From an optimization exercise on the open Yosys and OpenROAD flow, aimed at small area and a short achievable clock period; shortcuts taken in it are not production practice.
RTL that was checked went through simulation tests only; none was proved equivalent to the original.
Not every run is shown, and edits may drop behaviour that the tests do not exercise.
Only the layout flow was run in runs 2 to 9; the RTL was not checked for function there.

`flow/run.sh`:
```
#!/bin/bash
# synth_recipe.tcl (not shown) runs the flow's synth.tcl, then flattens the netlist and writes it again
# the make line also repeats each setting of config.mk as NAME=value (left out here)
make -C /OpenROAD-flow-scripts/flow DESIGN_CONFIG=/design/flow/config.mk WORK_HOME=/design/flow/orfs CLKGATE_MAP_FILE= SYNTH_SCRIPT=/design/flow/synth_recipe.tcl finish
```
`flow/config.mk`:
```
export PLATFORM = sky130hd
export DESIGN_NAME = CS
export DESIGN_NICKNAME = CS
export VERILOG_FILES = /design/flow/design.v
export SDC_FILE = /design/flow/constraint.sdc
export NUM_CORES = 4
export LEC_CHECK = 0
export CAP_MARGIN = 20
export CORE_MARGIN = 2
export CORE_UTILIZATION = 40
export SLEW_MARGIN = 20
```
`flow/constraint.sdc`:
```
create_clock -name core_clock -period 23.0 [get_ports {clk}]
set_input_delay 4.6000 -clock core_clock [delete_from_list [all_inputs] [get_ports {clk}]]
set_output_delay 4.6000 -clock core_clock [all_outputs]
set_load 0.01 [all_outputs]
```
`flow/design.v`:
```
`timescale 1ns/10ps
module CS(Y, X, reset, clk);
input clk, reset; 
input [7:0] X;
output reg [9:0] Y;
reg [3:0]count;
reg [7:0]buffer[8:0];
wire [10:0]avg;
wire [7:0]smaller0, smaller1, smaller2, smaller3, smaller4, smaller5, smaller6, smaller7, smaller8, 
          com01, com23, com45, com67, 
          com03, com47,
          com07, com8;        
integer i;
assign avg = (buffer[0] + buffer[1] + buffer[2] + buffer[3] + buffer[4] + buffer[5] + buffer[6] + buffer[7] + buffer[8])/9; 
assign smaller0 = (buffer[0] <= avg)?buffer[0]:8'd0;
assign smaller1 = (buffer[1] <= avg)?buffer[1]:8'd0;
assign smaller2 = (buffer[2] <= avg)?buffer[2]:8'd0;
assign smaller3 = (buffer[3] <= avg)?buffer[3]:8'd0;
assign smaller4 = (buffer[4] <= avg)?buffer[4]:8'd0;
assign smaller5 = (buffer[5] <= avg)?buffer[5]:8'd0;
assign smaller6 = (buffer[6] <= avg)?buffer[6]:8'd0;
assign smaller7 = (buffer[7] <= avg)?buffer[7]:8'd0;
assign smaller8 = (buffer[8] <= avg)?buffer[8]:8'd0;
assign com01 = (smaller0 > smaller1)?smaller0:smaller1;
assign com23 = (smaller2 > smaller3)?smaller2:smaller3;
assign com45 = (smaller4 > smaller5)?smaller4:smaller5;
assign com67 = (smaller6 > smaller7)?smaller6:smaller7;
assign com03 = (com01 > com23)?com01:com23;
assign com47 = (com45 > com67)?com45:com67;
assign com07 = (com03 > com47)?com03:com47;
assign com8 = (com07 > smaller8)?com07:smaller8;
always@(posedge clk)
begin
  if(reset)
    begin
      for(i = 0; i < 9; i = i + 1)
        buffer[i] <= 8'd0;    
  end  
  else
    begin
      for(i = 0; i < 8; i = i + 1)
          buffer[i+1] <= buffer[i]; 
      buffer[0] <= X;
  end
end
always@(posedge clk)
begin
  if(reset)
    begin
      count <= 4'd0; 
      Y <= 10'd0; 
  end  
  else
    begin
      if(count != 4'd9)
        begin     
          Y <= 10'd0;  
          count <= count + 4'd1;  
      end
      else
        begin
          count <= count;
                Y <= (buffer[0] + buffer[1] + buffer[2] + buffer[3] + buffer[4] + buffer[5] + buffer[6] + buffer[7] + buffer[8] + (com8 * 9)) >> 3;
      end
  end
end
endmodule
```
Figure 1. M3 wires (run 1).
The bar under the picture is 50 µm long.
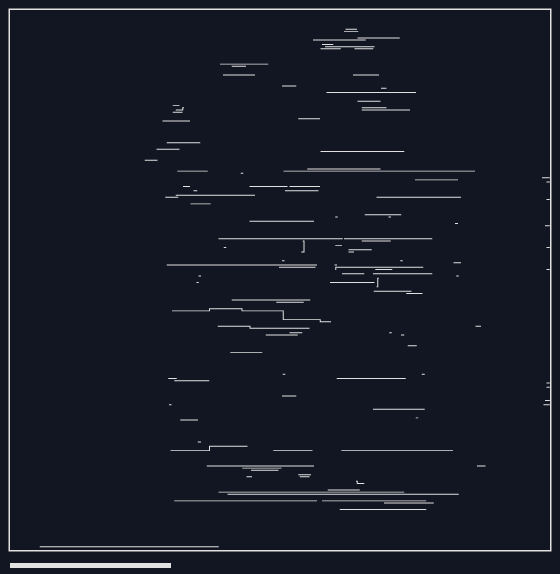
wire length on this layer = 1,370 µm
longest straight run = 71.8 µm
nets with wire on the layer = 90
main direction = horizontal
share of all routed wire = 4.5%
routed wire length: 30,500 µm
met3 Track Usage GR: 0.0282

Figure 2. Supply network (run 1).
Pins as bars on the die edge.
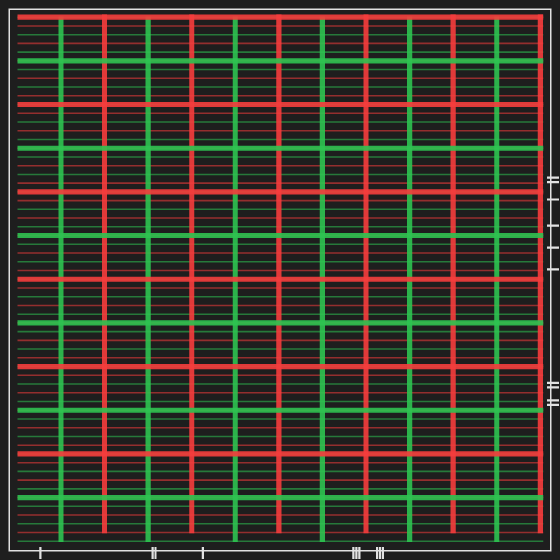
VSS -> green
VDD -> red
met4 straps = 12
rows = 60

Figure 3. Worst path highlighted (run 1).
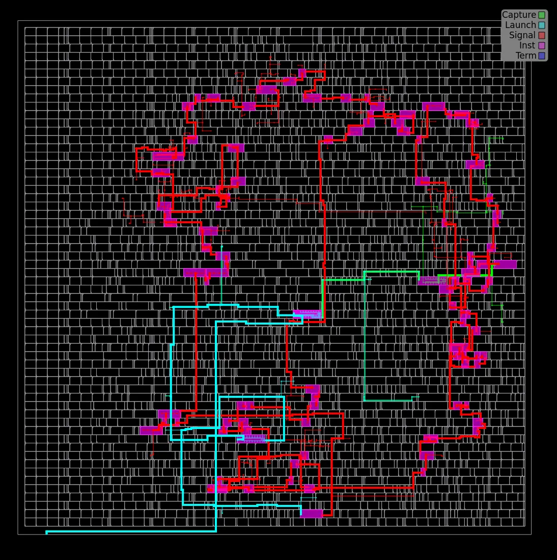
Tmin final: 21.66 ns
Final TNS setup: 0 ns
Final Util: 0.447

Figure 4. Clock network drawn from the DEF (run 1).
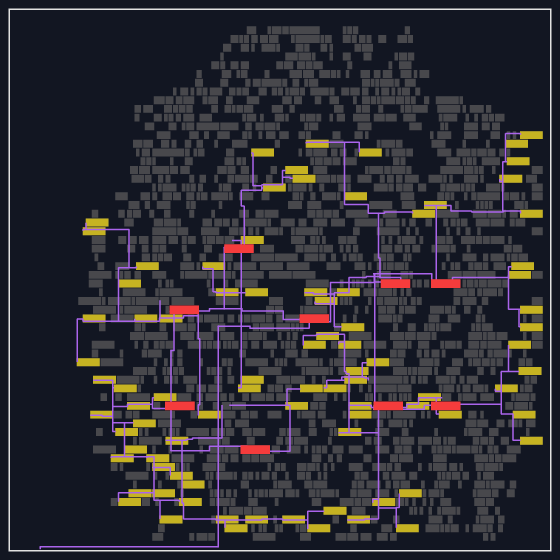
flip-flops -> yellow  # count 86
clock drivers -> red  # count 9
clock wires -> purple  # length 1,530 µm
routed clock nets = 10

## run 1: critical path, delay by kind of cell, from the launching register on
family | cells | cell delay, ns
AOI/OAI and AO/OA | 43 | 8.24
xor gates and xnor gates | 1 | 0.21
adders and majority gates | 17 | 6.05
buffers and inverters | 14 | 1.73
DFF | 1 | 0.48
muxes | 3 | 0.93
and+or+nand+nor | 23 | 3.82
## run 1: final cells by class
class,count,area [µm²],area share
multi-input combinational,1043,8470,0.709
sequential,86,1720,0.144
inverter,159,602,0.0504
tap,341,427,0.0357
timing repair buffer,50,422,0.0353
clock buffer,9,225,0.0189
clock inverter,7,85.1,0.00712
## run 1: worst max-delay path by stage
stage	slack, ns	startpoint	cells after the start	end
floorplan	1.28	buffer[0][2]$_SDFF_PP0_	109	Y[8]$_SDFF_PP0_
global placement	0.65	buffer[0][2]$_SDFF_PP0_	99	Y[8]$_SDFF_PP0_
detailed placement	0.11	buffer[0][2]$_SDFF_PP0_	100	Y[8]$_SDFF_PP0_
CTS	0.01	buffer[0][2]$_SDFF_PP0_	100	Y[8]$_SDFF_PP0_
global route	-0.07	buffer[0][2]$_SDFF_PP0_	108	Y[8]$_SDFF_PP0_
finish	1.34	buffer[0][5]$_SDFF_PP0_	101	Y[8]$_SDFF_PP0_
## run 1: cell families (layout without fill, tap and decap cells)
kind of cell / Yosys count / after routing
xor+xnor: 28 / 28
flops: 86 / 86
mux: 28 / 28
fa+ha+maj: 236 / 236
buf+inv: 189 / 225
simple gates: 437 / 437
compound gates: 314 / 314
## run 1: sequential cells by signal, summed over array words and instances, names as in the netlist
name and cells:
Y 10, count 4, buffer 72
## run 1: what timing repair did
action | in CTS | in global routing
setup buffers | 0 | 3
setup endpoints to repair | 0 | 9
gates resized for setup | 0 | 30
## run 1: cell usage after synthesis (4+ instances only)
cell        n
ha_1      171
inv_1     156
nand2_1   115
nor2_1     88
dfxtp_1    86
nor2b_1    70
a21oi_1    59
fa_1       59
o21ai_0    55
nand3_1    48
o21a_1     43
a21o_1     28
clkbuf_1   26
mux2i_1    24
nand2b_1   24
nand4_1    21
xnor2_1    21
nor3_1     17
o31ai_1    15
a211oi_1   14
o21ai_1    12
and3_1     11
and2_1      9
o211ai_1    8
o221ai_1    8
or2_2       7
or3_1       7
xor2_1      6
a31oi_1     5
nor4_1      5
o22ai_1     5
mux2_2      4
## run 1: layer usage
| layer | vias up | routed length, µm | GRT usage |
|---|---|---|---|
| met4 | 0 | 600 | 0.0566 |
| met3 | 40 | 1370 | 0.0282 |
| li1 | 4698 | - | - |
| met1 | 4487 | 14900 | 0.317 |
| met2 | 217 | 13600 | 0.355 |
| met5 | - | 0 | 0 |
## run 1: metrics by stage
stage / hold WS [ns] / cell area (µm²) / instances
floorplan: 0.462 / 10800 / 1318
global placement: 0.496 / 11500 / 1676
detailed placement: 0.500 / 11500 / 1676
CTS: 0.510 / 11800 / 1692
global route: 0.535 / 11900 / 1695
finish: 0.507 / 11900 / 1695
==> results.sh, run 1 <==
export IMPL_synth_compound_area_share=0.207
export IMPL_run_status="timing/DRC/antenna clean"
export IMPL_r2r_cells=101
export IMPL_fillers=2621
export IMPL_dp_hpwl_um=24500
export IMPL_ys_seq_elements=86
export IMPL_cts_root_buf="clkbuf_16"
export IMPL_finClkSkew_ns=0.0110
export IMPL_hold_depth=2
export IMPL_initial_utilization=0.403
export IMPL_worstSetupStartpointType="flop"
export IMPL_synth_top_family_by_area="adder cells"
export IMPL_path_clk_slew_ns=0.07
export IMPL_syn_instance_count=1318
export IMPL_synthTopCellsByArea="ha_1, dfxtp_1, fa_1, inv_1, nor2b_1"
export IMPL_dpl_worst_slack_ns=0.111
export IMPL_r2r_start="buffer[0][5]$_SDFF_PP0_"
export IMPL_layout_drive_gt1_share=0.0812
export IMPL_drc_errors=0
export IMPL_yosys_area_share_simple=0.203
export IMPL_antenna_found_initial=0
export IMPL_grt_pass1_wl_um=49100
export IMPL_synthArstFlopShare=0
export IMPL_slew_viol_final=0
export IMPL_design_die_area_um2=28300
export IMPL_critPathRequiredTime_ns=23.25
export IMPL_firstDrtPassIters=5
export IMPL_cts_htree_levels=3
export IMPL_layout_commonest_cell="ha_1"
export IMPL_ant_nets=0
export IMPL_cpPeakStageDelay_ns=0.56
export IMPL_hold_violations=0
export IMPL_clock_sinks=86
export IMPL_rrSetupSlack_ns=1.34
export IMPL_worstHoldStart="count[2]$_SDFFE_PP0P_"
export IMPL_hold_class="flop to flop"
export IMPL_synth_edff_count=0
export IMPL_muxShareOfSynthArea=0.0265
export IMPL_portBuffers=19
export IMPL_ys_types=91
export IMPL_reg2reg_to="Y[8]$_SDFF_PP0_"
export IMPL_cts_buffers_inserted=9
export IMPL_globalRouteOverflowTotal=0
export IMPL_fin_crit_sh=0.942
export IMPL_coreArea_um2=26700
export IMPL_io_pins=20
export IMPL_min_to="count[2]$_SDFFE_PP0P_"
export IMPL_synthAdderAreaFrac=0.314
export IMPL_maxSlewHeadroom=0.481
export IMPL_arrival_ns=21.91
export IMPL_gp_congestion=0.889
export IMPL_critPathSlowestCell="fa_1"
export IMPL_ctsHoldBuffers=0
export IMPL_vias_per_cell=5.57
export IMPL_drtIter0Drc=785
export IMPL_synth_top_area_frac=0.198
export IMPL_rows=60
export IMPL_synth_top_cell_by_area="ha_1"
export IMPL_worstSetupPathType="flop to flop"
export IMPL_crit_path_max_fanout=18
export IMPL_fin_nets=1589
export IMPL_grt_max_degree=53
export IMPL_tightest_slew_ns=0.779
export IMPL_crit_path_end_kind="flop"
export IMPL_synth_top_flop_cell="dfxtp_1"
export IMPL_vias=9442
export IMPL_timing_fmax_mhz=46.2
export IMPL_syn_area_um2=10800
export IMPL_cts_tree="yes"
export IMPL_clkLatencyLatePin_ns=0.36
export IMPL_chipWidth_um=168
export IMPL_ys_seq_area_frac=0.160
export IMPL_drt_wirelength_per_cell_um=18.0
export IMPL_maxCapViolations=0
export IMPL_yosysWarnings=2
export IMPL_grt_pass1_vias=9211
export IMPL_track_usage=0.222
export IMPL_syn_avg_cell_area_um2=8.18
export IMPL_cts_max_path_buffers=2
export IMPL_antenna_cells=0
export IMPL_mostFrequentLayoutCells="ha_1, inv_1, nand2_1"
export IMPL_setup_viol=0
export IMPL_die_h_um=168
export IMPL_syn_to_final_growth_pct=10.8
export IMPL_synth_xor_area_share=0.0234
export IMPL_timing_final_ws_setup_ns=1.34
Figure 5. Where the registers sit (run 1).
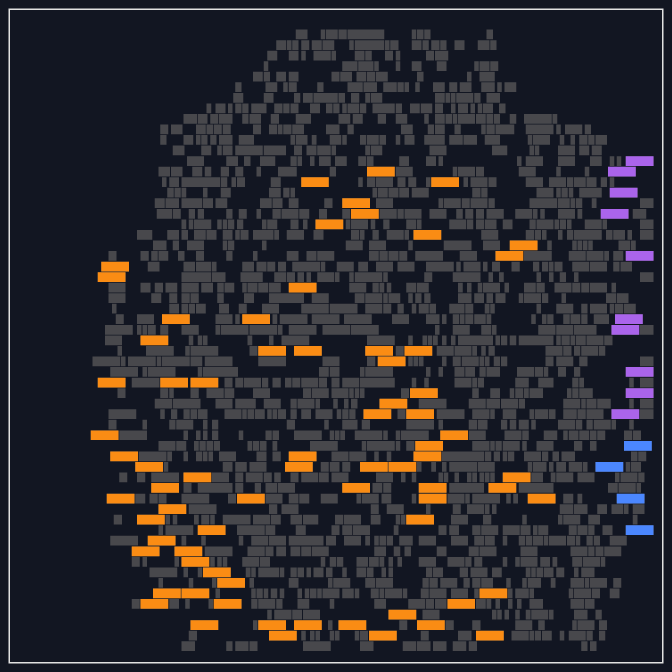

==> run 2: changes to the inputs <==
==> flow/design.v (replaced) <==
`timescale 1ns/10ps
module CS(Y, X, reset, clk);
input clk, reset;
input [7:0] X;
output reg [9:0] Y;
reg [3:0] count;
reg [7:0] w [0:8];
reg [7:0] q;       
reg [3:0] r;       
integer i, k;
wire full = (count == 4'd9);
always @(posedge clk) begin
  w[0] <= X;
  for (i = 1; i < 9; i = i + 1) w[i] <= w[i-1];
end
always @(posedge clk) begin
  if (reset) count <= 4'd0;
  else if (!full) count <= count + 4'd1;
end
wire [9:0] u = {2'b00, X} - {2'b00, (full ? w[8] : 8'd0)};
wire signed [5:0] s = $signed({2'b00, r}) + $signed({3'b000, u[2:0]}) + $signed({3'b000, u[8:6]})
                    + $signed({5'b00000, u[9]}) - $signed({3'b000, u[5:3]});    
wire signed [5:0] s1 = s < 0 ? s + 6'sd9 : (s >= 18 ? s - 6'sd18 : (s >= 9 ? s - 6'sd9 : s));
wire [3:0] rn = s1[3:0];
wire [7:0] v = {4'd0, r} + u[7:0] - {4'd0, rn};
wire [7:0] qn = q + (v << 6) - (v << 3) + v;
always @(posedge clk) begin
  if (reset) begin q <= 8'd0; r <= 4'd0; end
  else begin q <= qn; r <= rn; end
end
function gt8;
  input [7:0] a; input [7:0] b;
  reg [7:0] g, l; reg [3:0] g1, l1; reg [1:0] g2, l2;
  integer k;
  begin
    g = a & ~b; l = ~a & b;
    for (k = 0; k < 4; k = k + 1) begin
      g1[k] = g[2*k+1] | (~l[2*k+1] & g[2*k]);
      l1[k] = l[2*k+1] | (~g[2*k+1] & l[2*k]);
    end
    for (k = 0; k < 2; k = k + 1) begin
      g2[k] = g1[2*k+1] | (~l1[2*k+1] & g1[2*k]);
      l2[k] = l1[2*k+1] | (~g1[2*k+1] & l1[2*k]);
    end
    gt8 = g2[1] | (~l2[1] & g2[0]);
  end
endfunction
reg [8:0] c;
reg [7:0] xa;
reg any;
always @(*) begin
  for (i = 0; i < 9; i = i + 1) c[i] = !gt8(w[i], q);
  for (k = 7; k >= 0; k = k - 1) begin
    any = 1'b0;
    for (i = 0; i < 9; i = i + 1) any = any | (c[i] & w[i][k]);
    xa[k] = any;
    for (i = 0; i < 9; i = i + 1) c[i] = c[i] & (w[i][k] | !any);
  end
end
wire [8:0] T = q + xa;
wire [12:0] tot = {T, 3'b000} + T + r;
always @(posedge clk) begin
  if (reset || !full) Y <= 10'd0;
  else Y <= tot[12:3];
end
endmodule
Figure 6. Where the registers sit (run 2).
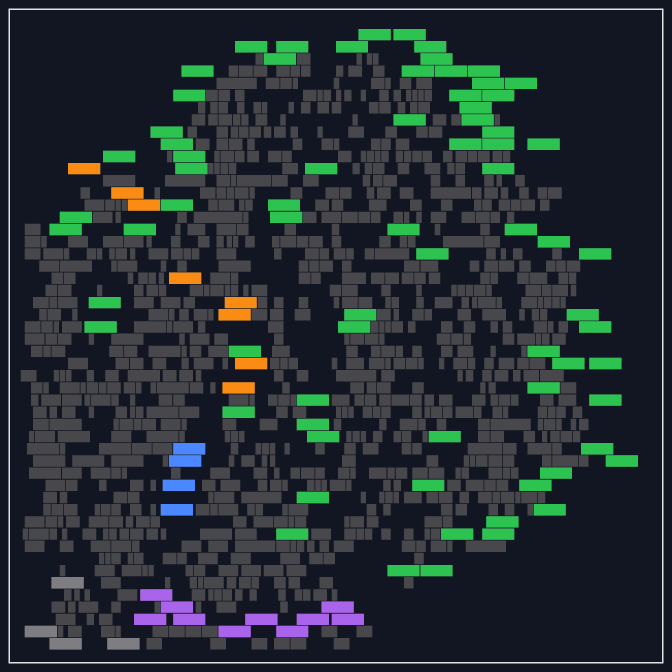
q -> orange  # sequential cells 8
w -> green  # sequential cells 72
r -> blue  # sequential cells 4
Y -> purple  # sequential cells 10
Final Util: 0.445
register area: 1960 µm²
Seq area share: 0.225

Figure 7. Clock network drawn from the DEF (run 2).
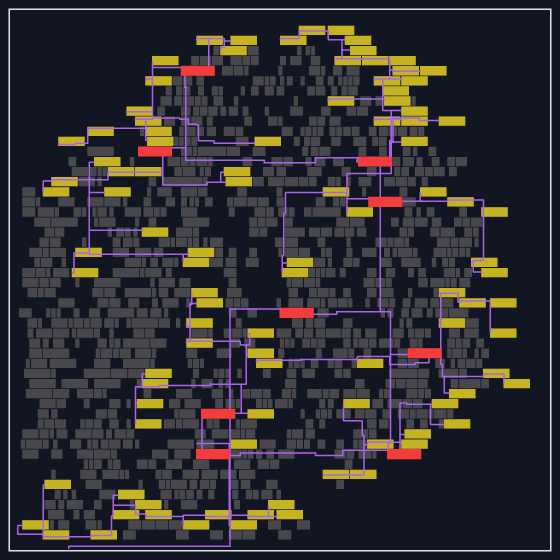
Layout Skew: 0.00829 ns
clock latency on the worst-skew pair: 0.36 ns

==> run 2 against run 1 <==
Net effect:
- utilization shrank 0.16 points
- via count shrank 21%
- critical path depth shrank 60
- non-clock buffer count shrank 27
- cell area shrank 27%
- count of clock-buffer cells in the layout grew 1
- cell count shrank 28%
- flip-flop and latch count grew 12
- die area shrank 25%
- critical endpoint is now q[7]$_SDFF_PP0_
==> results.sh, run 2 <==
export IMPL_clock_sinks=98
export IMPL_grt_pass1_wl_um=39800
export IMPL_slew_viol_final=0
export IMPL_fin_crit_sh=0.578
export IMPL_wl_um=25300
export IMPL_layout_drive_gt1_share=0.0558
export IMPL_fin_nets=1042
export IMPL_vias_per_cell=6.15
export IMPL_syn_area_um2=8020
export IMPL_die_h_um=146
export IMPL_post_cts_resized=0
export IMPL_setup_viol=0
export IMPL_path_clk_slew_ns=0.07
export IMPL_postCtsSetupBuffers=0
export IMPL_globalRouteOverflowTotal=0
export IMPL_ant_nets=0
export IMPL_min_to="w[2][0]$_DFF_P_"
export IMPL_synth_top_area_frac=0.245
export IMPL_run_status="timing/DRC/antenna clean"
export IMPL_rows=51
export IMPL_synth_edff_count=0
export IMPL_synthTopCellsByArea="dfxtp_1, ha_1, fa_1, inv_1, a21oi_1"
export IMPL_initial_utilization=0.409
export IMPL_syn_to_final_growth_pct=8.83
export IMPL_synth_top_cell_by_area="dfxtp_1"
export IMPL_critPathSlowestCell="fa_1"
export IMPL_hold_violations=0
export IMPL_maxSlewHeadroom=0.498
export IMPL_arrival_ns=13.52
export IMPL_worstHoldStart="w[1][0]$_DFF_P_"
export IMPL_yosysWarnings=2
export IMPL_synth_top_flop_cell="dfxtp_1"
export IMPL_dp_hpwl_um=19500
export IMPL_cts_htree_levels=3
export IMPL_syn_instance_count=945
export IMPL_chipWidth_um=146
export IMPL_portBuffers=19
export IMPL_design_die_area_um2=21200
export IMPL_ys_seq_area_frac=0.245
export IMPL_yosysMostFrequentCell="dfxtp_1"
export IMPL_worstSetupPathType="input port to flop"
export IMPL_hold_class="flop to flop"
export IMPL_grt_pass1_vias=7003
export IMPL_antenna_found_initial=0
export IMPL_io_pins=20
export IMPL_place_inst=1199
export IMPL_rrSetupSlack_ns=11.97
export IMPL_r2r_cells=41
export IMPL_drc_errors=0
export IMPL_cts_buffers_inserted=9
export IMPL_layout_cells_non_filler=1215
export IMPL_firstDrtPassIters=6
export IMPL_drtIter0Drc=785
export IMPL_hold_depth=0
export IMPL_fillers=1954
export IMPL_top_regs="w x72, Y x10, q x8"
export IMPL_fin_hold_ws_ns=0.359
export IMPL_fin_crit_ns=13.29
export IMPL_largest_reg_flops=72
export IMPL_coreArea_um2=19600
export IMPL_top_register="w"
export IMPL_crit_path_end_kind="flop"
export IMPL_r2r_start="q[3]$_SDFF_PP0_"
export IMPL_gp_congestion=0.958
export IMPL_cts_max_path_buffers=2
export IMPL_worstSetupStartpointType="input port"
export IMPL_syn_avg_cell_area_um2=8.48
run 2: cell families after synthesis:
logic type / count (synthesis) / synth area share
simple gates: 266 / 0.183
fa+ha+maj: 101 / 0.171
buf+inv: 123 / 0.0615
compound gates: 315 / 0.294
xor+xnor: 42 / 0.0459
flops: 98 / 0.245
run 2: layout make-up:
type / count / area (µm²) / share of cell area
tap: 265 / 332 / 0.0380
timing repair buffer: 23 / 220 / 0.0252
multi-input combinational: 724 / 5560 / 0.638
inverter: 89 / 337 / 0.0386
clock buffer: 10 / 239 / 0.0274
clock inverter: 6 / 73.8 / 0.00846
sequential: 98 / 1960 / 0.225
run 2: worst max-delay path by stage:
stage	from	endpoint	slack, ns	cells after the start
after floorplan	X[0]	q[7]$_SDFF_PP0_	10.45	38
after global placement	X[0]	q[7]$_SDFF_PP0_	9.55	39
after detailed placement	X[0]	q[7]$_SDFF_PP0_	9.36	41
after CTS	X[0]	q[7]$_SDFF_PP0_	9.74	41
after global routing	X[0]	q[7]$_SDFF_PP0_	9.03	41
final	X[0]	q[7]$_SDFF_PP0_	9.71	41
run 2: per-stage QoR:
| stage | instance area, µm² | setup WS (ns) |
|---|---|---|
| final | 8730 | 9.71 |
| after global routing | 8730 | 9.03 |
| after CTS | 8730 | 9.74 |
| after detailed placement | 8410 | 9.36 |
| after global placement | 8410 | 9.55 |
| after floorplan | 8020 | 10.45 |
run 2: per-layer routing:
layer / part of all wire / vias up / track usage
li1: - / 3515 / -
met1: 0.45 / 3528 / 0.328
met2: 0.44 / 389 / 0.376
met3: 0.086 / 46 / 0.0433
met4: 0.023 / 0 / 0.0794
met5: 0 / - / 0
run 2: critical path, delay by kind of cell:
family / cells / cell delay, ns
xor+xnor: 5 / 0.82
compound gates: 14 / 2.70
fa+ha+maj: 11 / 3.88
buf+inv: 5 / 0.74
simple gates: 6 / 0.77
Figure 8. M3 wires (run 2).
The bar under the picture is 50 µm long.
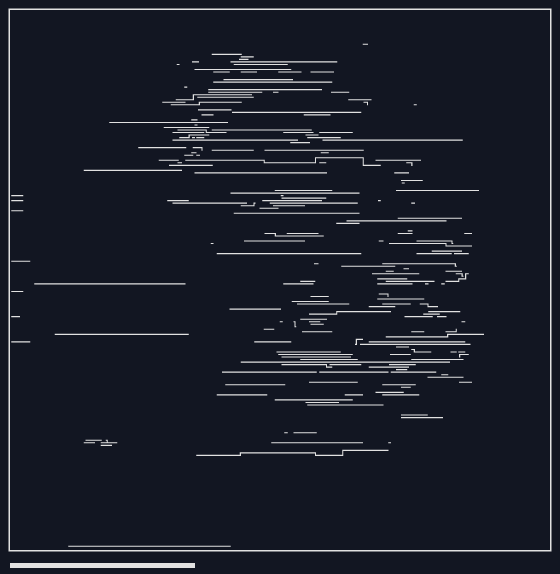

## Run 3: files that changed since run 2, shown whole
removed: flow/run.sh
==> flow/design.v <==
`timescale 1ns/10ps
module cs_fa(input a, input b, input c, output s, output co);
  assign s = a ^ b ^ c;
  assign co = (a & b) | (a & c) | (b & c);
endmodule
module cs_ha(input a, input b, output s, output co);
  assign s = a ^ b;
  assign co = a & b;
endmodule
module cs_hb(input a, input b, output s, output co);
  assign s = ~(a ^ b);
  assign co = a | b;
endmodule
module cs_xor(input a, input b, output y);
  assign y = a ^ b;
endmodule
module cs_xnor(input a, input b, output y);
  assign y = ~(a ^ b);
endmodule
module cs_maj(input a, input b, input c, output y);
  assign y = (a & b) | (a & c) | (b & c);
endmodule
module cs_and(input a, input b, output y);
  assign y = a & b;
endmodule
module cs_or(input a, input b, output y);
  assign y = a | b;
endmodule
module cs_inv(input a, output y);
  assign y = ~a;
endmodule
module cs_nand(input a, input b, output y);
  assign y = ~(a & b);
endmodule
module cs_orn(input a, input b, output y);
  assign y = a | ~b;
endmodule
module cs_o21a(input a, input b, input c, output y);
  assign y = (a | b) & c;
endmodule
module cs_nand3(input a, input b, input c, output y);
  assign y = ~(a & b & c);
endmodule
module cs_nor3(input a, input b, input c, output y);
  assign y = ~(a | b | c);
endmodule
module cs_or3(input a, input b, input c, output y);
  assign y = a | b | c;
endmodule
module cs_and9(input [8:0] a, output y, output ny);
  assign y = &a;
  assign ny = ~(&a);
endmodule
module cs_ao222i(input a0, input b0, input a1, input b1, input a2, input b2, output y);
  assign y = ~((a0 & b0) | (a1 & b1) | (a2 & b2));
endmodule
module cs_and3(input a, input b, input c, output y);
  assign y = a & b & c;
endmodule
module cs_o221a(input a1, input a2, input b1, input b2, input c, output y);
  assign y = (a1 | a2) & (b1 | b2) & c;
endmodule
module cs_mux(input s, input a, input b, output y);
  assign y = s ? b : a;
endmodule
module cs_ge(input [4:0] h, output g1, output g2);
  assign g1 = h[4] | (h[3] & (h[2] | h[1] | h[0]));
  assign g2 = h[4] & (h[3] | h[2] | h[1]);
endmodule
module cs_add5(input [4:0] a, input [4:0] b, output [4:0] s);
  assign s = a + b;
endmodule
module cs_add8(input [7:0] a, input [7:0] b, output [7:0] s);
  assign s = a + b;
endmodule
module cs_add13(input [12:0] a, input [12:0] b, output [12:0] s);
  assign s = a + b;
endmodule
module CS(Y, X, reset, clk);
input clk, reset;
input [7:0] X;
output reg [9:0] Y;
reg [3:0] count;                  
reg [7:0] w0, w1, w2, w3, w4, w5, w6, w7, w8;    
reg [7:0] q;                      
reg [3:0] r;                      
wire full = (count == 4'd9);
wire en = full & ~reset;
wire [7:0] qn;
wire [3:0] rn;
wire [9:0] Yd;
always @(posedge clk) begin
  w0 <= X; w1 <= w0; w2 <= w1; w3 <= w2; w4 <= w3;
  w5 <= w4; w6 <= w5; w7 <= w6; w8 <= w7;
end
always @(posedge clk) begin
  if (reset) count <= 4'd0;
  else if (!full) count <= count + 4'd1;
end
always @(posedge clk) begin
  if (reset) begin q <= 8'd0; r <= 4'd0; end
  else begin q <= qn; r <= rn; end
end
always @(posedge clk) Y <= Yd;
wire n1, n2, n3, n4, n5, n6, n7, n8, n9, n10, n11, n12, n13, n14, n15, n16, n17, n18, n19, n20, n21, n22, n23, n24, n25, n26, n27, n28, n29, n30, n31, n32, n33, n34, n35, n36, n37, n38, n39, n40, n41, n42, n43, n44, n45, n46, n47, n48, n49, n50, n51, n52, n53, n54, n55, n56, n57, n58, n59, n60, n61, n62, n63, n64, n65, n66, n67, n68, n69, n70, n71, n72, n73, n74, n75, n76, n77, n78, n79, n80, n81, n82, n83, n84, n85, n86, n87, n88, n89, n90, n91, n92, n93, n94, n95, n96, n97, n98, n99, n100, n101, n102, n103, n104, n105, n106, n107, n108, n109, n110, n111, n112, n113, n114, n115, n116, n117, n118, n119, n120, n121, n122, n123, n124, n125, n126, n127, n128, n129, n130, n131, n132, n133, n134, n135, n136, n137, n138, n139, n140, n141, n142, n143, n144, n145, n146, n147, n148, n149, n150, n151, n152, n153, n154, n155, n156, n157, n158, n159, n160, n161, n162, n163, n164, n165, n166, n167, n168, n169, n170, n171, n172, n173, n174, n175, n176, n177, n178, n179, n180, n181, n182, n183, n184, n185, n186, n187, n188, n189, n190, n191, n192, n193, n194, n195, n196, n197, n198, n199, n200, n201, n202, n203, n204, n205, n206, n207, n208, n209, n210, n211, n212, n213, n214, n215, n216, n217, n218, n219, n220, n221, n222, n223, n224, n225, n226, n227, n228, n229, n230, n231, n232, n233, n234, n235, n236, n237, n238, n239, n240, n241, n242, n243, n244, n245, n246, n247, n248, n249, n250, n251, n252, n253, n254, n255, n256, n257, n258, n259, n260, n261, n262, n263, n264, n265, n266, n267, n268, n269, n270, n271, n272, n273, n274, n275, n276, n277, n278, n279, n280, n281, n282, n283, n284, n285, n286, n287, n288, n289, n290, n291, n292, n293, n294, n295, n296, n297, n298, n299, n300, n301, n302, n303, n304, n305, n306, n307, n308, n309, n310, n311, n312, n313, n314, n315, n316, n317, n318, n319, n320, n321, n322, n323, n324, n325, n326, n327, n328, n329, n330, n331, n332, n333, n334, n335, n336, n337, n338, n339, n340, n341, n342, n343, n344, n345, n346, n347, n348, n349, n350, n351, n352, n353, n354, n355, n356, n357, n358, n359, n360, n361, n362, n363, n364, n365, n366, n367, n368, n369, n370, n371, n372, n373, n374, n375, n376, n377, n378, n379, n380, n381, n382, n383, n384, n385, n386, n387, n388, n389, n390, n391, n392, n393, n394, n395, n396, n397, n398, n399, n400, n401, n402, n403, n404, n405, n406, n407, n408, n409, n410, n411, n412, n413, n414, n415, n416, n417, n418, n419, n420, n421, n422, n423, n424, n425, n426, n427, n428, n429, n430, n431, n432, n433, n434, n435, n436, n437, n438, n439, n440, n441, n442, n443, n444, n445, n446, n447, n448, n449, n450, n451, n452, n453, n454, n455, n456, n457, n458, n459, n460, n461, n462, n463, n464, n465, n466, n467, n468, n469, n470, n471, n472, n473, n474, n475, n476, n477, n478, n479, n480, n481, n482, n483, n484, n485, n486, n487, n488, n489, n490, n491, n492, n493, n494, n495, n496, n497, n498, n499, n500, n501, n502, n503, n504, n505, n506, n507;
cs_and u0 (.a(w8[0]), .b(full), .y(n1));
cs_and u1 (.a(w8[1]), .b(full), .y(n2));
cs_and u2 (.a(w8[2]), .b(full), .y(n3));
cs_and u3 (.a(w8[3]), .b(full), .y(n4));
cs_and u4 (.a(w8[4]), .b(full), .y(n5));
cs_and u5 (.a(w8[5]), .b(full), .y(n6));
cs_and u6 (.a(w8[6]), .b(full), .y(n7));
cs_and u7 (.a(w8[7]), .b(full), .y(n8));
cs_inv u8 (.a(n1), .y(n9));
cs_inv u9 (.a(n2), .y(n10));
cs_inv u10 (.a(n3), .y(n11));
cs_inv u11 (.a(n7), .y(n12));
cs_inv u12 (.a(n8), .y(n13));
cs_inv u13 (.a(r[0]), .y(n14));
cs_fa u14 (.a(n14), .b(n4), .c(n9), .s(n15), .co(n16));
cs_fa u15 (.a(r[1]), .b(r[0]), .c(n5), .s(n17), .co(n18));
cs_fa u16 (.a(n10), .b(n13), .c(n17), .s(n19), .co(n20));
cs_fa u17 (.a(r[2]), .b(n6), .c(n11), .s(n21), .co(n22));
cs_fa u18 (.a(n18), .b(n21), .c(n20), .s(n23), .co(n24));
cs_fa u19 (.a(r[3]), .b(n22), .c(n24), .s(n25), .co(n26));
cs_ha u20 (.a(n12), .b(n15), .s(n27), .co(n28));
cs_fa u21 (.a(n16), .b(n19), .c(n28), .s(n29), .co(n30));
cs_ha u22 (.a(n23), .b(n30), .s(n31), .co(n32));
cs_ha u23 (.a(n25), .b(n32), .s(n33), .co(n34));
cs_xor u24 (.a(n26), .b(n34), .y(n35));
cs_ge u25 (.h({n35, n33, n31, n29, n27}), .g1(n36), .g2(n37));
cs_fa u26 (.a(n27), .b(n36), .c(n37), .s(n38), .co(n39));
cs_fa u27 (.a(n29), .b(n36), .c(n37), .s(n40), .co(n41));
cs_fa u28 (.a(n31), .b(n36), .c(n37), .s(n42), .co(n43));
cs_ha u29 (.a(n39), .b(n40), .s(n44), .co(n45));
cs_fa u30 (.a(n41), .b(n42), .c(n45), .s(n46), .co(n47));
cs_fa u31 (.a(n33), .b(n43), .c(n47), .s(n48), .co(n49));
cs_inv u32 (.a(X[3]), .y(n50));
cs_inv u33 (.a(X[4]), .y(n51));
cs_inv u34 (.a(X[5]), .y(n52));
cs_ha u35 (.a(n38), .b(X[0]), .s(n53), .co(n54));
cs_fa u36 (.a(X[1]), .b(X[7]), .c(n51), .s(n55), .co(n56));
cs_ha u37 (.a(X[2]), .b(n52), .s(n57), .co(n58));
cs_ha u38 (.a(X[6]), .b(n50), .s(n59), .co(n60));
cs_fa u39 (.a(n44), .b(n54), .c(n55), .s(n61), .co(n62));
cs_fa u40 (.a(n57), .b(n56), .c(n46), .s(n63), .co(n64));
cs_ha u41 (.a(n58), .b(n48), .s(n65), .co(n66));
cs_add5 u42 (.a({n66, n65, n63, n61, n53}), .b({1'b0, n64, n62, n60, n59}), .s({n71, n70, n69, n68, n67}));
cs_ge u43 (.h({n71, n70, n69, n68, n67}), .g1(n72), .g2(n73));
cs_fa u44 (.a(n67), .b(n72), .c(n73), .s(n74), .co(n75));
cs_fa u45 (.a(n68), .b(n72), .c(n73), .s(n76), .co(n77));
cs_fa u46 (.a(n69), .b(n72), .c(n73), .s(n78), .co(n79));
cs_ha u47 (.a(n75), .b(n76), .s(n80), .co(n81));
cs_fa u48 (.a(n77), .b(n78), .c(n81), .s(n82), .co(n83));
cs_fa u49 (.a(n70), .b(n79), .c(n83), .s(n84), .co(n85));
cs_inv u50 (.a(n4), .y(n86));
cs_inv u51 (.a(n5), .y(n87));
cs_inv u52 (.a(n6), .y(n88));
cs_inv u53 (.a(q[1]), .y(n89));
cs_inv u54 (.a(q[5]), .y(n90));
cs_inv u55 (.a(q[6]), .y(n91));
cs_inv u56 (.a(q[7]), .y(n92));
cs_fa u57 (.a(q[0]), .b(n86), .c(n12), .s(n93), .co(n94));
cs_ha u58 (.a(n36), .b(n37), .s(n95), .co(n96));
cs_fa u59 (.a(n89), .b(n87), .c(n12), .s(n97), .co(n98));
cs_ha u60 (.a(n13), .b(X[4]), .s(n99), .co(n100));
cs_fa u61 (.a(q[2]), .b(q[1]), .c(n88), .s(n101), .co(n102));
cs_fa u62 (.a(n12), .b(n13), .c(X[5]), .s(n103), .co(n104));
cs_fa u63 (.a(n93), .b(n95), .c(X[3]), .s(n105), .co(n106));
cs_fa u64 (.a(n97), .b(n94), .c(n96), .s(n107), .co(n108));
cs_ha u65 (.a(X[6]), .b(X[7]), .s(n109), .co(n110));
cs_fa u66 (.a(n101), .b(n98), .c(X[6]), .s(n111), .co(n112));
cs_fa u67 (.a(X[7]), .b(n100), .c(n103), .s(n113), .co(n114));
cs_fa u68 (.a(q[3]), .b(n13), .c(n102), .s(n115), .co(n116));
cs_ha u69 (.a(X[7]), .b(n104), .s(n117), .co(n118));
cs_ha u70 (.a(X[6]), .b(n105), .s(n119), .co(n120));
cs_fa u71 (.a(n107), .b(n99), .c(n109), .s(n121), .co(n122));
cs_fa u72 (.a(n108), .b(n110), .c(n111), .s(n123), .co(n124));
cs_fa u73 (.a(n115), .b(n112), .c(n117), .s(n125), .co(n126));
cs_ha u74 (.a(q[4]), .b(n116), .s(n127), .co(n128));
cs_ha u75 (.a(n119), .b(n72), .s(n129), .co(n130));
cs_fa u76 (.a(n106), .b(n121), .c(n120), .s(n131), .co(n132));
cs_fa u77 (.a(n122), .b(n113), .c(n123), .s(n133), .co(n134));
cs_fa u78 (.a(n114), .b(n124), .c(n125), .s(n135), .co(n136));
cs_fa u79 (.a(n127), .b(n118), .c(n126), .s(n137), .co(n138));
cs_ha u80 (.a(n90), .b(n128), .s(n139), .co(n140));
cs_ha u81 (.a(q[5]), .b(n91), .s(n141), .co(n142));
cs_ha u82 (.a(q[6]), .b(n92), .s(n143), .co(n144));
cs_add8 u83 (.a({n143, n141, n139, n137, n135, n133, n131, n73}), .b({n142, n140, n138, n136, n134, n132, n130, n129}), .s({n152, n151, n150, n149, n148, n147, n146, n145}));
cs_inv u84 (.a(q[0]), .y(n153));
cs_inv u85 (.a(q[1]), .y(n154));
cs_inv u86 (.a(q[2]), .y(n155));
cs_inv u87 (.a(q[3]), .y(n156));
cs_inv u88 (.a(q[4]), .y(n157));
cs_inv u89 (.a(q[5]), .y(n158));
cs_inv u90 (.a(q[6]), .y(n159));
cs_inv u91 (.a(q[7]), .y(n160));
cs_inv u92 (.a(q[0]), .y(n161));
cs_inv u93 (.a(q[1]), .y(n162));
cs_inv u94 (.a(q[2]), .y(n163));
cs_inv u95 (.a(q[3]), .y(n164));
cs_inv u96 (.a(q[4]), .y(n165));
cs_inv u97 (.a(q[5]), .y(n166));
cs_inv u98 (.a(q[6]), .y(n167));
cs_inv u99 (.a(q[7]), .y(n168));
cs_inv u100 (.a(q[0]), .y(n169));
cs_inv u101 (.a(q[1]), .y(n170));
cs_inv u102 (.a(q[2]), .y(n171));
cs_inv u103 (.a(q[3]), .y(n172));
cs_inv u104 (.a(q[4]), .y(n173));
cs_inv u105 (.a(q[5]), .y(n174));
cs_inv u106 (.a(q[6]), .y(n175));
cs_inv u107 (.a(q[7]), .y(n176));
cs_and u108 (.a(w0[0]), .b(n153), .y(n177));
cs_maj u109 (.a(w0[1]), .b(n154), .c(n177), .y(n178));
cs_maj u110 (.a(w0[2]), .b(n155), .c(n178), .y(n179));
cs_maj u111 (.a(w0[3]), .b(n156), .c(n179), .y(n180));
cs_maj u112 (.a(w0[4]), .b(n157), .c(n180), .y(n181));
cs_maj u113 (.a(w0[5]), .b(n158), .c(n181), .y(n182));
cs_maj u114 (.a(w0[6]), .b(n159), .c(n182), .y(n183));
cs_maj u115 (.a(w0[7]), .b(n160), .c(n183), .y(n184));
cs_and u116 (.a(w1[0]), .b(n153), .y(n185));
cs_maj u117 (.a(w1[1]), .b(n154), .c(n185), .y(n186));
cs_maj u118 (.a(w1[2]), .b(n155), .c(n186), .y(n187));
cs_maj u119 (.a(w1[3]), .b(n156), .c(n187), .y(n188));
cs_maj u120 (.a(w1[4]), .b(n157), .c(n188), .y(n189));
cs_maj u121 (.a(w1[5]), .b(n158), .c(n189), .y(n190));
cs_maj u122 (.a(w1[6]), .b(n159), .c(n190), .y(n191));
cs_maj u123 (.a(w1[7]), .b(n160), .c(n191), .y(n192));
cs_and u124 (.a(w2[0]), .b(n153), .y(n193));
cs_maj u125 (.a(w2[1]), .b(n154), .c(n193), .y(n194));
cs_maj u126 (.a(w2[2]), .b(n155), .c(n194), .y(n195));
cs_maj u127 (.a(w2[3]), .b(n156), .c(n195), .y(n196));
cs_maj u128 (.a(w2[4]), .b(n157), .c(n196), .y(n197));
cs_maj u129 (.a(w2[5]), .b(n158), .c(n197), .y(n198));
cs_maj u130 (.a(w2[6]), .b(n159), .c(n198), .y(n199));
cs_maj u131 (.a(w2[7]), .b(n160), .c(n199), .y(n200));
cs_and u132 (.a(w3[0]), .b(n161), .y(n201));
cs_maj u133 (.a(w3[1]), .b(n162), .c(n201), .y(n202));
cs_maj u134 (.a(w3[2]), .b(n163), .c(n202), .y(n203));
cs_maj u135 (.a(w3[3]), .b(n164), .c(n203), .y(n204));
cs_maj u136 (.a(w3[4]), .b(n165), .c(n204), .y(n205));
cs_maj u137 (.a(w3[5]), .b(n166), .c(n205), .y(n206));
cs_maj u138 (.a(w3[6]), .b(n167), .c(n206), .y(n207));
cs_maj u139 (.a(w3[7]), .b(n168), .c(n207), .y(n208));
cs_and u140 (.a(w4[0]), .b(n161), .y(n209));
cs_maj u141 (.a(w4[1]), .b(n162), .c(n209), .y(n210));
cs_maj u142 (.a(w4[2]), .b(n163), .c(n210), .y(n211));
cs_maj u143 (.a(w4[3]), .b(n164), .c(n211), .y(n212));
cs_maj u144 (.a(w4[4]), .b(n165), .c(n212), .y(n213));
cs_maj u145 (.a(w4[5]), .b(n166), .c(n213), .y(n214));
cs_maj u146 (.a(w4[6]), .b(n167), .c(n214), .y(n215));
cs_maj u147 (.a(w4[7]), .b(n168), .c(n215), .y(n216));
cs_and u148 (.a(w5[0]), .b(n161), .y(n217));
cs_maj u149 (.a(w5[1]), .b(n162), .c(n217), .y(n218));
cs_maj u150 (.a(w5[2]), .b(n163), .c(n218), .y(n219));
cs_maj u151 (.a(w5[3]), .b(n164), .c(n219), .y(n220));
cs_maj u152 (.a(w5[4]), .b(n165), .c(n220), .y(n221));
cs_maj u153 (.a(w5[5]), .b(n166), .c(n221), .y(n222));
cs_maj u154 (.a(w5[6]), .b(n167), .c(n222), .y(n223));
cs_maj u155 (.a(w5[7]), .b(n168), .c(n223), .y(n224));
cs_and u156 (.a(w6[0]), .b(n169), .y(n225));
cs_maj u157 (.a(w6[1]), .b(n170), .c(n225), .y(n226));
cs_maj u158 (.a(w6[2]), .b(n171), .c(n226), .y(n227));
cs_maj u159 (.a(w6[3]), .b(n172), .c(n227), .y(n228));
cs_maj u160 (.a(w6[4]), .b(n173), .c(n228), .y(n229));
cs_maj u161 (.a(w6[5]), .b(n174), .c(n229), .y(n230));
cs_maj u162 (.a(w6[6]), .b(n175), .c(n230), .y(n231));
cs_maj u163 (.a(w6[7]), .b(n176), .c(n231), .y(n232));
cs_and u164 (.a(w7[0]), .b(n169), .y(n233));
cs_maj u165 (.a(w7[1]), .b(n170), .c(n233), .y(n234));
cs_maj u166 (.a(w7[2]), .b(n171), .c(n234), .y(n235));
cs_maj u167 (.a(w7[3]), .b(n172), .c(n235), .y(n236));
cs_maj u168 (.a(w7[4]), .b(n173), .c(n236), .y(n237));
cs_maj u169 (.a(w7[5]), .b(n174), .c(n237), .y(n238));
cs_maj u170 (.a(w7[6]), .b(n175), .c(n238), .y(n239));
cs_maj u171 (.a(w7[7]), .b(n176), .c(n239), .y(n240));
cs_and u172 (.a(w8[0]), .b(n169), .y(n241));
cs_maj u173 (.a(w8[1]), .b(n170), .c(n241), .y(n242));
cs_maj u174 (.a(w8[2]), .b(n171), .c(n242), .y(n243));
cs_maj u175 (.a(w8[3]), .b(n172), .c(n243), .y(n244));
cs_maj u176 (.a(w8[4]), .b(n173), .c(n244), .y(n245));
cs_maj u177 (.a(w8[5]), .b(n174), .c(n245), .y(n246));
cs_maj u178 (.a(w8[6]), .b(n175), .c(n246), .y(n247));
cs_maj u179 (.a(w8[7]), .b(n176), .c(n247), .y(n248));
cs_orn u180 (.a(n184), .b(w0[7]), .y(n249));
cs_orn u181 (.a(n192), .b(w1[7]), .y(n250));
cs_orn u182 (.a(n200), .b(w2[7]), .y(n251));
cs_orn u183 (.a(n208), .b(w3[7]), .y(n252));
cs_orn u184 (.a(n216), .b(w4[7]), .y(n253));
cs_orn u185 (.a(n224), .b(w5[7]), .y(n254));
cs_orn u186 (.a(n232), .b(w6[7]), .y(n255));
cs_orn u187 (.a(n240), .b(w7[7]), .y(n256));
cs_orn u188 (.a(n248), .b(w8[7]), .y(n257));
cs_nand3 u189 (.a(n249), .b(n250), .c(n251), .y(n258));
cs_nand3 u190 (.a(n252), .b(n253), .c(n254), .y(n259));
cs_nand3 u191 (.a(n255), .b(n256), .c(n257), .y(n260));
cs_nor3 u192 (.a(n258), .b(n259), .c(n260), .y(n261));
cs_nor3 u193 (.a(n258), .b(n259), .c(n260), .y(n262));
cs_or3 u194 (.a(n258), .b(n259), .c(n260), .y(n263));
cs_inv u195 (.a(n184), .y(n264));
cs_o21a u196 (.a(w0[7]), .b(n261), .c(n264), .y(n265));
cs_inv u197 (.a(n192), .y(n266));
cs_o21a u198 (.a(w1[7]), .b(n261), .c(n266), .y(n267));
cs_inv u199 (.a(n200), .y(n268));
cs_o21a u200 (.a(w2[7]), .b(n261), .c(n268), .y(n269));
cs_inv u201 (.a(n208), .y(n270));
cs_o21a u202 (.a(w3[7]), .b(n261), .c(n270), .y(n271));
cs_inv u203 (.a(n216), .y(n272));
cs_o21a u204 (.a(w4[7]), .b(n261), .c(n272), .y(n273));
cs_inv u205 (.a(n224), .y(n274));
cs_o21a u206 (.a(w5[7]), .b(n262), .c(n274), .y(n275));
cs_inv u207 (.a(n232), .y(n276));
cs_o21a u208 (.a(w6[7]), .b(n262), .c(n276), .y(n277));
cs_inv u209 (.a(n240), .y(n278));
cs_o21a u210 (.a(w7[7]), .b(n262), .c(n278), .y(n279));
cs_inv u211 (.a(n248), .y(n280));
cs_o21a u212 (.a(w8[7]), .b(n262), .c(n280), .y(n281));
cs_nand u213 (.a(n265), .b(w0[6]), .y(n282));
cs_nand u214 (.a(n267), .b(w1[6]), .y(n283));
cs_nand u215 (.a(n269), .b(w2[6]), .y(n284));
cs_nand u216 (.a(n271), .b(w3[6]), .y(n285));
cs_nand u217 (.a(n273), .b(w4[6]), .y(n286));
cs_nand u218 (.a(n275), .b(w5[6]), .y(n287));
cs_nand u219 (.a(n277), .b(w6[6]), .y(n288));
cs_nand u220 (.a(n279), .b(w7[6]), .y(n289));
cs_nand u221 (.a(n281), .b(w8[6]), .y(n290));
cs_nand3 u222 (.a(n282), .b(n283), .c(n284), .y(n291));
cs_nand3 u223 (.a(n285), .b(n286), .c(n287), .y(n292));
cs_nand3 u224 (.a(n288), .b(n289), .c(n290), .y(n293));
cs_nor3 u225 (.a(n291), .b(n292), .c(n293), .y(n294));
cs_nor3 u226 (.a(n291), .b(n292), .c(n293), .y(n295));
cs_or3 u227 (.a(n291), .b(n292), .c(n293), .y(n296));
cs_o21a u228 (.a(w0[6]), .b(n294), .c(n265), .y(n297));
cs_o21a u229 (.a(w1[6]), .b(n294), .c(n267), .y(n298));
cs_o21a u230 (.a(w2[6]), .b(n294), .c(n269), .y(n299));
cs_o21a u231 (.a(w3[6]), .b(n294), .c(n271), .y(n300));
cs_o21a u232 (.a(w4[6]), .b(n294), .c(n273), .y(n301));
cs_o21a u233 (.a(w5[6]), .b(n295), .c(n275), .y(n302));
cs_o21a u234 (.a(w6[6]), .b(n295), .c(n277), .y(n303));
cs_o21a u235 (.a(w7[6]), .b(n295), .c(n279), .y(n304));
cs_o21a u236 (.a(w8[6]), .b(n295), .c(n281), .y(n305));
cs_nand u237 (.a(n297), .b(w0[5]), .y(n306));
cs_nand u238 (.a(n298), .b(w1[5]), .y(n307));
cs_nand u239 (.a(n299), .b(w2[5]), .y(n308));
cs_nand u240 (.a(n300), .b(w3[5]), .y(n309));
cs_nand u241 (.a(n301), .b(w4[5]), .y(n310));
cs_nand u242 (.a(n302), .b(w5[5]), .y(n311));
cs_nand u243 (.a(n303), .b(w6[5]), .y(n312));
cs_nand u244 (.a(n304), .b(w7[5]), .y(n313));
cs_nand u245 (.a(n305), .b(w8[5]), .y(n314));
cs_nand3 u246 (.a(n306), .b(n307), .c(n308), .y(n315));
cs_nand3 u247 (.a(n309), .b(n310), .c(n311), .y(n316));
cs_nand3 u248 (.a(n312), .b(n313), .c(n314), .y(n317));
cs_nor3 u249 (.a(n315), .b(n316), .c(n317), .y(n318));
cs_nor3 u250 (.a(n315), .b(n316), .c(n317), .y(n319));
cs_or3 u251 (.a(n315), .b(n316), .c(n317), .y(n320));
cs_o21a u252 (.a(w0[5]), .b(n318), .c(n297), .y(n321));
cs_o21a u253 (.a(w1[5]), .b(n318), .c(n298), .y(n322));
cs_o21a u254 (.a(w2[5]), .b(n318), .c(n299), .y(n323));
cs_o21a u255 (.a(w3[5]), .b(n318), .c(n300), .y(n324));
cs_o21a u256 (.a(w4[5]), .b(n318), .c(n301), .y(n325));
cs_o21a u257 (.a(w5[5]), .b(n319), .c(n302), .y(n326));
cs_o21a u258 (.a(w6[5]), .b(n319), .c(n303), .y(n327));
cs_o21a u259 (.a(w7[5]), .b(n319), .c(n304), .y(n328));
cs_o21a u260 (.a(w8[5]), .b(n319), .c(n305), .y(n329));
cs_nand u261 (.a(n321), .b(w0[4]), .y(n330));
cs_nand u262 (.a(n322), .b(w1[4]), .y(n331));
cs_nand u263 (.a(n323), .b(w2[4]), .y(n332));
cs_nand u264 (.a(n324), .b(w3[4]), .y(n333));
cs_nand u265 (.a(n325), .b(w4[4]), .y(n334));
cs_nand u266 (.a(n326), .b(w5[4]), .y(n335));
cs_nand u267 (.a(n327), .b(w6[4]), .y(n336));
cs_nand u268 (.a(n328), .b(w7[4]), .y(n337));
cs_nand u269 (.a(n329), .b(w8[4]), .y(n338));
cs_nand3 u270 (.a(n330), .b(n331), .c(n332), .y(n339));
cs_nand3 u271 (.a(n333), .b(n334), .c(n335), .y(n340));
cs_nand3 u272 (.a(n336), .b(n337), .c(n338), .y(n341));
cs_nor3 u273 (.a(n339), .b(n340), .c(n341), .y(n342));
cs_nor3 u274 (.a(n339), .b(n340), .c(n341), .y(n343));
cs_or3 u275 (.a(n339), .b(n340), .c(n341), .y(n344));
cs_o21a u276 (.a(w0[4]), .b(n342), .c(n321), .y(n345));
cs_o21a u277 (.a(w1[4]), .b(n342), .c(n322), .y(n346));
cs_o21a u278 (.a(w2[4]), .b(n342), .c(n323), .y(n347));
cs_o21a u279 (.a(w3[4]), .b(n342), .c(n324), .y(n348));
cs_o21a u280 (.a(w4[4]), .b(n342), .c(n325), .y(n349));
cs_o21a u281 (.a(w5[4]), .b(n343), .c(n326), .y(n350));
cs_o21a u282 (.a(w6[4]), .b(n343), .c(n327), .y(n351));
cs_o21a u283 (.a(w7[4]), .b(n343), .c(n328), .y(n352));
cs_o21a u284 (.a(w8[4]), .b(n343), .c(n329), .y(n353));
cs_nand u285 (.a(n345), .b(w0[3]), .y(n354));
cs_nand u286 (.a(n346), .b(w1[3]), .y(n355));
cs_nand u287 (.a(n347), .b(w2[3]), .y(n356));
cs_nand u288 (.a(n348), .b(w3[3]), .y(n357));
cs_nand u289 (.a(n349), .b(w4[3]), .y(n358));
cs_nand u290 (.a(n350), .b(w5[3]), .y(n359));
cs_nand u291 (.a(n351), .b(w6[3]), .y(n360));
cs_nand u292 (.a(n352), .b(w7[3]), .y(n361));
cs_nand u293 (.a(n353), .b(w8[3]), .y(n362));
cs_nand3 u294 (.a(n354), .b(n355), .c(n356), .y(n363));
cs_nand3 u295 (.a(n357), .b(n358), .c(n359), .y(n364));
cs_nand3 u296 (.a(n360), .b(n361), .c(n362), .y(n365));
cs_nor3 u297 (.a(n363), .b(n364), .c(n365), .y(n366));
cs_nor3 u298 (.a(n363), .b(n364), .c(n365), .y(n367));
cs_or3 u299 (.a(n363), .b(n364), .c(n365), .y(n368));
cs_o21a u300 (.a(w0[3]), .b(n366), .c(n345), .y(n369));
cs_o21a u301 (.a(w1[3]), .b(n366), .c(n346), .y(n370));
cs_o21a u302 (.a(w2[3]), .b(n366), .c(n347), .y(n371));
cs_o21a u303 (.a(w3[3]), .b(n366), .c(n348), .y(n372));
cs_o21a u304 (.a(w4[3]), .b(n366), .c(n349), .y(n373));
cs_o21a u305 (.a(w5[3]), .b(n367), .c(n350), .y(n374));
cs_o21a u306 (.a(w6[3]), .b(n367), .c(n351), .y(n375));
cs_o21a u307 (.a(w7[3]), .b(n367), .c(n352), .y(n376));
cs_o21a u308 (.a(w8[3]), .b(n367), .c(n353), .y(n377));
cs_nand u309 (.a(n369), .b(w0[2]), .y(n378));
cs_nand u310 (.a(n370), .b(w1[2]), .y(n379));
cs_nand u311 (.a(n371), .b(w2[2]), .y(n380));
cs_nand u312 (.a(n372), .b(w3[2]), .y(n381));
cs_nand u313 (.a(n373), .b(w4[2]), .y(n382));
cs_nand u314 (.a(n374), .b(w5[2]), .y(n383));
cs_nand u315 (.a(n375), .b(w6[2]), .y(n384));
cs_nand u316 (.a(n376), .b(w7[2]), .y(n385));
cs_nand u317 (.a(n377), .b(w8[2]), .y(n386));
cs_nand3 u318 (.a(n378), .b(n379), .c(n380), .y(n387));
cs_nand3 u319 (.a(n381), .b(n382), .c(n383), .y(n388));
cs_nand3 u320 (.a(n384), .b(n385), .c(n386), .y(n389));
cs_nor3 u321 (.a(n387), .b(n388), .c(n389), .y(n390));
cs_nor3 u322 (.a(n387), .b(n388), .c(n389), .y(n391));
cs_or3 u323 (.a(n387), .b(n388), .c(n389), .y(n392));
cs_o21a u324 (.a(w0[2]), .b(n390), .c(n369), .y(n393));
cs_o21a u325 (.a(w1[2]), .b(n390), .c(n370), .y(n394));
cs_o21a u326 (.a(w2[2]), .b(n390), .c(n371), .y(n395));
cs_o21a u327 (.a(w3[2]), .b(n390), .c(n372), .y(n396));
cs_o21a u328 (.a(w4[2]), .b(n390), .c(n373), .y(n397));
cs_o21a u329 (.a(w5[2]), .b(n391), .c(n374), .y(n398));
cs_o21a u330 (.a(w6[2]), .b(n391), .c(n375), .y(n399));
cs_o21a u331 (.a(w7[2]), .b(n391), .c(n376), .y(n400));
cs_o21a u332 (.a(w8[2]), .b(n391), .c(n377), .y(n401));
cs_nand u333 (.a(n393), .b(w0[1]), .y(n402));
cs_nand u334 (.a(n394), .b(w1[1]), .y(n403));
cs_nand u335 (.a(n395), .b(w2[1]), .y(n404));
cs_nand u336 (.a(n396), .b(w3[1]), .y(n405));
cs_nand u337 (.a(n397), .b(w4[1]), .y(n406));
cs_nand u338 (.a(n398), .b(w5[1]), .y(n407));
cs_nand u339 (.a(n399), .b(w6[1]), .y(n408));
cs_nand u340 (.a(n400), .b(w7[1]), .y(n409));
cs_nand u341 (.a(n401), .b(w8[1]), .y(n410));
cs_nand3 u342 (.a(n402), .b(n403), .c(n404), .y(n411));
cs_nand3 u343 (.a(n405), .b(n406), .c(n407), .y(n412));
cs_nand3 u344 (.a(n408), .b(n409), .c(n410), .y(n413));
cs_nor3 u345 (.a(n411), .b(n412), .c(n413), .y(n414));
cs_nor3 u346 (.a(n411), .b(n412), .c(n413), .y(n415));
cs_or3 u347 (.a(n411), .b(n412), .c(n413), .y(n416));
cs_o21a u348 (.a(w0[1]), .b(n414), .c(n393), .y(n417));
cs_o21a u349 (.a(w1[1]), .b(n414), .c(n394), .y(n418));
cs_o21a u350 (.a(w2[1]), .b(n414), .c(n395), .y(n419));
cs_o21a u351 (.a(w3[1]), .b(n414), .c(n396), .y(n420));
cs_o21a u352 (.a(w4[1]), .b(n414), .c(n397), .y(n421));
cs_o21a u353 (.a(w5[1]), .b(n415), .c(n398), .y(n422));
cs_o21a u354 (.a(w6[1]), .b(n415), .c(n399), .y(n423));
cs_o21a u355 (.a(w7[1]), .b(n415), .c(n400), .y(n424));
cs_o21a u356 (.a(w8[1]), .b(n415), .c(n401), .y(n425));
cs_nand u357 (.a(n417), .b(w0[0]), .y(n426));
cs_nand u358 (.a(n418), .b(w1[0]), .y(n427));
cs_nand u359 (.a(n419), .b(w2[0]), .y(n428));
cs_nand u360 (.a(n420), .b(w3[0]), .y(n429));
cs_nand u361 (.a(n421), .b(w4[0]), .y(n430));
cs_nand u362 (.a(n422), .b(w5[0]), .y(n431));
cs_nand u363 (.a(n423), .b(w6[0]), .y(n432));
cs_nand u364 (.a(n424), .b(w7[0]), .y(n433));
cs_nand u365 (.a(n425), .b(w8[0]), .y(n434));
cs_nand3 u366 (.a(n426), .b(n427), .c(n428), .y(n435));
cs_nand3 u367 (.a(n429), .b(n430), .c(n431), .y(n436));
cs_nand3 u368 (.a(n432), .b(n433), .c(n434), .y(n437));
cs_nor3 u369 (.a(n435), .b(n436), .c(n437), .y(n438));
cs_nor3 u370 (.a(n435), .b(n436), .c(n437), .y(n439));
cs_or3 u371 (.a(n435), .b(n436), .c(n437), .y(n440));
cs_ha u372 (.a(q[0]), .b(q[3]), .s(n441), .co(n442));
cs_ha u373 (.a(q[1]), .b(q[4]), .s(n443), .co(n444));
cs_ha u374 (.a(q[2]), .b(q[5]), .s(n445), .co(n446));
cs_ha u375 (.a(q[3]), .b(q[6]), .s(n447), .co(n448));
cs_ha u376 (.a(q[4]), .b(q[7]), .s(n449), .co(n450));
cs_ha u377 (.a(r[3]), .b(n441), .s(n451), .co(n452));
cs_fa u378 (.a(n443), .b(n442), .c(n344), .s(n453), .co(n454));
cs_fa u379 (.a(n445), .b(n444), .c(n320), .s(n455), .co(n456));
cs_fa u380 (.a(n447), .b(n446), .c(n296), .s(n457), .co(n458));
cs_fa u381 (.a(n449), .b(n448), .c(n263), .s(n459), .co(n460));
cs_ha u382 (.a(q[5]), .b(n450), .s(n461), .co(n462));
cs_ha u383 (.a(q[0]), .b(r[0]), .s(n463), .co(n464));
cs_fa u384 (.a(q[1]), .b(r[1]), .c(n416), .s(n465), .co(n466));
cs_fa u385 (.a(q[2]), .b(r[2]), .c(n392), .s(n467), .co(n468));
cs_fa u386 (.a(n451), .b(n368), .c(n440), .s(n469), .co(n470));
cs_fa u387 (.a(n452), .b(n453), .c(n416), .s(n471), .co(n472));
cs_fa u388 (.a(n455), .b(n454), .c(n392), .s(n473), .co(n474));
cs_fa u389 (.a(n457), .b(n456), .c(n368), .s(n475), .co(n476));
cs_fa u390 (.a(n459), .b(n458), .c(n344), .s(n477), .co(n478));
cs_fa u391 (.a(n461), .b(n460), .c(n320), .s(n479), .co(n480));
cs_fa u392 (.a(q[6]), .b(n462), .c(n296), .s(n481), .co(n482));
cs_ha u393 (.a(q[7]), .b(n263), .s(n483), .co(n484));
cs_add13 u394 (.a({1'b0, n484, n483, n481, n479, n477, n475, n473, n471, n469, n467, n465, n440}), .b({1'b0, 1'b0, n482, n480, n478, n476, n474, n472, n470, n468, n466, n464, n463}), .s({n497, n496, n495, n494, n493, n492, n491, n490, n489, n488, n487, n486, n485}));
cs_and u395 (.a(n488), .b(en), .y(n498));
cs_and u396 (.a(n489), .b(en), .y(n499));
cs_and u397 (.a(n490), .b(en), .y(n500));
cs_and u398 (.a(n491), .b(en), .y(n501));
cs_and u399 (.a(n492), .b(en), .y(n502));
cs_and u400 (.a(n493), .b(en), .y(n503));
cs_and u401 (.a(n494), .b(en), .y(n504));
cs_and u402 (.a(n495), .b(en), .y(n505));
cs_and u403 (.a(n496), .b(en), .y(n506));
cs_and u404 (.a(n497), .b(en), .y(n507));
assign qn[0] = n145;
assign qn[1] = n146;
assign qn[2] = n147;
assign qn[3] = n148;
assign qn[4] = n149;
assign qn[5] = n150;
assign qn[6] = n151;
assign qn[7] = n152;
assign rn[0] = n74;
assign rn[1] = n80;
assign rn[2] = n82;
assign rn[3] = n84;
assign Yd[0] = n498;
assign Yd[1] = n499;
assign Yd[2] = n500;
assign Yd[3] = n501;
assign Yd[4] = n502;
assign Yd[5] = n503;
assign Yd[6] = n504;
assign Yd[7] = n505;
assign Yd[8] = n506;
assign Yd[9] = n507;
endmodule
==> flow/flow/run.sh <==
#!/bin/bash
# The standard layout (standard.sh), with ORFS's timing repair aimed at a
# setup slack of 13.5 ns at the design's clock period (SETUP_SLACK_MARGIN),
# so that repair_timing sizes and buffers the critical paths.
set -e
export SETUP_SLACK_MARGIN=13.5
bash standard.sh > standard.log 2>&1
==> flow/standard.sh <==
#!/bin/bash
# synth_recipe.tcl (not shown) runs the flow's synth.tcl, then flattens the netlist and writes it again
# the make line also repeats each setting of config.mk as NAME=value (left out here)
make -C /OpenROAD-flow-scripts/flow DESIGN_CONFIG=/design/flow/config.mk WORK_HOME=/design/flow/orfs CLKGATE_MAP_FILE= SYNTH_SCRIPT=/design/flow/synth_recipe.tcl "${@:-finish}"
==> flow/config.mk <==
export PLATFORM = sky130hd
export DESIGN_NAME = CS
export DESIGN_NICKNAME = CS
export VERILOG_FILES = /design/flow/design.v
export SDC_FILE = /design/flow/constraint.sdc
export NUM_CORES = 4
export LEC_CHECK = 0
export CAP_MARGIN = 20
export CORE_MARGIN = 2
export CORE_UTILIZATION = 40
export SLEW_MARGIN = 20
export SYNTH_HIERARCHICAL = 1
export SYNTH_MINIMUM_KEEP_SIZE = 0
Figure 9. M3 wires (run 3).
The bar under the picture is 50 µm long.
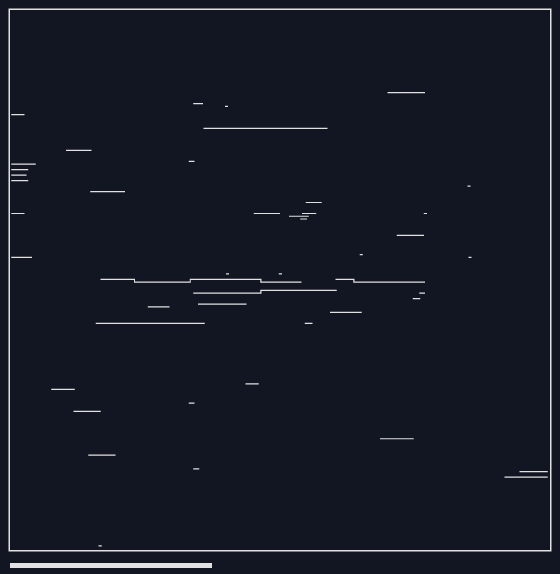
main direction = horizontal
nets with wire on the layer = 29
longest straight run = 30.4 µm
share of all routed wire = 2.2%
wire length on this layer = 326 µm

Figure 10. Clock network drawn from the DEF (run 3).
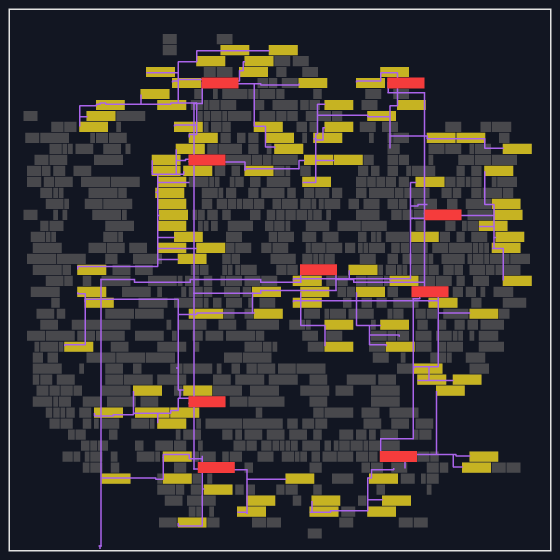
Layout Skew: 0.0104 ns

==> run 3 against run 2 <==
Net effect:
- still clean on timing, DRC and antenna
- flip-flop and latch count stayed put
- maximum frequency is 44% higher
- first-iteration DRC count is 69% lower
- wire length is 40% lower
- highest routed layer unchanged
==> results.sh, run 3 <==
export IMPL_slew_viol_final=0
export IMPL_dr_wl_met2_um=7490
export IMPL_cts_root_buf="clkbuf_16"
export IMPL_dp_hpwl_um=12000
export IMPL_crit_path_max_fanout=6
export IMPL_crit_path_end_kind="flop"
export IMPL_arrival_ns=9.48
export IMPL_worstHoldStart="w1[0]$_DFF_P_"
export IMPL_io_pins=20
export IMPL_globalRouteOverflowTotal=0
export IMPL_gp_congestion=0.839
export IMPL_worstSetupStartpointType="flop"
export IMPL_ctsHoldBuffers=0
export IMPL_fin_tns_setup_ns=0
export IMPL_setup_viol=0
export IMPL_design_die_area_um2=17900
export IMPL_run_status="timing/DRC/antenna clean"
export IMPL_largest_reg_flops=10
export IMPL_critPathRequiredTime_ns=23.25
export IMPL_r2r_start="q[0]$_SDFF_PP0_"
export IMPL_hold_violations=0
export IMPL_dr_wl_met3_um=326
export IMPL_vias=4780
export IMPL_rrSetupSlack_ns=13.77
export IMPL_vias_per_cell=5.06
export IMPL_r2r_cells=48
export IMPL_initial_utilization=0.407
export IMPL_coreArea_um2=16500
export IMPL_rsz0062_at_grt="yes"
export IMPL_fin_hold_ws_ns=0.371
export IMPL_maxCapViolations=0
export IMPL_crit_buf_inv=1
export IMPL_critPathSlowestCell="fa_1"
export IMPL_seq_area_um2=1970
export IMPL_cts_max_path_buffers=2
export IMPL_layout_drive_gt1_share=0.300
export IMPL_fin_nets=834
export IMPL_mostFrequentLayoutCells="dfxtp_1, o21a_1, maj3_2"
export IMPL_syn_to_final_growth_pct=23.0
export IMPL_final_core_util=0.500
export IMPL_cts_tree="yes"
export IMPL_grt_pass1_vias=5045
export IMPL_rows=47
export IMPL_reg2reg_to="Y[6]$_DFF_P_"
export IMPL_fin_crit_ns=9.23
export IMPL_drtIter0Drc=240
export IMPL_firstDrtPassIters=4
export IMPL_drc_errors=0
export IMPL_portBuffers=19
export IMPL_layout_commonest_cell="dfxtp_1"
export IMPL_timing_fmax_mhz=108
export IMPL_syn_area_um2=6730
export IMPL_cpPeakStageDelay_ns=0.60
export IMPL_hold_class="flop to flop"
export IMPL_cts_htree_levels=3
export IMPL_wl_um=15100
export IMPL_syn_avg_cell_area_um2=10.2
export IMPL_top_layer="met4"
export IMPL_drt_met1_wl_um=6930
export IMPL_hold_depth=0
export IMPL_fillers=1513
export IMPL_grt_max_degree=19
export IMPL_path_clk_slew_ns=0.07
export IMPL_min_to="w2[0]$_DFF_P_"
export IMPL_track_usage=0.178
export IMPL_die_h_um=134
export IMPL_worstSetupPathType="flop to flop"
export IMPL_drt_wirelength_per_cell_um=16.0
export IMPL_fin_crit_sh=0.401
export IMPL_antenna_found_initial=0
export IMPL_clock_sinks=98
export IMPL_grt_pass1_wl_um=25000
export IMPL_top_register="Y"
export IMPL_yosysWarnings=7
export IMPL_ant_nets=0
export IMPL_clkLatencyLatePin_ns=0.36
export IMPL_antenna_cells=0
export IMPL_tightest_slew_ns=0.667
export IMPL_path_delay_family="simple AND/OR/NAND/NOR gates"
export IMPL_multi_input_area_um2=5090
export IMPL_chipWidth_um=134
export IMPL_cts_buffers_inserted=9
export IMPL_syn_instance_count=657
export IMPL_maxSlewHeadroom=0.554
export IMPL_crit_path_start="q[0]$_SDFF_PP0_"
## run 3: worst max-delay path by stage
stage | cells after the start | end | slack [ns]
floorplan | 48 | Y[6]$_DFF_P_ | 13.99
global placement | 48 | Y[6]$_DFF_P_ | 13.01
finish | 48 | Y[6]$_DFF_P_ | 13.77
detailed placement | 48 | Y[6]$_DFF_P_ | 12.83
global route | 48 | Y[6]$_DFF_P_ | 13.36
CTS | 48 | Y[6]$_DFF_P_ | 13.50
## run 3: final cells by class
| cell class | count | share of cell area |
|---|---|---|
| Inverter | 60 | 0.0275 |
| Tap cell | 220 | 0.0333 |
| Clock inverter | 6 | 0.00696 |
| Multi-Input combinational cell | 501 | 0.615 |
| Clock buffer | 10 | 0.0289 |
| Sequential cell | 98 | 0.238 |
| Timing Repair Buffer | 49 | 0.0502 |
## run 3: per-stage QoR
step	cells	cell area [µm²]	setup WS [ns]
floorplan	660	6740	13.99
global placement	898	7200	13.01
detailed placement	898	7200	12.83
CTS	915	7640	13.50
global route	944	8270	13.36
finish	944	8270	13.77
## run 3: what timing repair did
item / CTS / global route
resized for setup: 27 / 90
endpoints found under the hold margin: 0 / 0
cloned: 0 / 0
endpoints found under the setup margin: 9 / 9
setup buffers: 1 / 29
pin swaps: 10 / 101
## run 3: layer usage
layer	vias to the layer above	global-route usage
li1	2366	-
met1	2328	0.232
met2	61	0.295
met3	25	0.0213
met4	0	0.0833
met5	-	0
Figure 11. Supply network (run 3).
Pins as bars on the die edge.
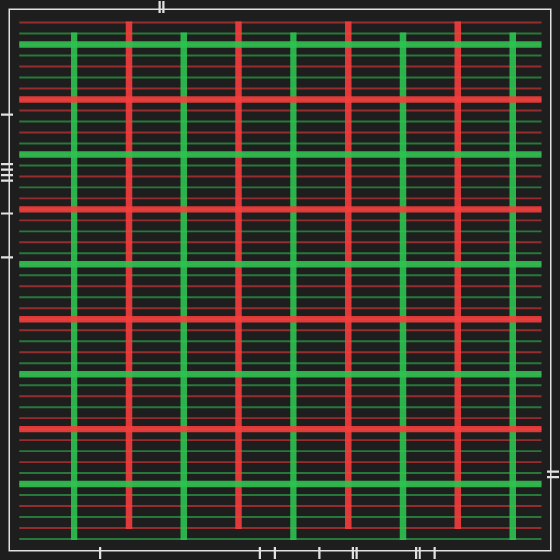

--- run 4: outline of the changes from run 3 ---
flow/design.v: 533 -> 530 lines; modules unchanged: 24
  CS: edited, 455 -> 452 lines
==> flow/flow/run.sh (replaced) <==
#!/bin/bash
# The standard layout (standard.sh), with two changes to how it is made:
#  - ORFS's timing repair aims at a setup slack of 13.5 ns at the design's clock
#    period (SETUP_SLACK_MARGIN), so repair_timing sizes and buffers critical paths;
#  - every input and output port still gets a buffer, of cell sky130_fd_sc_hd__buf_2.
set -e
export SETUP_SLACK_MARGIN=13.5
export BUFFER_PORTS_ARGS="-buffer_cell sky130_fd_sc_hd__buf_2"
bash standard.sh > standard.log 2>&1
--- a/flow/config.mk
+++ b/flow/config.mk
@@ -9,4 +9,5 @@
 export CORE_MARGIN = 2
 export CORE_UTILIZATION = 40
+export CTS_BUF_LIST = sky130_fd_sc_hd__clkbuf_8
 export SLEW_MARGIN = 20
 export SYNTH_HIERARCHICAL = 1
Figure 12. Supply network (run 4).
Pins as bars on the die edge.
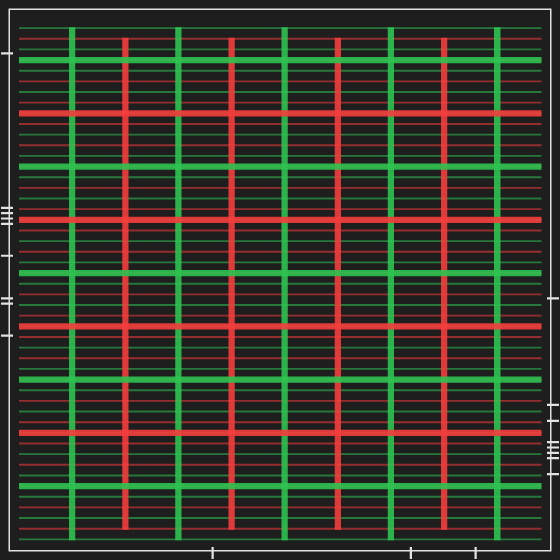
VSS -> green
VDD -> red
met5 straps = 9
met4 straps = 9
signal pins = 20

Figure 13. Clock network drawn from the DEF (run 4).
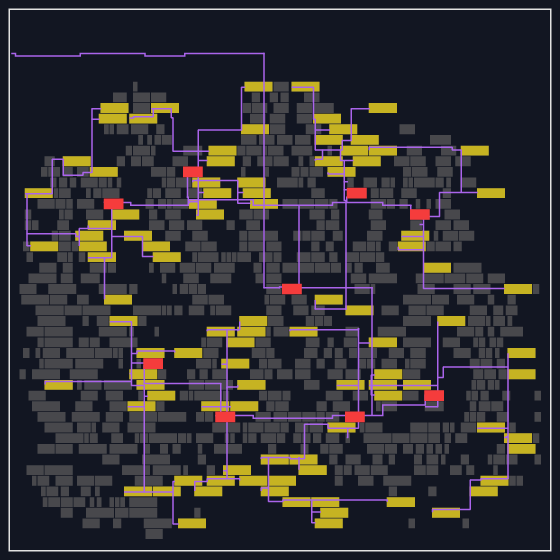
clock drivers -> red  # count 9
flip-flops -> yellow  # count 98
clock wires -> purple  # length 1,360 µm
flops lie = widely spread
clock latency on the worst-skew pair: 0.39 ns
Layout Skew: 0.0162 ns

==> run 4 against run 3 <==
Net effect:
- first-iteration DRC count grew 110%
- die area increased by 6.4%
- synthesized cell count did not move
- sequential share of layout area grew 1.5 points
- wire length up 11%
- non-clock buffer count fell by 29
- cell count down 2.6%
- worst hold slack about the same
- cell area shrank 6.3%
- critical path type unchanged
==> results.sh, run 4 <==
export IMPL_drt_wirelength_per_cell_um=18.3
export IMPL_worstSetupStartpointType="flop"
export IMPL_crit_top_cell="a222oi_1"
export IMPL_post_cts_resized=0
export IMPL_rrSetupSlack_ns=13.90
export IMPL_maxCapViolations=0
export IMPL_layout_commonest_cell="dfxtp_1"
export IMPL_r2r_start="q[4]$_DFF_P_"
export IMPL_mostFrequentLayoutCells="dfxtp_1, maj3_2, and2_1"
export IMPL_postCtsSetupBuffers=0
export IMPL_grt_pass1_vias=5290
export IMPL_crit_path_max_fanout=10
export IMPL_place_inst=903
export IMPL_slew_viol_final=0
export IMPL_drc_errors=0
export IMPL_syn_area_um2=7170
export IMPL_worstSetupPathType="flop to flop"
export IMPL_r2r_cells=29
export IMPL_fin_crit_sh=0.396
export IMPL_fin_tns_setup_ns=0
export IMPL_dp_hpwl_um=13600
export IMPL_grt_pass1_wl_um=27700
export IMPL_antenna_found_initial=0
export IMPL_coreArea_um2=17400
export IMPL_setup_viol=0
export IMPL_critPathSlowestCell="dfxtp_1"
export IMPL_dpl_worst_slack_ns=13.85
export IMPL_rows=48
export IMPL_critPathRequiredTime_ns=23.29
export IMPL_cts_max_path_buffers=2
export IMPL_clock_sinks=98
export IMPL_io_pins=20
export IMPL_fin_nets=807
export IMPL_cpPeakStageDelay_ns=0.65
export IMPL_globalRouteOverflowTotal=0
export IMPL_arrival_ns=9.39
export IMPL_syn_avg_cell_area_um2=10.9
export IMPL_cts_tree="yes"
export IMPL_wl_um=16800
export IMPL_final_area_um2=7750
export IMPL_seq_area_um2=1960
export IMPL_hold_depth=0
export IMPL_path_clk_slew_ns=0.10
export IMPL_reg2reg_to="Y[9]$_DFF_P_"
export IMPL_cts_buffers_inserted=9
export IMPL_hold_violations=0
export IMPL_syn_to_final_growth_pct=8.01
export IMPL_ctsHoldBuffers=0
export IMPL_track_usage=0.191
export IMPL_fin_crit_ns=9.10
export IMPL_hold_class="flop to flop"
export IMPL_multi_input_area_um2=4970
export IMPL_ant_nets=0
export IMPL_yosysWarnings=7
export IMPL_timing_final_ws_setup_ns=13.90
export IMPL_largest_reg_flops=10
export IMPL_cts_htree_levels=3
export IMPL_drtIter0Drc=493
export IMPL_tightest_slew_ns=0.796
export IMPL_cts_root_buf="clkbuf_8"
export IMPL_fillers=1662
export IMPL_crit_path_end_kind="flop"
export IMPL_die_h_um=138
export IMPL_worstHoldStart="w4[0]$_DFF_P_"
export IMPL_vias_per_cell=5.64
export IMPL_portBuffers=19
export IMPL_layout_drive_gt1_share=0.202
export IMPL_design_die_area_um2=19000
export IMPL_vias=5180
export IMPL_rsz0062_at_grt="no"
export IMPL_gp_congestion=0.885
export IMPL_run_status="timing/DRC/antenna clean"
export IMPL_chipWidth_um=138
export IMPL_timing_fmax_mhz=110
export IMPL_syn_instance_count=657
export IMPL_min_to="w5[0]$_DFF_P_"
export IMPL_layout_cells_non_filler=919
export IMPL_grt_max_degree=16
export IMPL_placed_area_um2=7560
export IMPL_firstDrtPassIters=5
export IMPL_antenna_cells=0
export IMPL_maxSlewHeadroom=0.468
export IMPL_initial_utilization=0.412
export IMPL_top_register="Y"
export IMPL_fin_hold_ws_ns=0.371
run 4: cell types whose count changed in the layout (fill, tap and decap cells not counted), sizes merged, moves of 9 or more:
cell / change
o21a: -59
buf: -10
and3: +10
nand3: -19
maj3: +18
nor3: -14
mux2: +9
and2: +44
clkdlybuf4s50: -19
a222oi: +36
nand2: -58
o221a: +27
nand2b: -9
or2: +9
run 4: layout make-up:
| cell class | count | area share |
|---|---|---|
| Multi-Input combinational cell | 494 | 0.642 |
| Tap cell | 225 | 0.0363 |
| Inverter | 66 | 0.0320 |
| Clock inverter | 5 | 0.00355 |
| Timing Repair Buffer | 20 | 0.0132 |
| Sequential cell | 98 | 0.253 |
| Clock buffer | 11 | 0.0195 |
run 4: layer usage:
layer,GRT usage,vias up,part of all wire
met5,0,-,0
met4,0.0533,0,0.015
met3,0.0468,20,0.052
met2,0.320,131,0.49
met1,0.246,2565,0.45
li1,-,2464,-
run 4: how the worst max path moves through the flow:
stage	start	endpoint	slack (ns)	cells after the start
2_1_floorplan	X[1]	r[3]$_DFF_P_	14.47	13
3_3_place_gp	X[7]	r[3]$_DFF_P_	14.08	14
3_5_place_dp	q[0]$_DFF_P_	Y[8]$_DFF_P_	13.85	29
4_1_cts	q[0]$_DFF_P_	Y[8]$_DFF_P_	13.82	29
5_1_grt	q[0]$_DFF_P_	Y[8]$_DFF_P_	13.50	29
6_report	q[4]$_DFF_P_	Y[9]$_DFF_P_	13.90	29
run 4: critical path: cells and delay by family (launching register included):
family | cells | cell delay (ns)
XOR/XNOR | 1 | 0.16
AND/OR/NAND/NOR | 7 | 1.63
flip-flops | 1 | 0.65
AO/OA/AOI/OAI | 13 | 4.14
multiplexers | 1 | 0.26
buffers and inverters | 2 | 0.33
adder cells (fa/ha/maj) | 5 | 1.82
run 4: through the flow:
stage / utilization
floorplan: -
global route: 0.445
global placement: 0.434
finish: 0.445
CTS: 0.444
detailed placement: 0.434
Figure 14. Selected gate families (run 4).
The bar under the picture is 50 µm long.
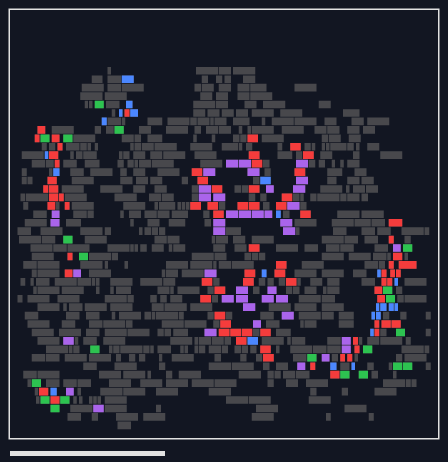

## Run 5: large edit since run 4, in outline
flow/design.v: 530 -> 469 lines; modules unchanged: 24
  CS: edited, 452 -> 391 lines
Figure 15. Selected gate families (run 5).
The bar under the picture is 50 µm long.
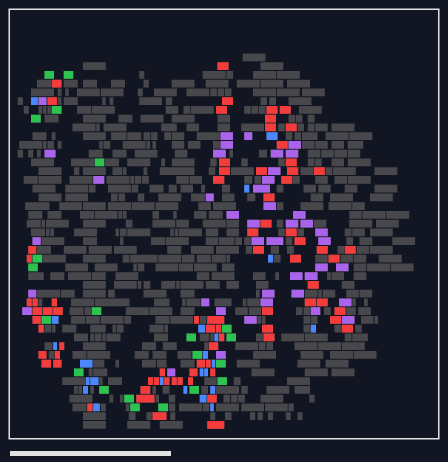
AND-OR and OR-AND gates -> purple  # cells 42, most used o221a_1
NAND gates -> blue  # cells 23, most used nand2_1
XOR/XNOR gates -> green  # cells 21, most used xnor2_1
inverting AOI/OAI gates -> red  # cells 76, most used a222oi_1, where widely spread

Figure 16. Clock network drawn from the DEF (run 5).
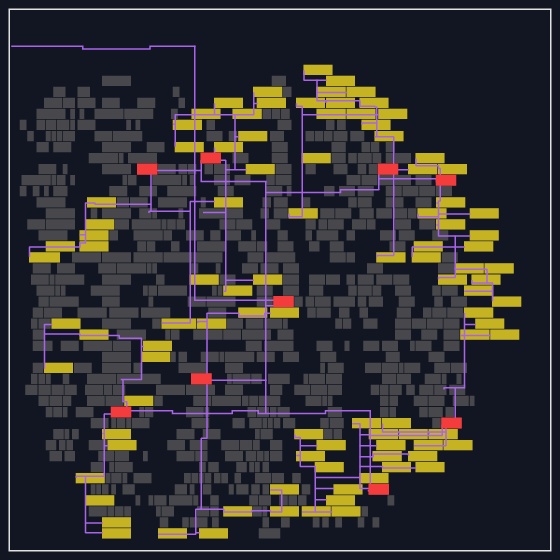
clock drivers -> red  # count 9
flip-flops -> yellow  # count 98
clock wires -> purple  # length 1,290 µm
flops lie = widely spread
routed clock nets = 10

==> run 5 against run 4 <==
Net effect:
- wire length fell by 8.7%
- utilization up 0.21 points
- setup slack improved by 0.036 ns
- register-to-register slack gained 0.04 ns
- maximum frequency increased by 0.40%
- still clean
- area after synthesis fell by 7.1%
- critical path depth increased by 3
- cell area down 5.3%
- die area fell by 6.9%
==> results.sh, run 5 <==
export IMPL_vias=4833
export IMPL_clock_sinks=98
export IMPL_crit_path_max_fanout=10
export IMPL_drt_wirelength_per_cell_um=17.9
export IMPL_die_h_um=133
export IMPL_fin_crit_ns=9.07
export IMPL_fin_tns_setup_ns=0
export IMPL_cpPeakStageDelay_ns=0.54
export IMPL_cts_buffers_inserted=9
export IMPL_ant_nets=0
export IMPL_cp_endpoint="Y[9]$_DFF_P_"
export IMPL_worstSetupStartpointType="flop"
export IMPL_rows=47
export IMPL_maxSlewHeadroom=0.500
export IMPL_critPathSlowestCell="fa_1"
export IMPL_timing_fmax_mhz=110
export IMPL_drc_errors=0
export IMPL_fin_hold_ws_ns=0.380
export IMPL_antenna_found_initial=0
export IMPL_chipWidth_um=133
export IMPL_layout_drive_gt1_share=0.198
export IMPL_rsz0062_at_grt="no"
export IMPL_crit_top_cell="maj3_2"
export IMPL_hold_class="flop to flop"
export IMPL_r2r_start="q[0]$_DFF_P_"
export IMPL_cts_max_path_buffers=2
export IMPL_wl_um=15300
export IMPL_critPathRequiredTime_ns=23.29
export IMPL_yosysWarnings=7
export IMPL_worstHoldStart="w2[0]$_DFF_P_"
export IMPL_cts_htree_levels=3
export IMPL_dpl_worst_slack_ns=13.02
export IMPL_antenna_cells=0
export IMPL_run_status="timing/DRC/antenna clean"
export IMPL_fin_nets=750
export IMPL_grt_max_degree=17
export IMPL_syn_to_final_growth_pct=10.1
export IMPL_globalRouteOverflowTotal=0
export IMPL_syn_avg_cell_area_um2=11.2
export IMPL_worstSetupPathType="flop to flop"
export IMPL_mostFrequentLayoutCells="dfxtp_1, and2_1, maj3_2"
export IMPL_crit_path_end_kind="flop"
export IMPL_grt_pass1_vias=4966
export IMPL_cts_root_buf="clkbuf_8"
export IMPL_grt_pass1_wl_um=25300
export IMPL_fillers=1508
export IMPL_cts_tree="yes"
export IMPL_drtIter0Drc=494
export IMPL_track_usage=0.178
export IMPL_gp_congestion=0.888
export IMPL_top_register="Y"
export IMPL_coreArea_um2=16400
export IMPL_maxCapViolations=0
export IMPL_vias_per_cell=5.65
export IMPL_crit_path_start="q[0]$_DFF_P_"
export IMPL_fin_crit_sh=0.394
export IMPL_firstDrtPassIters=5
export IMPL_finClkSkew_ns=0.00784
export IMPL_design_die_area_um2=17700
export IMPL_dp_hpwl_um=12200
export IMPL_layout_commonest_cell="dfxtp_1"
export IMPL_layout_cells_non_filler=855
export IMPL_portBuffers=19
export IMPL_syn_area_um2=6660
export IMPL_arrival_ns=9.36
export IMPL_r2r_cells=32
export IMPL_syn_instance_count=596
export IMPL_initial_utilization=0.406
export IMPL_clkLatencyLatePin_ns=0.39
export IMPL_place_inst=836
export IMPL_timing_final_ws_setup_ns=13.93
export IMPL_rrSetupSlack_ns=13.93
export IMPL_ctsHoldBuffers=0
export IMPL_hold_depth=0
export IMPL_tightest_slew_ns=0.746
export IMPL_io_pins=20
export IMPL_setup_viol=0
export IMPL_hold_violations=0
export IMPL_largest_reg_flops=10
export IMPL_path_clk_slew_ns=0.10
export IMPL_slew_viol_final=0
export IMPL_reg2reg_to="Y[9]$_DFF_P_"
-- run 5: metrics by stage --
step	util	instance area (µm²)
after floorplan	-	6670
after global placement	0.429	7030
after detailed placement	0.429	7030
after CTS	0.443	7270
after global routing	0.447	7330
final	0.447	7330
-- run 5: final cells by class --
type                    count  area, µm²  share of cell area
repair inverters            1       7.51             0.00102
multi-input cells         449       4560               0.621
repair buffers             23        125              0.0171
well taps                 220        275              0.0375
inverters                  50        191              0.0261
flip-flops and latches     98       1970               0.268
clock inverters             5       86.3              0.0118
clock buffers               9        124              0.0169
-- run 5: worst min path at each step --
stage                    endpoint
floorplan           w2[0]$_DFF_P_
global placement    w3[0]$_DFF_P_
detailed placement  w3[0]$_DFF_P_
CTS                 w3[0]$_DFF_P_
global route        w3[0]$_DFF_P_
finish              w3[0]$_DFF_P_
-- run 5: what timing repair did --
action,4_1_cts,5_1_grt
cloned,0,1
setup endpoints to repair,7,7
buffers inserted,2,2
pin swaps,4,6
gates resized for setup,4,15
-- run 5: layer usage --
metal,up-vias,GRT usage,routed length [µm]
met5,-,0,0
met2,122,0.291,7350
met4,0,0.0448,244
li1,2280,-,-
met1,2415,0.237,6970
met3,16,0.0448,748
-- run 5: critical path, delay by kind of cell, from the launching register on --
| kind | cells | cell delay [ns] |
|---|---|---|
| flip-flops | 1 | 0.41 |
| adder cells (fa/ha/maj) | 9 | 3.06 |
| XOR/XNOR | 1 | 0.14 |
| AND/OR/NAND/NOR | 7 | 1.26 |
| buffers and inverters | 2 | 0.21 |
| AO/OA/AOI/OAI | 13 | 3.86 |
==> run 6: changes to the inputs <==
--- a/flow/config.mk
+++ b/flow/config.mk
@@ -9,3 +9,3 @@
 export CORE_MARGIN = 2
-export CORE_UTILIZATION = 40
+export CORE_UTILIZATION = 60
 export CTS_BUF_LIST = sky130_fd_sc_hd__clkbuf_8
Figure 17. Selected gate families (run 6).
The bar under the picture is 20 µm long.
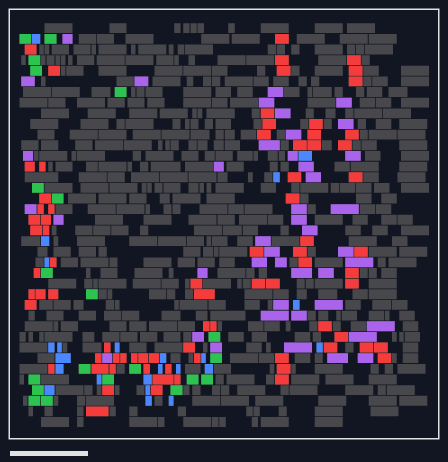
multi-input combinational area share: 0.634
final cell count without fillers: 783
most common cell after layout, fill and taps aside: dfxtp_1

==> run 6 against run 5 <==
Net effect:
- setup slack got worse by 0.12 ns
- synthesized cell count did not move
- critical path depth rose by 1
- non-clock buffer count rose by 6
- register-to-register slack got worse by 0.12 ns
- count of clock-buffer cells in the layout did not move
- critical path type unchanged
- critical endpoint unchanged
- highest routed layer unchanged
==> results.sh, run 6 <==
export IMPL_run_status="timing/DRC/antenna clean"
export IMPL_yosysWarnings=7
export IMPL_hold_violations=0
export IMPL_fin_tns_setup_ns=0
export IMPL_rsz0062_at_grt="no"
export IMPL_layout_drive_gt1_share=0.224
export IMPL_die_h_um=109
export IMPL_design_die_area_um2=12000
export IMPL_slew_viol_final=0
export IMPL_clkLatencyLatePin_ns=0.38
export IMPL_syn_instance_count=596
export IMPL_fin_crit_sh=0.399
export IMPL_drc_errors=0
export IMPL_path_clk_slew_ns=0.09
export IMPL_finClkSkew_ns=0.0139
export IMPL_critPathSlowestCell="fa_1"
export IMPL_critPathRequiredTime_ns=23.28
export IMPL_rows=38
export IMPL_clock_sinks=98
export IMPL_grt_pass1_wl_um=24700
export IMPL_coreArea_um2=10800
export IMPL_cts_tree="yes"
export IMPL_firstDrtPassIters=7
export IMPL_dp_hpwl_um=11600
export IMPL_fillers=807
export IMPL_track_usage=0.268
export IMPL_antenna_cells=0
export IMPL_antenna_found_initial=0
export IMPL_cpPeakStageDelay_ns=0.63
export IMPL_grt_max_degree=17
export IMPL_top_register="Y"
export IMPL_fin_nets=757
export IMPL_timing_fmax_mhz=109
export IMPL_grt_pass1_vias=4877
export IMPL_ant_nets=0
export IMPL_portBuffers=19
export IMPL_syn_avg_cell_area_um2=11.2
export IMPL_cts_htree_levels=3
export IMPL_io_pins=20
export IMPL_cts_root_buf="clkbuf_8"
export IMPL_cts_max_path_buffers=2
export IMPL_crit_top_cell="maj3_2"
export IMPL_globalRouteOverflowTotal=0
export IMPL_vias=4821
export IMPL_wl_um=15000
export IMPL_setup_viol=0
export IMPL_cts_buffers_inserted=9
export IMPL_gp_congestion=0.924
export IMPL_chipWidth_um=109
export IMPL_maxCapViolations=0
export IMPL_worstSetupPathType="flop to flop"
export IMPL_syn_to_final_growth_pct=9.92
export IMPL_drtIter0Drc=475
export IMPL_drt_wirelength_per_cell_um=19.2
export IMPL_vias_per_cell=6.16
export IMPL_ctsHoldBuffers=0
export IMPL_syn_area_um2=6660
export IMPL_initial_utilization=0.614
export IMPL_worstSetupStartpointType="flop"
export IMPL_crit_path_max_fanout=10
export IMPL_crit_path_end_kind="flop"
export IMPL_mostFrequentLayoutCells="dfxtp_1, and2_1, maj3_2"
export IMPL_arrival_ns=9.47
export IMPL_hold_class="flop to flop"
export IMPL_fin_hold_ws_ns=0.389
export IMPL_largest_reg_flops=10
Figure 18. Worst path highlighted (run 6).
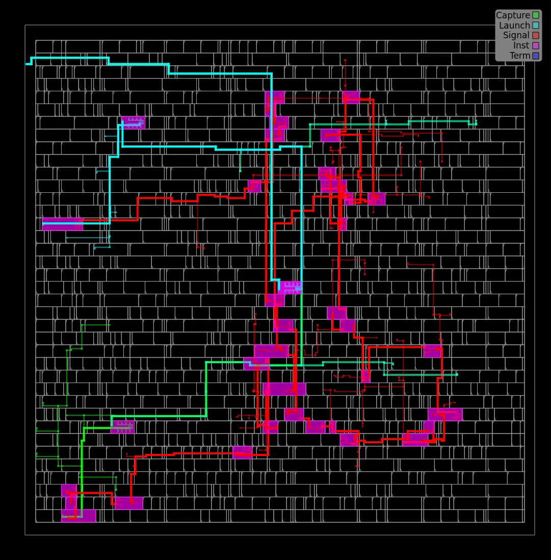
Tmin final: 9.18 ns
Final Util: 0.675

[run 6: critical path: cells and delay by family, from the launching register on]
family / cells / cell delay [ns]
flops: 1 / 0.42
compound gates: 13 / 3.66
xor+xnor: 1 / 0.14
simple gates: 7 / 1.38
buf+inv: 3 / 0.38
fa+ha+maj: 9 / 3.07
[run 6: metrics by stage]
step                instances  cell area [µm²]  utilization  setup slack, ns
global placement          757             6940        0.640            13.34
finish                    783             7320        0.675            13.82
detailed placement        757             6940        0.640            13.11
global route              783             7320        0.675            13.50
floorplan                 598             6670            -            14.47
CTS                       773             7120        0.657            13.54
[run 6: layout make-up]
type,count,area [µm²],share of cell area
Inverter,50,195,0.0267
Sequential cell,98,1970,0.269
Clock inverter,6,43.8,0.00598
Clock buffer,9,124,0.0169
Multi-Input combinational cell,450,4640,0.634
Timing Repair Buffer,29,168,0.0229
Tap cell,140,175,0.0239
Timing Repair inverter,1,7.51,0.00103
[run 6: final timing paths]
check	start	endpoint	slack, ns	cells past startpoint
worst min register to register	w4[0]$_DFF_P_	w5[0]$_DFF_P_	0.39	0
worst max register to register	q[0]$_DFF_P_	Y[9]$_DFF_P_	13.82	33
worst min-delay path	w4[0]$_DFF_P_	w5[0]$_DFF_P_	0.39	0
worst max-delay path	q[0]$_DFF_P_	Y[9]$_DFF_P_	13.82	33
[run 6: timing repair]
item                       CTS  global route
setup endpoints to repair    6             8
pin swaps                    5            14
cloned                       0             2
buffers inserted             1             8
resized for setup            4            28
[run 6: per-layer routing]
layer	global-route usage	up-vias	wire length [µm]
met1	0.350	2376	6570
met5	0	-	0
li1	-	2291	-
met3	0.0581	25	690
met2	0.448	129	7410
met4	0.0787	0	332
==> run 7: changes to the inputs <==
--- a/flow/config.mk
+++ b/flow/config.mk
@@ -9,4 +9,6 @@
 export CORE_MARGIN = 2
-export CORE_UTILIZATION = 60
+export CORE_UTILIZATION = 40
 export CTS_BUF_LIST = sky130_fd_sc_hd__clkbuf_8
+export CTS_CLUSTER_DIAMETER = 150
+export CTS_CLUSTER_SIZE = 40
 export SLEW_MARGIN = 20
Figure 19. M3 wires (run 7).
The bar under the picture is 50 µm long.
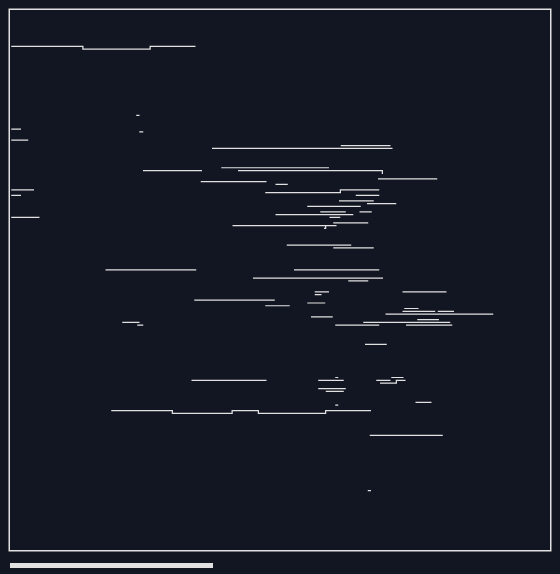
via count: 4,833
met3 Track Usage GR: 0.0448
routed wire length: 15,300 µm

Figure 20. Worst path highlighted (run 7).
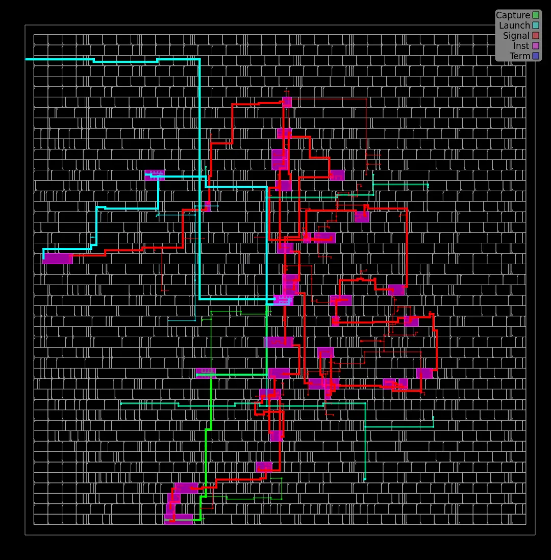
Tmin final: 9.07 ns
worst setup margin: 13.93 ns

==> run 7 against run 6 <==
Net effect:
- utilization is 23 points lower
- die area is 48% higher
- sequential share of layout area about the same
- maximum frequency rose by 1.3%
- setup slack better by 0.12 ns
- area after synthesis is the same
- highest routed layer unchanged
==> results.sh, run 7 <==
export IMPL_run_status="timing/DRC/antenna clean"
export IMPL_rows=47
export IMPL_dr_wl_met3_um=748
export IMPL_critPathRequiredTime_ns=23.29
export IMPL_cpPeakStageDelay_ns=0.54
export IMPL_finClkSkew_ns=0.00784
export IMPL_antenna_cells=0
export IMPL_crit_path_max_fanout=10
export IMPL_setup_viol=0
export IMPL_grt_max_degree=17
export IMPL_maxCapViolations=0
export IMPL_syn_instance_count=596
export IMPL_slew_viol_final=0
export IMPL_final_area_um2=7330
export IMPL_worstSetupPathType="flop to flop"
export IMPL_placed_area_um2=7030
export IMPL_yosysWarnings=7
export IMPL_chipWidth_um=133
export IMPL_clkLatencyLatePin_ns=0.39
export IMPL_fin_tns_setup_ns=0
export IMPL_gp_congestion=0.888
export IMPL_io_pins=20
export IMPL_die_h_um=133
export IMPL_syn_to_final_growth_pct=10.1
export IMPL_cts_buffers_inserted=9
export IMPL_fin_crit_sh=0.394
export IMPL_syn_avg_cell_area_um2=11.2
export IMPL_track_usage=0.178
export IMPL_tightest_slew_ns=0.746
export IMPL_firstDrtPassIters=5
export IMPL_path_clk_slew_ns=0.10
export IMPL_crit_path_end_kind="flop"
export IMPL_mostFrequentLayoutCells="dfxtp_1, and2_1, maj3_2"
export IMPL_crit_top_cell="maj3_2"
export IMPL_dp_hpwl_um=12200
export IMPL_grt_pass1_vias=4966
export IMPL_worstSetupStartpointType="flop"
export IMPL_hold_class="flop to flop"
export IMPL_syn_area_um2=6660
export IMPL_fillers=1508
export IMPL_cts_tree="yes"
export IMPL_antenna_found_initial=0
export IMPL_layout_commonest_cell="dfxtp_1"
export IMPL_globalRouteOverflowTotal=0
export IMPL_cts_root_buf="clkbuf_8"
export IMPL_maxSlewHeadroom=0.500
export IMPL_fin_nets=750
export IMPL_clock_sinks=98
export IMPL_portBuffers=19
export IMPL_drc_errors=0
export IMPL_hold_violations=0
export IMPL_top_register="Y"
export IMPL_critPathSlowestCell="fa_1"
export IMPL_initial_utilization=0.406
export IMPL_arrival_ns=9.36
export IMPL_path_delay_family="compound AO/OA/AOI/OAI gates"
export IMPL_vias_per_cell=5.65
export IMPL_crit_buf_inv=2
export IMPL_top_layer="met4"
export IMPL_dr_wl_met2_um=7350
export IMPL_cts_max_path_buffers=2
export IMPL_drt_met1_wl_um=6970
export IMPL_coreArea_um2=16400
export IMPL_ant_nets=0
export IMPL_grt_pass1_wl_um=25300
export IMPL_timing_fmax_mhz=110
export IMPL_cts_htree_levels=3
export IMPL_drtIter0Drc=494
export IMPL_layout_drive_gt1_share=0.198
export IMPL_design_die_area_um2=17700
export IMPL_drt_wirelength_per_cell_um=17.9
export IMPL_largest_reg_flops=10
export IMPL_rsz0062_at_grt="no"
[run 7: changes by cell type in the layout (fill, tap and decap cells not counted), sizes merged]
cell | before | now
o21a | 6 | 5
bufinv | 0 | 2
clkinv | 1 | 0
clkinvlp | 6 | 2
inv | 50 | 52
buf | 28 | 23
clkbuf | 10 | 9
[run 7: worst paths after layout]
kind / from / end / slack (ns) / cells after the start
max: q[0]$_DFF_P_ / Y[9]$_DFF_P_ / 13.93 / 32
max reg2reg: q[0]$_DFF_P_ / Y[9]$_DFF_P_ / 13.93 / 32
min reg2reg: w2[0]$_DFF_P_ / w3[0]$_DFF_P_ / 0.38 / 0
min: w2[0]$_DFF_P_ / w3[0]$_DFF_P_ / 0.38 / 0
[run 7: what timing repair did]
action | in CTS | in global routing
pin swaps | 4 | 6
resized for setup | 4 | 15
endpoints found under the setup margin | 7 | 7
gates cloned | 0 | 1
hold buffers | 0 | 0
buffers inserted | 2 | 2
[run 7: per-stage QoR]
| step | hold slack [ns] | util | instances | setup slack [ns] |
|---|---|---|---|---|
| after global placement | 0.369 | 0.429 | 836 | 13.32 |
| final | 0.380 | 0.447 | 855 | 13.93 |
| after CTS | 0.384 | 0.443 | 852 | 13.52 |
| after floorplan | 0.354 | - | 598 | 14.47 |
| after global routing | 0.397 | 0.447 | 855 | 13.47 |
| after detailed placement | 0.375 | 0.429 | 836 | 13.02 |
[run 7: routing by layer]
metal | GRT usage | up-vias
met5 | 0 | -
met4 | 0.0448 | 0
met3 | 0.0448 | 16
met2 | 0.291 | 122
met1 | 0.237 | 2415
li1 | - | 2280
[run 7: layout make-up]
type,count,area (µm²),area share
Timing Repair Buffer,23,125,0.0171
Multi-Input combinational cell,449,4560,0.621
Inverter,50,191,0.0261
Sequential cell,98,1970,0.268
Clock inverter,5,86.3,0.0118
Clock buffer,9,124,0.0169
Timing Repair inverter,1,7.51,0.00102
Tap cell,220,275,0.0375
Figure 21. Supply network (run 7).
Pins as bars on the die edge.
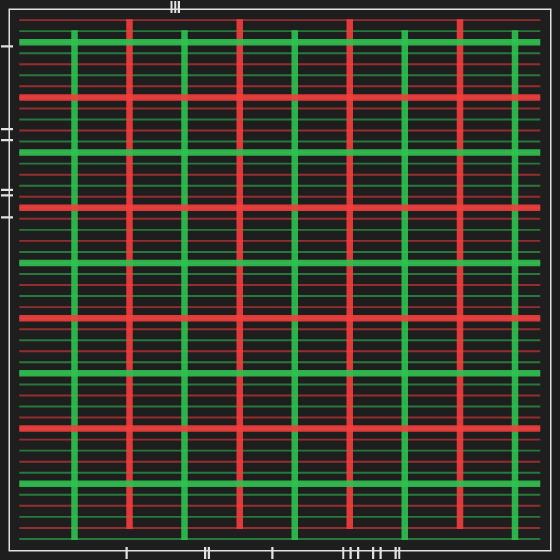

--- run 8: outline of the changes from run 7 ---
flow/design.v: 469 -> 465 lines; modules unchanged: 24
  CS: edited, 391 -> 387 lines
--- a/flow/config.mk
+++ b/flow/config.mk
@@ -10,6 +10,4 @@
 export CORE_UTILIZATION = 40
 export CTS_BUF_LIST = sky130_fd_sc_hd__clkbuf_8
-export CTS_CLUSTER_DIAMETER = 150
-export CTS_CLUSTER_SIZE = 40
 export SLEW_MARGIN = 20
 export SYNTH_HIERARCHICAL = 1
Figure 22. Supply network (run 8).
Pins as bars on the die edge.
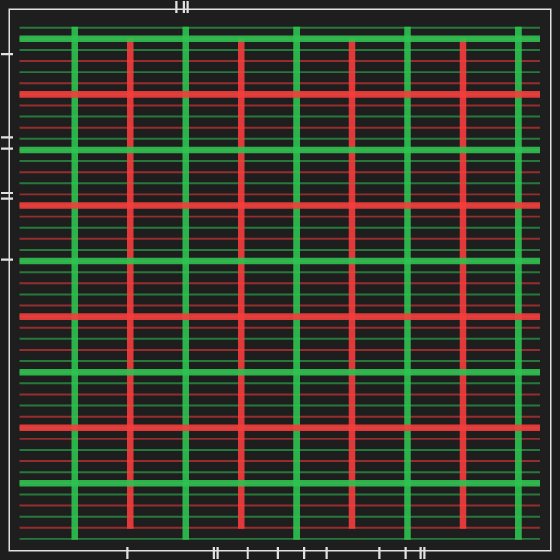
VSS -> green
VDD -> red
signal pins = 20
met1 rails = 47
total core area: 15,900 µm²
Die W: 132 µm
Die Ht: 132 µm

==> run 8 against run 7 <==
Net effect:
- largest cell class unchanged
- critical path type unchanged
- still clean on timing, DRC and antenna
- worst hold slack better by 0.0062 ns
- register-to-register slack got worse by 0.09 ns
- area after synthesis is 1.4% lower
==> results.sh, run 8 <==
export IMPL_crit_path_end_kind="flop"
export IMPL_syn_to_final_growth_pct=11.8
export IMPL_hold_class="flop to flop"
export IMPL_gp_congestion=0.874
export IMPL_rows=46
export IMPL_yosysWarnings=7
export IMPL_layout_drive_gt1_share=0.213
export IMPL_layout_commonest_cell="dfxtp_1"
export IMPL_critPathRequiredTime_ns=23.30
export IMPL_grt_pass1_wl_um=24900
export IMPL_fin_tns_setup_ns=0
export IMPL_syn_avg_cell_area_um2=11.0
export IMPL_initial_utilization=0.412
export IMPL_critPathSlowestCell="a222oi_1"
export IMPL_multi_input_area_um2=4510
export IMPL_arrival_ns=9.46
export IMPL_timing_fmax_mhz=109
export IMPL_setup_viol=0
export IMPL_run_status="timing/DRC/antenna clean"
export IMPL_timing_final_ws_setup_ns=13.85
export IMPL_cts_tree="yes"
export IMPL_antenna_found_initial=0
export IMPL_track_usage=0.178
export IMPL_cts_buffers_inserted=9
export IMPL_portBuffers=19
export IMPL_firstDrtPassIters=9
export IMPL_cts_max_path_buffers=2
export IMPL_crit_top_cell="maj3_2"
export IMPL_fillers=1492
export IMPL_top_register="Y"
export IMPL_syn_area_um2=6570
export IMPL_largest_reg_flops=10
export IMPL_placed_area_um2=6940
export IMPL_ctsHoldBuffers=0
export IMPL_wl_um=15400
export IMPL_drt_wirelength_per_cell_um=18.0
export IMPL_vias_per_cell=5.72
export IMPL_tightest_slew_ns=0.731
export IMPL_cts_root_buf="clkbuf_8"
export IMPL_clock_sinks=98
export IMPL_mostFrequentLayoutCells="dfxtp_1, maj3_2, ha_1"
export IMPL_cpPeakStageDelay_ns=0.49
export IMPL_path_clk_slew_ns=0.10
export IMPL_hold_violations=0
export IMPL_fin_crit_sh=0.398
export IMPL_fin_nets=755
export IMPL_fin_crit_ns=9.15
export IMPL_maxCapViolations=0
export IMPL_grt_max_degree=17
export IMPL_antenna_cells=0
export IMPL_grt_pass1_vias=4978
export IMPL_drc_errors=0
export IMPL_final_area_um2=7350
export IMPL_slew_viol_final=0
export IMPL_maxSlewHeadroom=0.510
export IMPL_design_die_area_um2=17500
export IMPL_crit_path_max_fanout=10
export IMPL_worstSetupPathType="flop to flop"
export IMPL_drtIter0Drc=515
export IMPL_ant_nets=0
export IMPL_seq_area_um2=1970
export IMPL_globalRouteOverflowTotal=0
export IMPL_syn_instance_count=596
export IMPL_io_pins=20
export IMPL_dp_hpwl_um=11900
export IMPL_cts_htree_levels=3
export IMPL_worstSetupStartpointType="flop"
export IMPL_dpl_worst_slack_ns=12.88
export IMPL_rsz0062_at_grt="no"
export IMPL_vias=4905
Figure 23. Clock network drawn from the DEF (run 8).
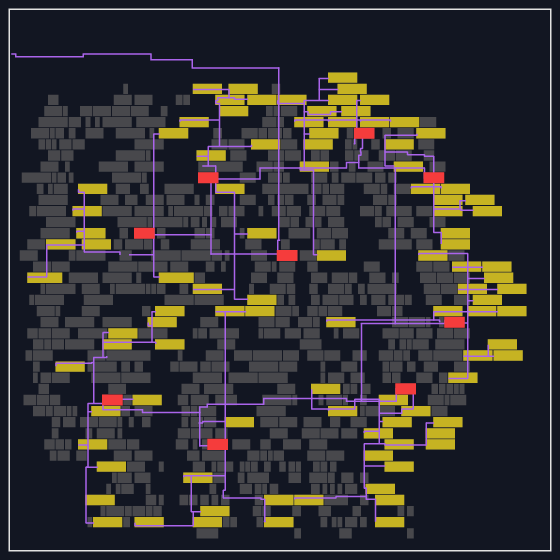
clock drivers -> red  # count 9
flip-flops -> yellow  # count 98
clock wires -> purple  # length 1,300 µm
flops lie = widely spread
routed clock nets = 10
Layout Skew: 0.0115 ns
clock latency on the worst-skew pair: 0.40 ns

## run 8: cell types whose count changed in the layout (fill, tap and decap cells not counted), moves of 2 or more
cell	previous run	this run
and2_1	63	27
nand3_1	6	41
a222oi_1	36	24
and3_1	13	25
o221a_1	27	22
o221a_4	0	4
buf_4	4	7
inv_1	48	50
## run 8: layout make-up
class                   instances  share of cell area
multi-input cells             449               0.614
flip-flops and latches         98               0.268
well taps                     216              0.0368
inverters                      50              0.0261
repair buffers                 28              0.0244
clock buffers                   9              0.0169
clock inverters                 7              0.0126
repair inverters                1             0.00102
## run 8: timing repair
item / CTS / global route
pin swaps: 6 / 11
setup endpoints to repair: 7 / 7
cloned: 0 / 1
gates resized for setup: 5 / 23
setup buffers: 3 / 6
## run 8: critical path: cells and delay by family, from the launching register on
kind,cells,cell delay [ns]
AOI/OAI and AO/OA,12,3.49
xor gates and xnor gates,1,0.08
adders and majority gates,9,3.12
buffers and inverters,2,0.20
DFF,1,0.39
and+or+nand+nor,9,1.79
## run 8: worst paths after layout
check                     start       endpoint  slack, ns  cells past startpoint
setup / recovery   q[0]$_DFF_P_   Y[7]$_DFF_P_      13.85                     33
hold / removal    w1[0]$_DFF_P_  w2[0]$_DFF_P_       0.39                      0
setup reg to reg   q[0]$_DFF_P_   Y[7]$_DFF_P_      13.85                     33
hold reg to reg   w1[0]$_DFF_P_  w2[0]$_DFF_P_       0.39                      0
## run 8: per-layer routing
metal,GRT usage,vias up,routed length [µm]
met5,0,-,0
met4,0.0603,0,376
met3,0.0408,29,840
met2,0.285,142,7270
met1,0.238,2439,6960
li1,-,2295,-
## run 8: stage by stage
stage / hold WS (ns) / utilization / instances
after floorplan: 0.359 / - / 598
after global placement: 0.373 / 0.435 / 832
after detailed placement: 0.379 / 0.435 / 832
after CTS: 0.393 / 0.451 / 851
after global routing: 0.404 / 0.461 / 858
final: 0.386 / 0.461 / 858
==> run 9: changes to the inputs <==
==> flow/flow/run.sh (replaced) <==
#!/bin/bash
# The standard layout (standard.sh), with two changes to how it is made:
#  - ORFS's timing repair aims at a setup slack of 14 ns at the design's clock
#    period (SETUP_SLACK_MARGIN), so repair_timing sizes and buffers critical paths;
#  - every input and output port still gets a buffer, of cell sky130_fd_sc_hd__buf_2.
set -e
export SETUP_SLACK_MARGIN=14
export BUFFER_PORTS_ARGS="-buffer_cell sky130_fd_sc_hd__buf_2"
bash standard.sh > standard.log 2>&1
==> run 9 against run 8 <==
Net effect:
- worst hold slack got worse by 0.0017 ns
- synthesized cell count did not move
- cell count rose by 1.4%
- utilization rose by 1.8 points
- die area did not move
- largest cell class unchanged
==> results.sh, run 9 <==
export IMPL_antenna_cells=0
export IMPL_syn_area_um2=6570
export IMPL_rows=46
export IMPL_fin_crit_sh=0.384
export IMPL_r2r_cells=32
export IMPL_r2r_start="q[1]$_DFF_P_"
export IMPL_path_clk_slew_ns=0.10
export IMPL_gp_congestion=0.874
export IMPL_arrival_ns=9.13
export IMPL_initial_utilization=0.412
export IMPL_cts_htree_levels=3
export IMPL_worstHoldStart="w1[0]$_DFF_P_"
export IMPL_critPathRequiredTime_ns=23.30
export IMPL_crit_path_start="q[1]$_DFF_P_"
export IMPL_wl_um=15700
export IMPL_syn_to_final_growth_pct=16.2
export IMPL_setup_viol=0
export IMPL_layout_commonest_cell="dfxtp_1"
export IMPL_min_to="w2[0]$_DFF_P_"
export IMPL_top_register="Y"
export IMPL_ctsHoldBuffers=0
export IMPL_clock_sinks=98
export IMPL_mostFrequentLayoutCells="dfxtp_1, maj3_2, ha_1"
export IMPL_maxSlewHeadroom=0.624
export IMPL_reg2reg_to="Y[9]$_DFF_P_"
export IMPL_grt_pass1_vias=5005
export IMPL_vias=5052
export IMPL_hold_violations=0
export IMPL_run_status="timing/DRC/antenna clean"
export IMPL_crit_path_max_fanout=6
export IMPL_cts_tree="yes"
export IMPL_cpPeakStageDelay_ns=0.63
export IMPL_drtIter0Drc=498
export IMPL_maxCapViolations=0
export IMPL_tightest_slew_ns=0.565
export IMPL_firstDrtPassIters=5
export IMPL_drc_errors=0
export IMPL_clkLatencyLatePin_ns=0.40
export IMPL_cts_max_path_buffers=2
export IMPL_cts_root_buf="clkbuf_8"
export IMPL_hold_class="flop to flop"
export IMPL_fillers=1452
export IMPL_largest_reg_flops=10
export IMPL_hold_depth=0
export IMPL_fin_nets=767
export IMPL_rsz0062_at_grt="yes"
export IMPL_fin_tns_setup_ns=0
export IMPL_dp_hpwl_um=11900
export IMPL_fin_hold_ws_ns=0.384
export IMPL_finClkSkew_ns=0.0121
export IMPL_worstSetupStartpointType="flop"
export IMPL_chipWidth_um=132
export IMPL_portBuffers=19
export IMPL_timing_fmax_mhz=113
export IMPL_crit_top_cell="maj3_2"
export IMPL_design_die_area_um2=17500
export IMPL_critPathSlowestCell="fa_1"
export IMPL_worstSetupPathType="flop to flop"
export IMPL_syn_instance_count=596
export IMPL_die_h_um=132
export IMPL_globalRouteOverflowTotal=0
export IMPL_layout_drive_gt1_share=0.275
export IMPL_cts_buffers_inserted=9
export IMPL_coreArea_um2=15900
export IMPL_yosysWarnings=7
export IMPL_antenna_found_initial=0
export IMPL_ant_nets=0
export IMPL_syn_avg_cell_area_um2=11.0
export IMPL_crit_path_end_kind="flop"
export IMPL_drt_wirelength_per_cell_um=18.1
export IMPL_rrSetupSlack_ns=14.17
export IMPL_grt_max_degree=17
-- run 9: stage by stage --
stage                     instances  area (µm²)  setup WS, ns   util
after floorplan                 598        6580         14.43      -
after global placement          832        6940         13.17  0.435
after detailed placement        832        6940         12.88  0.435
after CTS                       855        7250         14.04  0.455
after global routing            870        7640         13.85  0.479
final                           870        7640         14.17  0.479
-- run 9: layer usage --
layer / up-vias / global-route usage / share of wire
met4: 0 / 0.0705 / 0.027
met1: 2506 / 0.241 / 0.43
li1: 2339 / - / -
met2: 177 / 0.286 / 0.48
met5: - / 0 / 0
met3: 30 / 0.0361 / 0.068
-- run 9: critical path: cells and delay by family, from the launching register on --
family          cells  cell delay [ns]
xor+xnor            1             0.14
buf+inv             3             0.44
simple gates        6             1.14
fa+ha+maj           9             3.01
flops               1             0.42
compound gates     13             3.59
-- run 9: cell type report --
cell class,count,area [µm²],area share
Sequential cell,98,1970,0.258
Clock inverter,7,92.6,0.0121
Tap cell,216,270,0.0354
Multi-Input combinational cell,451,4730,0.619
Timing Repair inverter,1,7.51,0.000983
Timing Repair Buffer,38,254,0.0333
Clock buffer,9,124,0.0162
Inverter,50,194,0.0254
-- run 9: worst max-delay path by stage --
stage                         to  slack, ns
detailed placement  Y[8]$_DFF_P_      12.88
global route        Y[9]$_DFF_P_      13.85
finish              Y[9]$_DFF_P_      14.17
CTS                 Y[7]$_DFF_P_      14.04
floorplan           Y[8]$_DFF_P_      14.43
global placement    Y[8]$_DFF_P_      13.17
-- run 9: what timing repair did --
action	in CTS	in global routing
cloned	1	2
setup endpoints to repair	10	12
pin swaps	14	80
resized for setup	17	53
buffers inserted	6	13
hold endpoints to repair	0	0
Figure 24. Selected gate families (run 9).
The bar under the picture is 50 µm long.
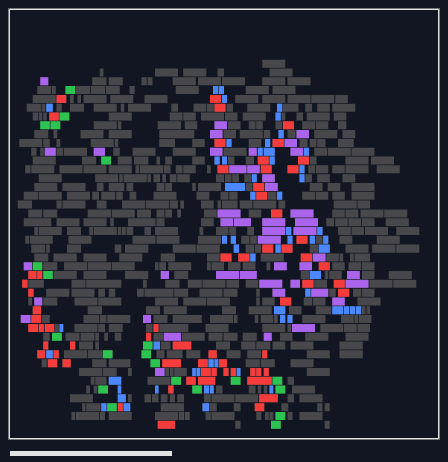
inverting AOI/OAI gates -> red  # cells 64, most used a222oi_1
AND-OR and OR-AND gates -> purple  # cells 44, most used o221a_1
XOR/XNOR gates -> green  # cells 21, most used xnor2_1
NAND gates -> blue  # cells 59, most used nand3_1

Figure 25. Worst path highlighted (run 9).
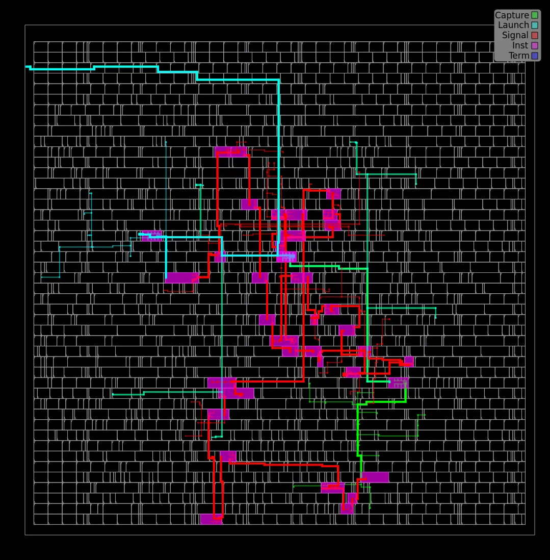
Final Util: 0.479
Tmin final: 8.83 ns
worst setup margin: 14.17 ns


==> notes/layouts.md <==
Pictures saved along the way, in no particular order.

Worst path highlighted.
panel A
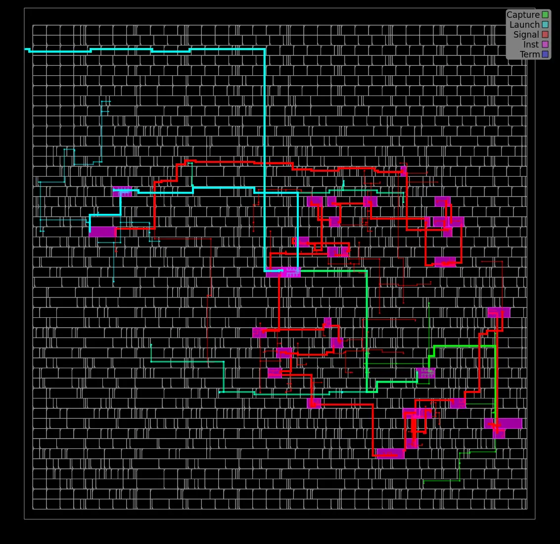
panel B
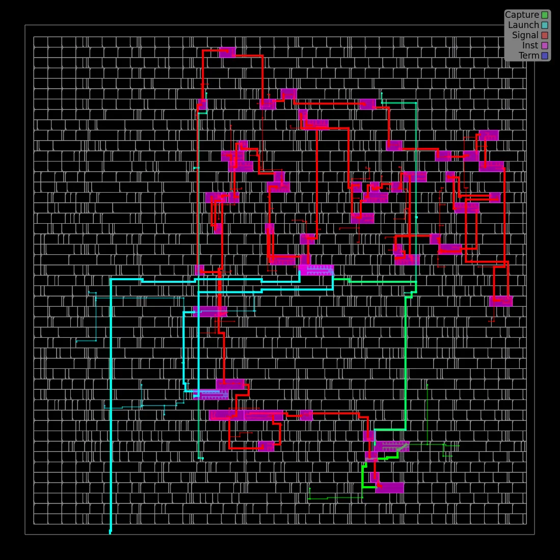
panel C
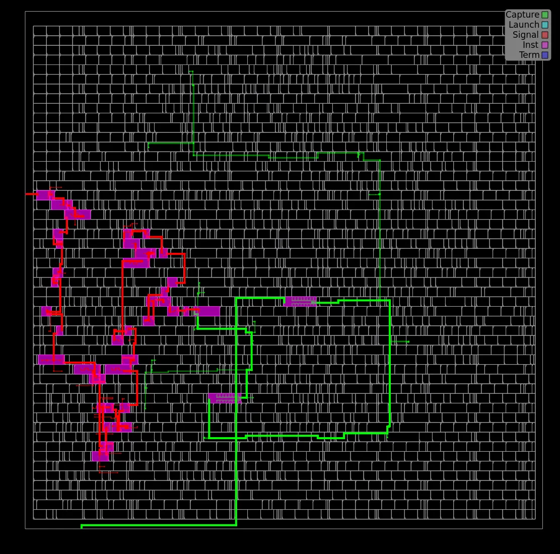
Run 2 is panel C.
Run 4 is panel A.
Run 3 is panel B.
- most cells: panel C

afterwards: timing with drivers on the ports:
No port has a modelled driver above. Below, the same layouts with a new extraction and two added sets of constraints. Step 1: set_driving_cell puts a clkbuf_16 on clk and a buf_2 on each other input, an assumption about the parent block. Step 2, shift: input delay + t, output delay - t, t = (earliest + latest rising clock arrival at the registers) / 2. This alone moves slack from input paths to output paths. Three values: ideal, step 1, step 2; two values: the first two.
run | t (ns) | slack for setup (ns) | worst hold slack (ns) | worst setup path after step 2 | cell pins on the clock port's net
run 1 | 0.406 | 1.342 / 1.342 / 1.342 | 0.507 / 0.507 / 0.507 | register to register | 1
run 2 | 0.402 | 9.705 / 9.727 / 9.325 | 0.359 / 0.359 / 0.359 | input to register | 1
run 3 | 0.399 | 13.768 / 13.768 / 13.390 | 0.371 / 0.371 / 0.371 | input to register | 1
run 4 | 0.417 | 13.898 / 13.898 / 13.898 | 0.371 / 0.371 / 0.371 | register to register | 1
run 5 | 0.427 | 13.934 / 13.934 / 13.934 | 0.380 / 0.380 / 0.380 | register to register | 1
run 6 | 0.411 | 13.816 / 13.816 / 13.816 | 0.389 / 0.389 / 0.389 | register to register | 1
run 7 | 0.427 | 13.934 / 13.934 / 13.934 | 0.380 / 0.380 / 0.380 | register to register | 1
run 8 | 0.430 | 13.848 / 13.848 / 13.848 | 0.386 / 0.386 / 0.386 | register to register | 1
run 9 | 0.425 | 14.173 / 14.173 / 14.125 | 0.384 / 0.384 / 0.384 | input to register | 1
After both steps setup and hold are still met in every run listed. For run 2, which loses most, drivers alone change the setup slack by +0.022 ns; drivers and shift together by -0.380 ns.
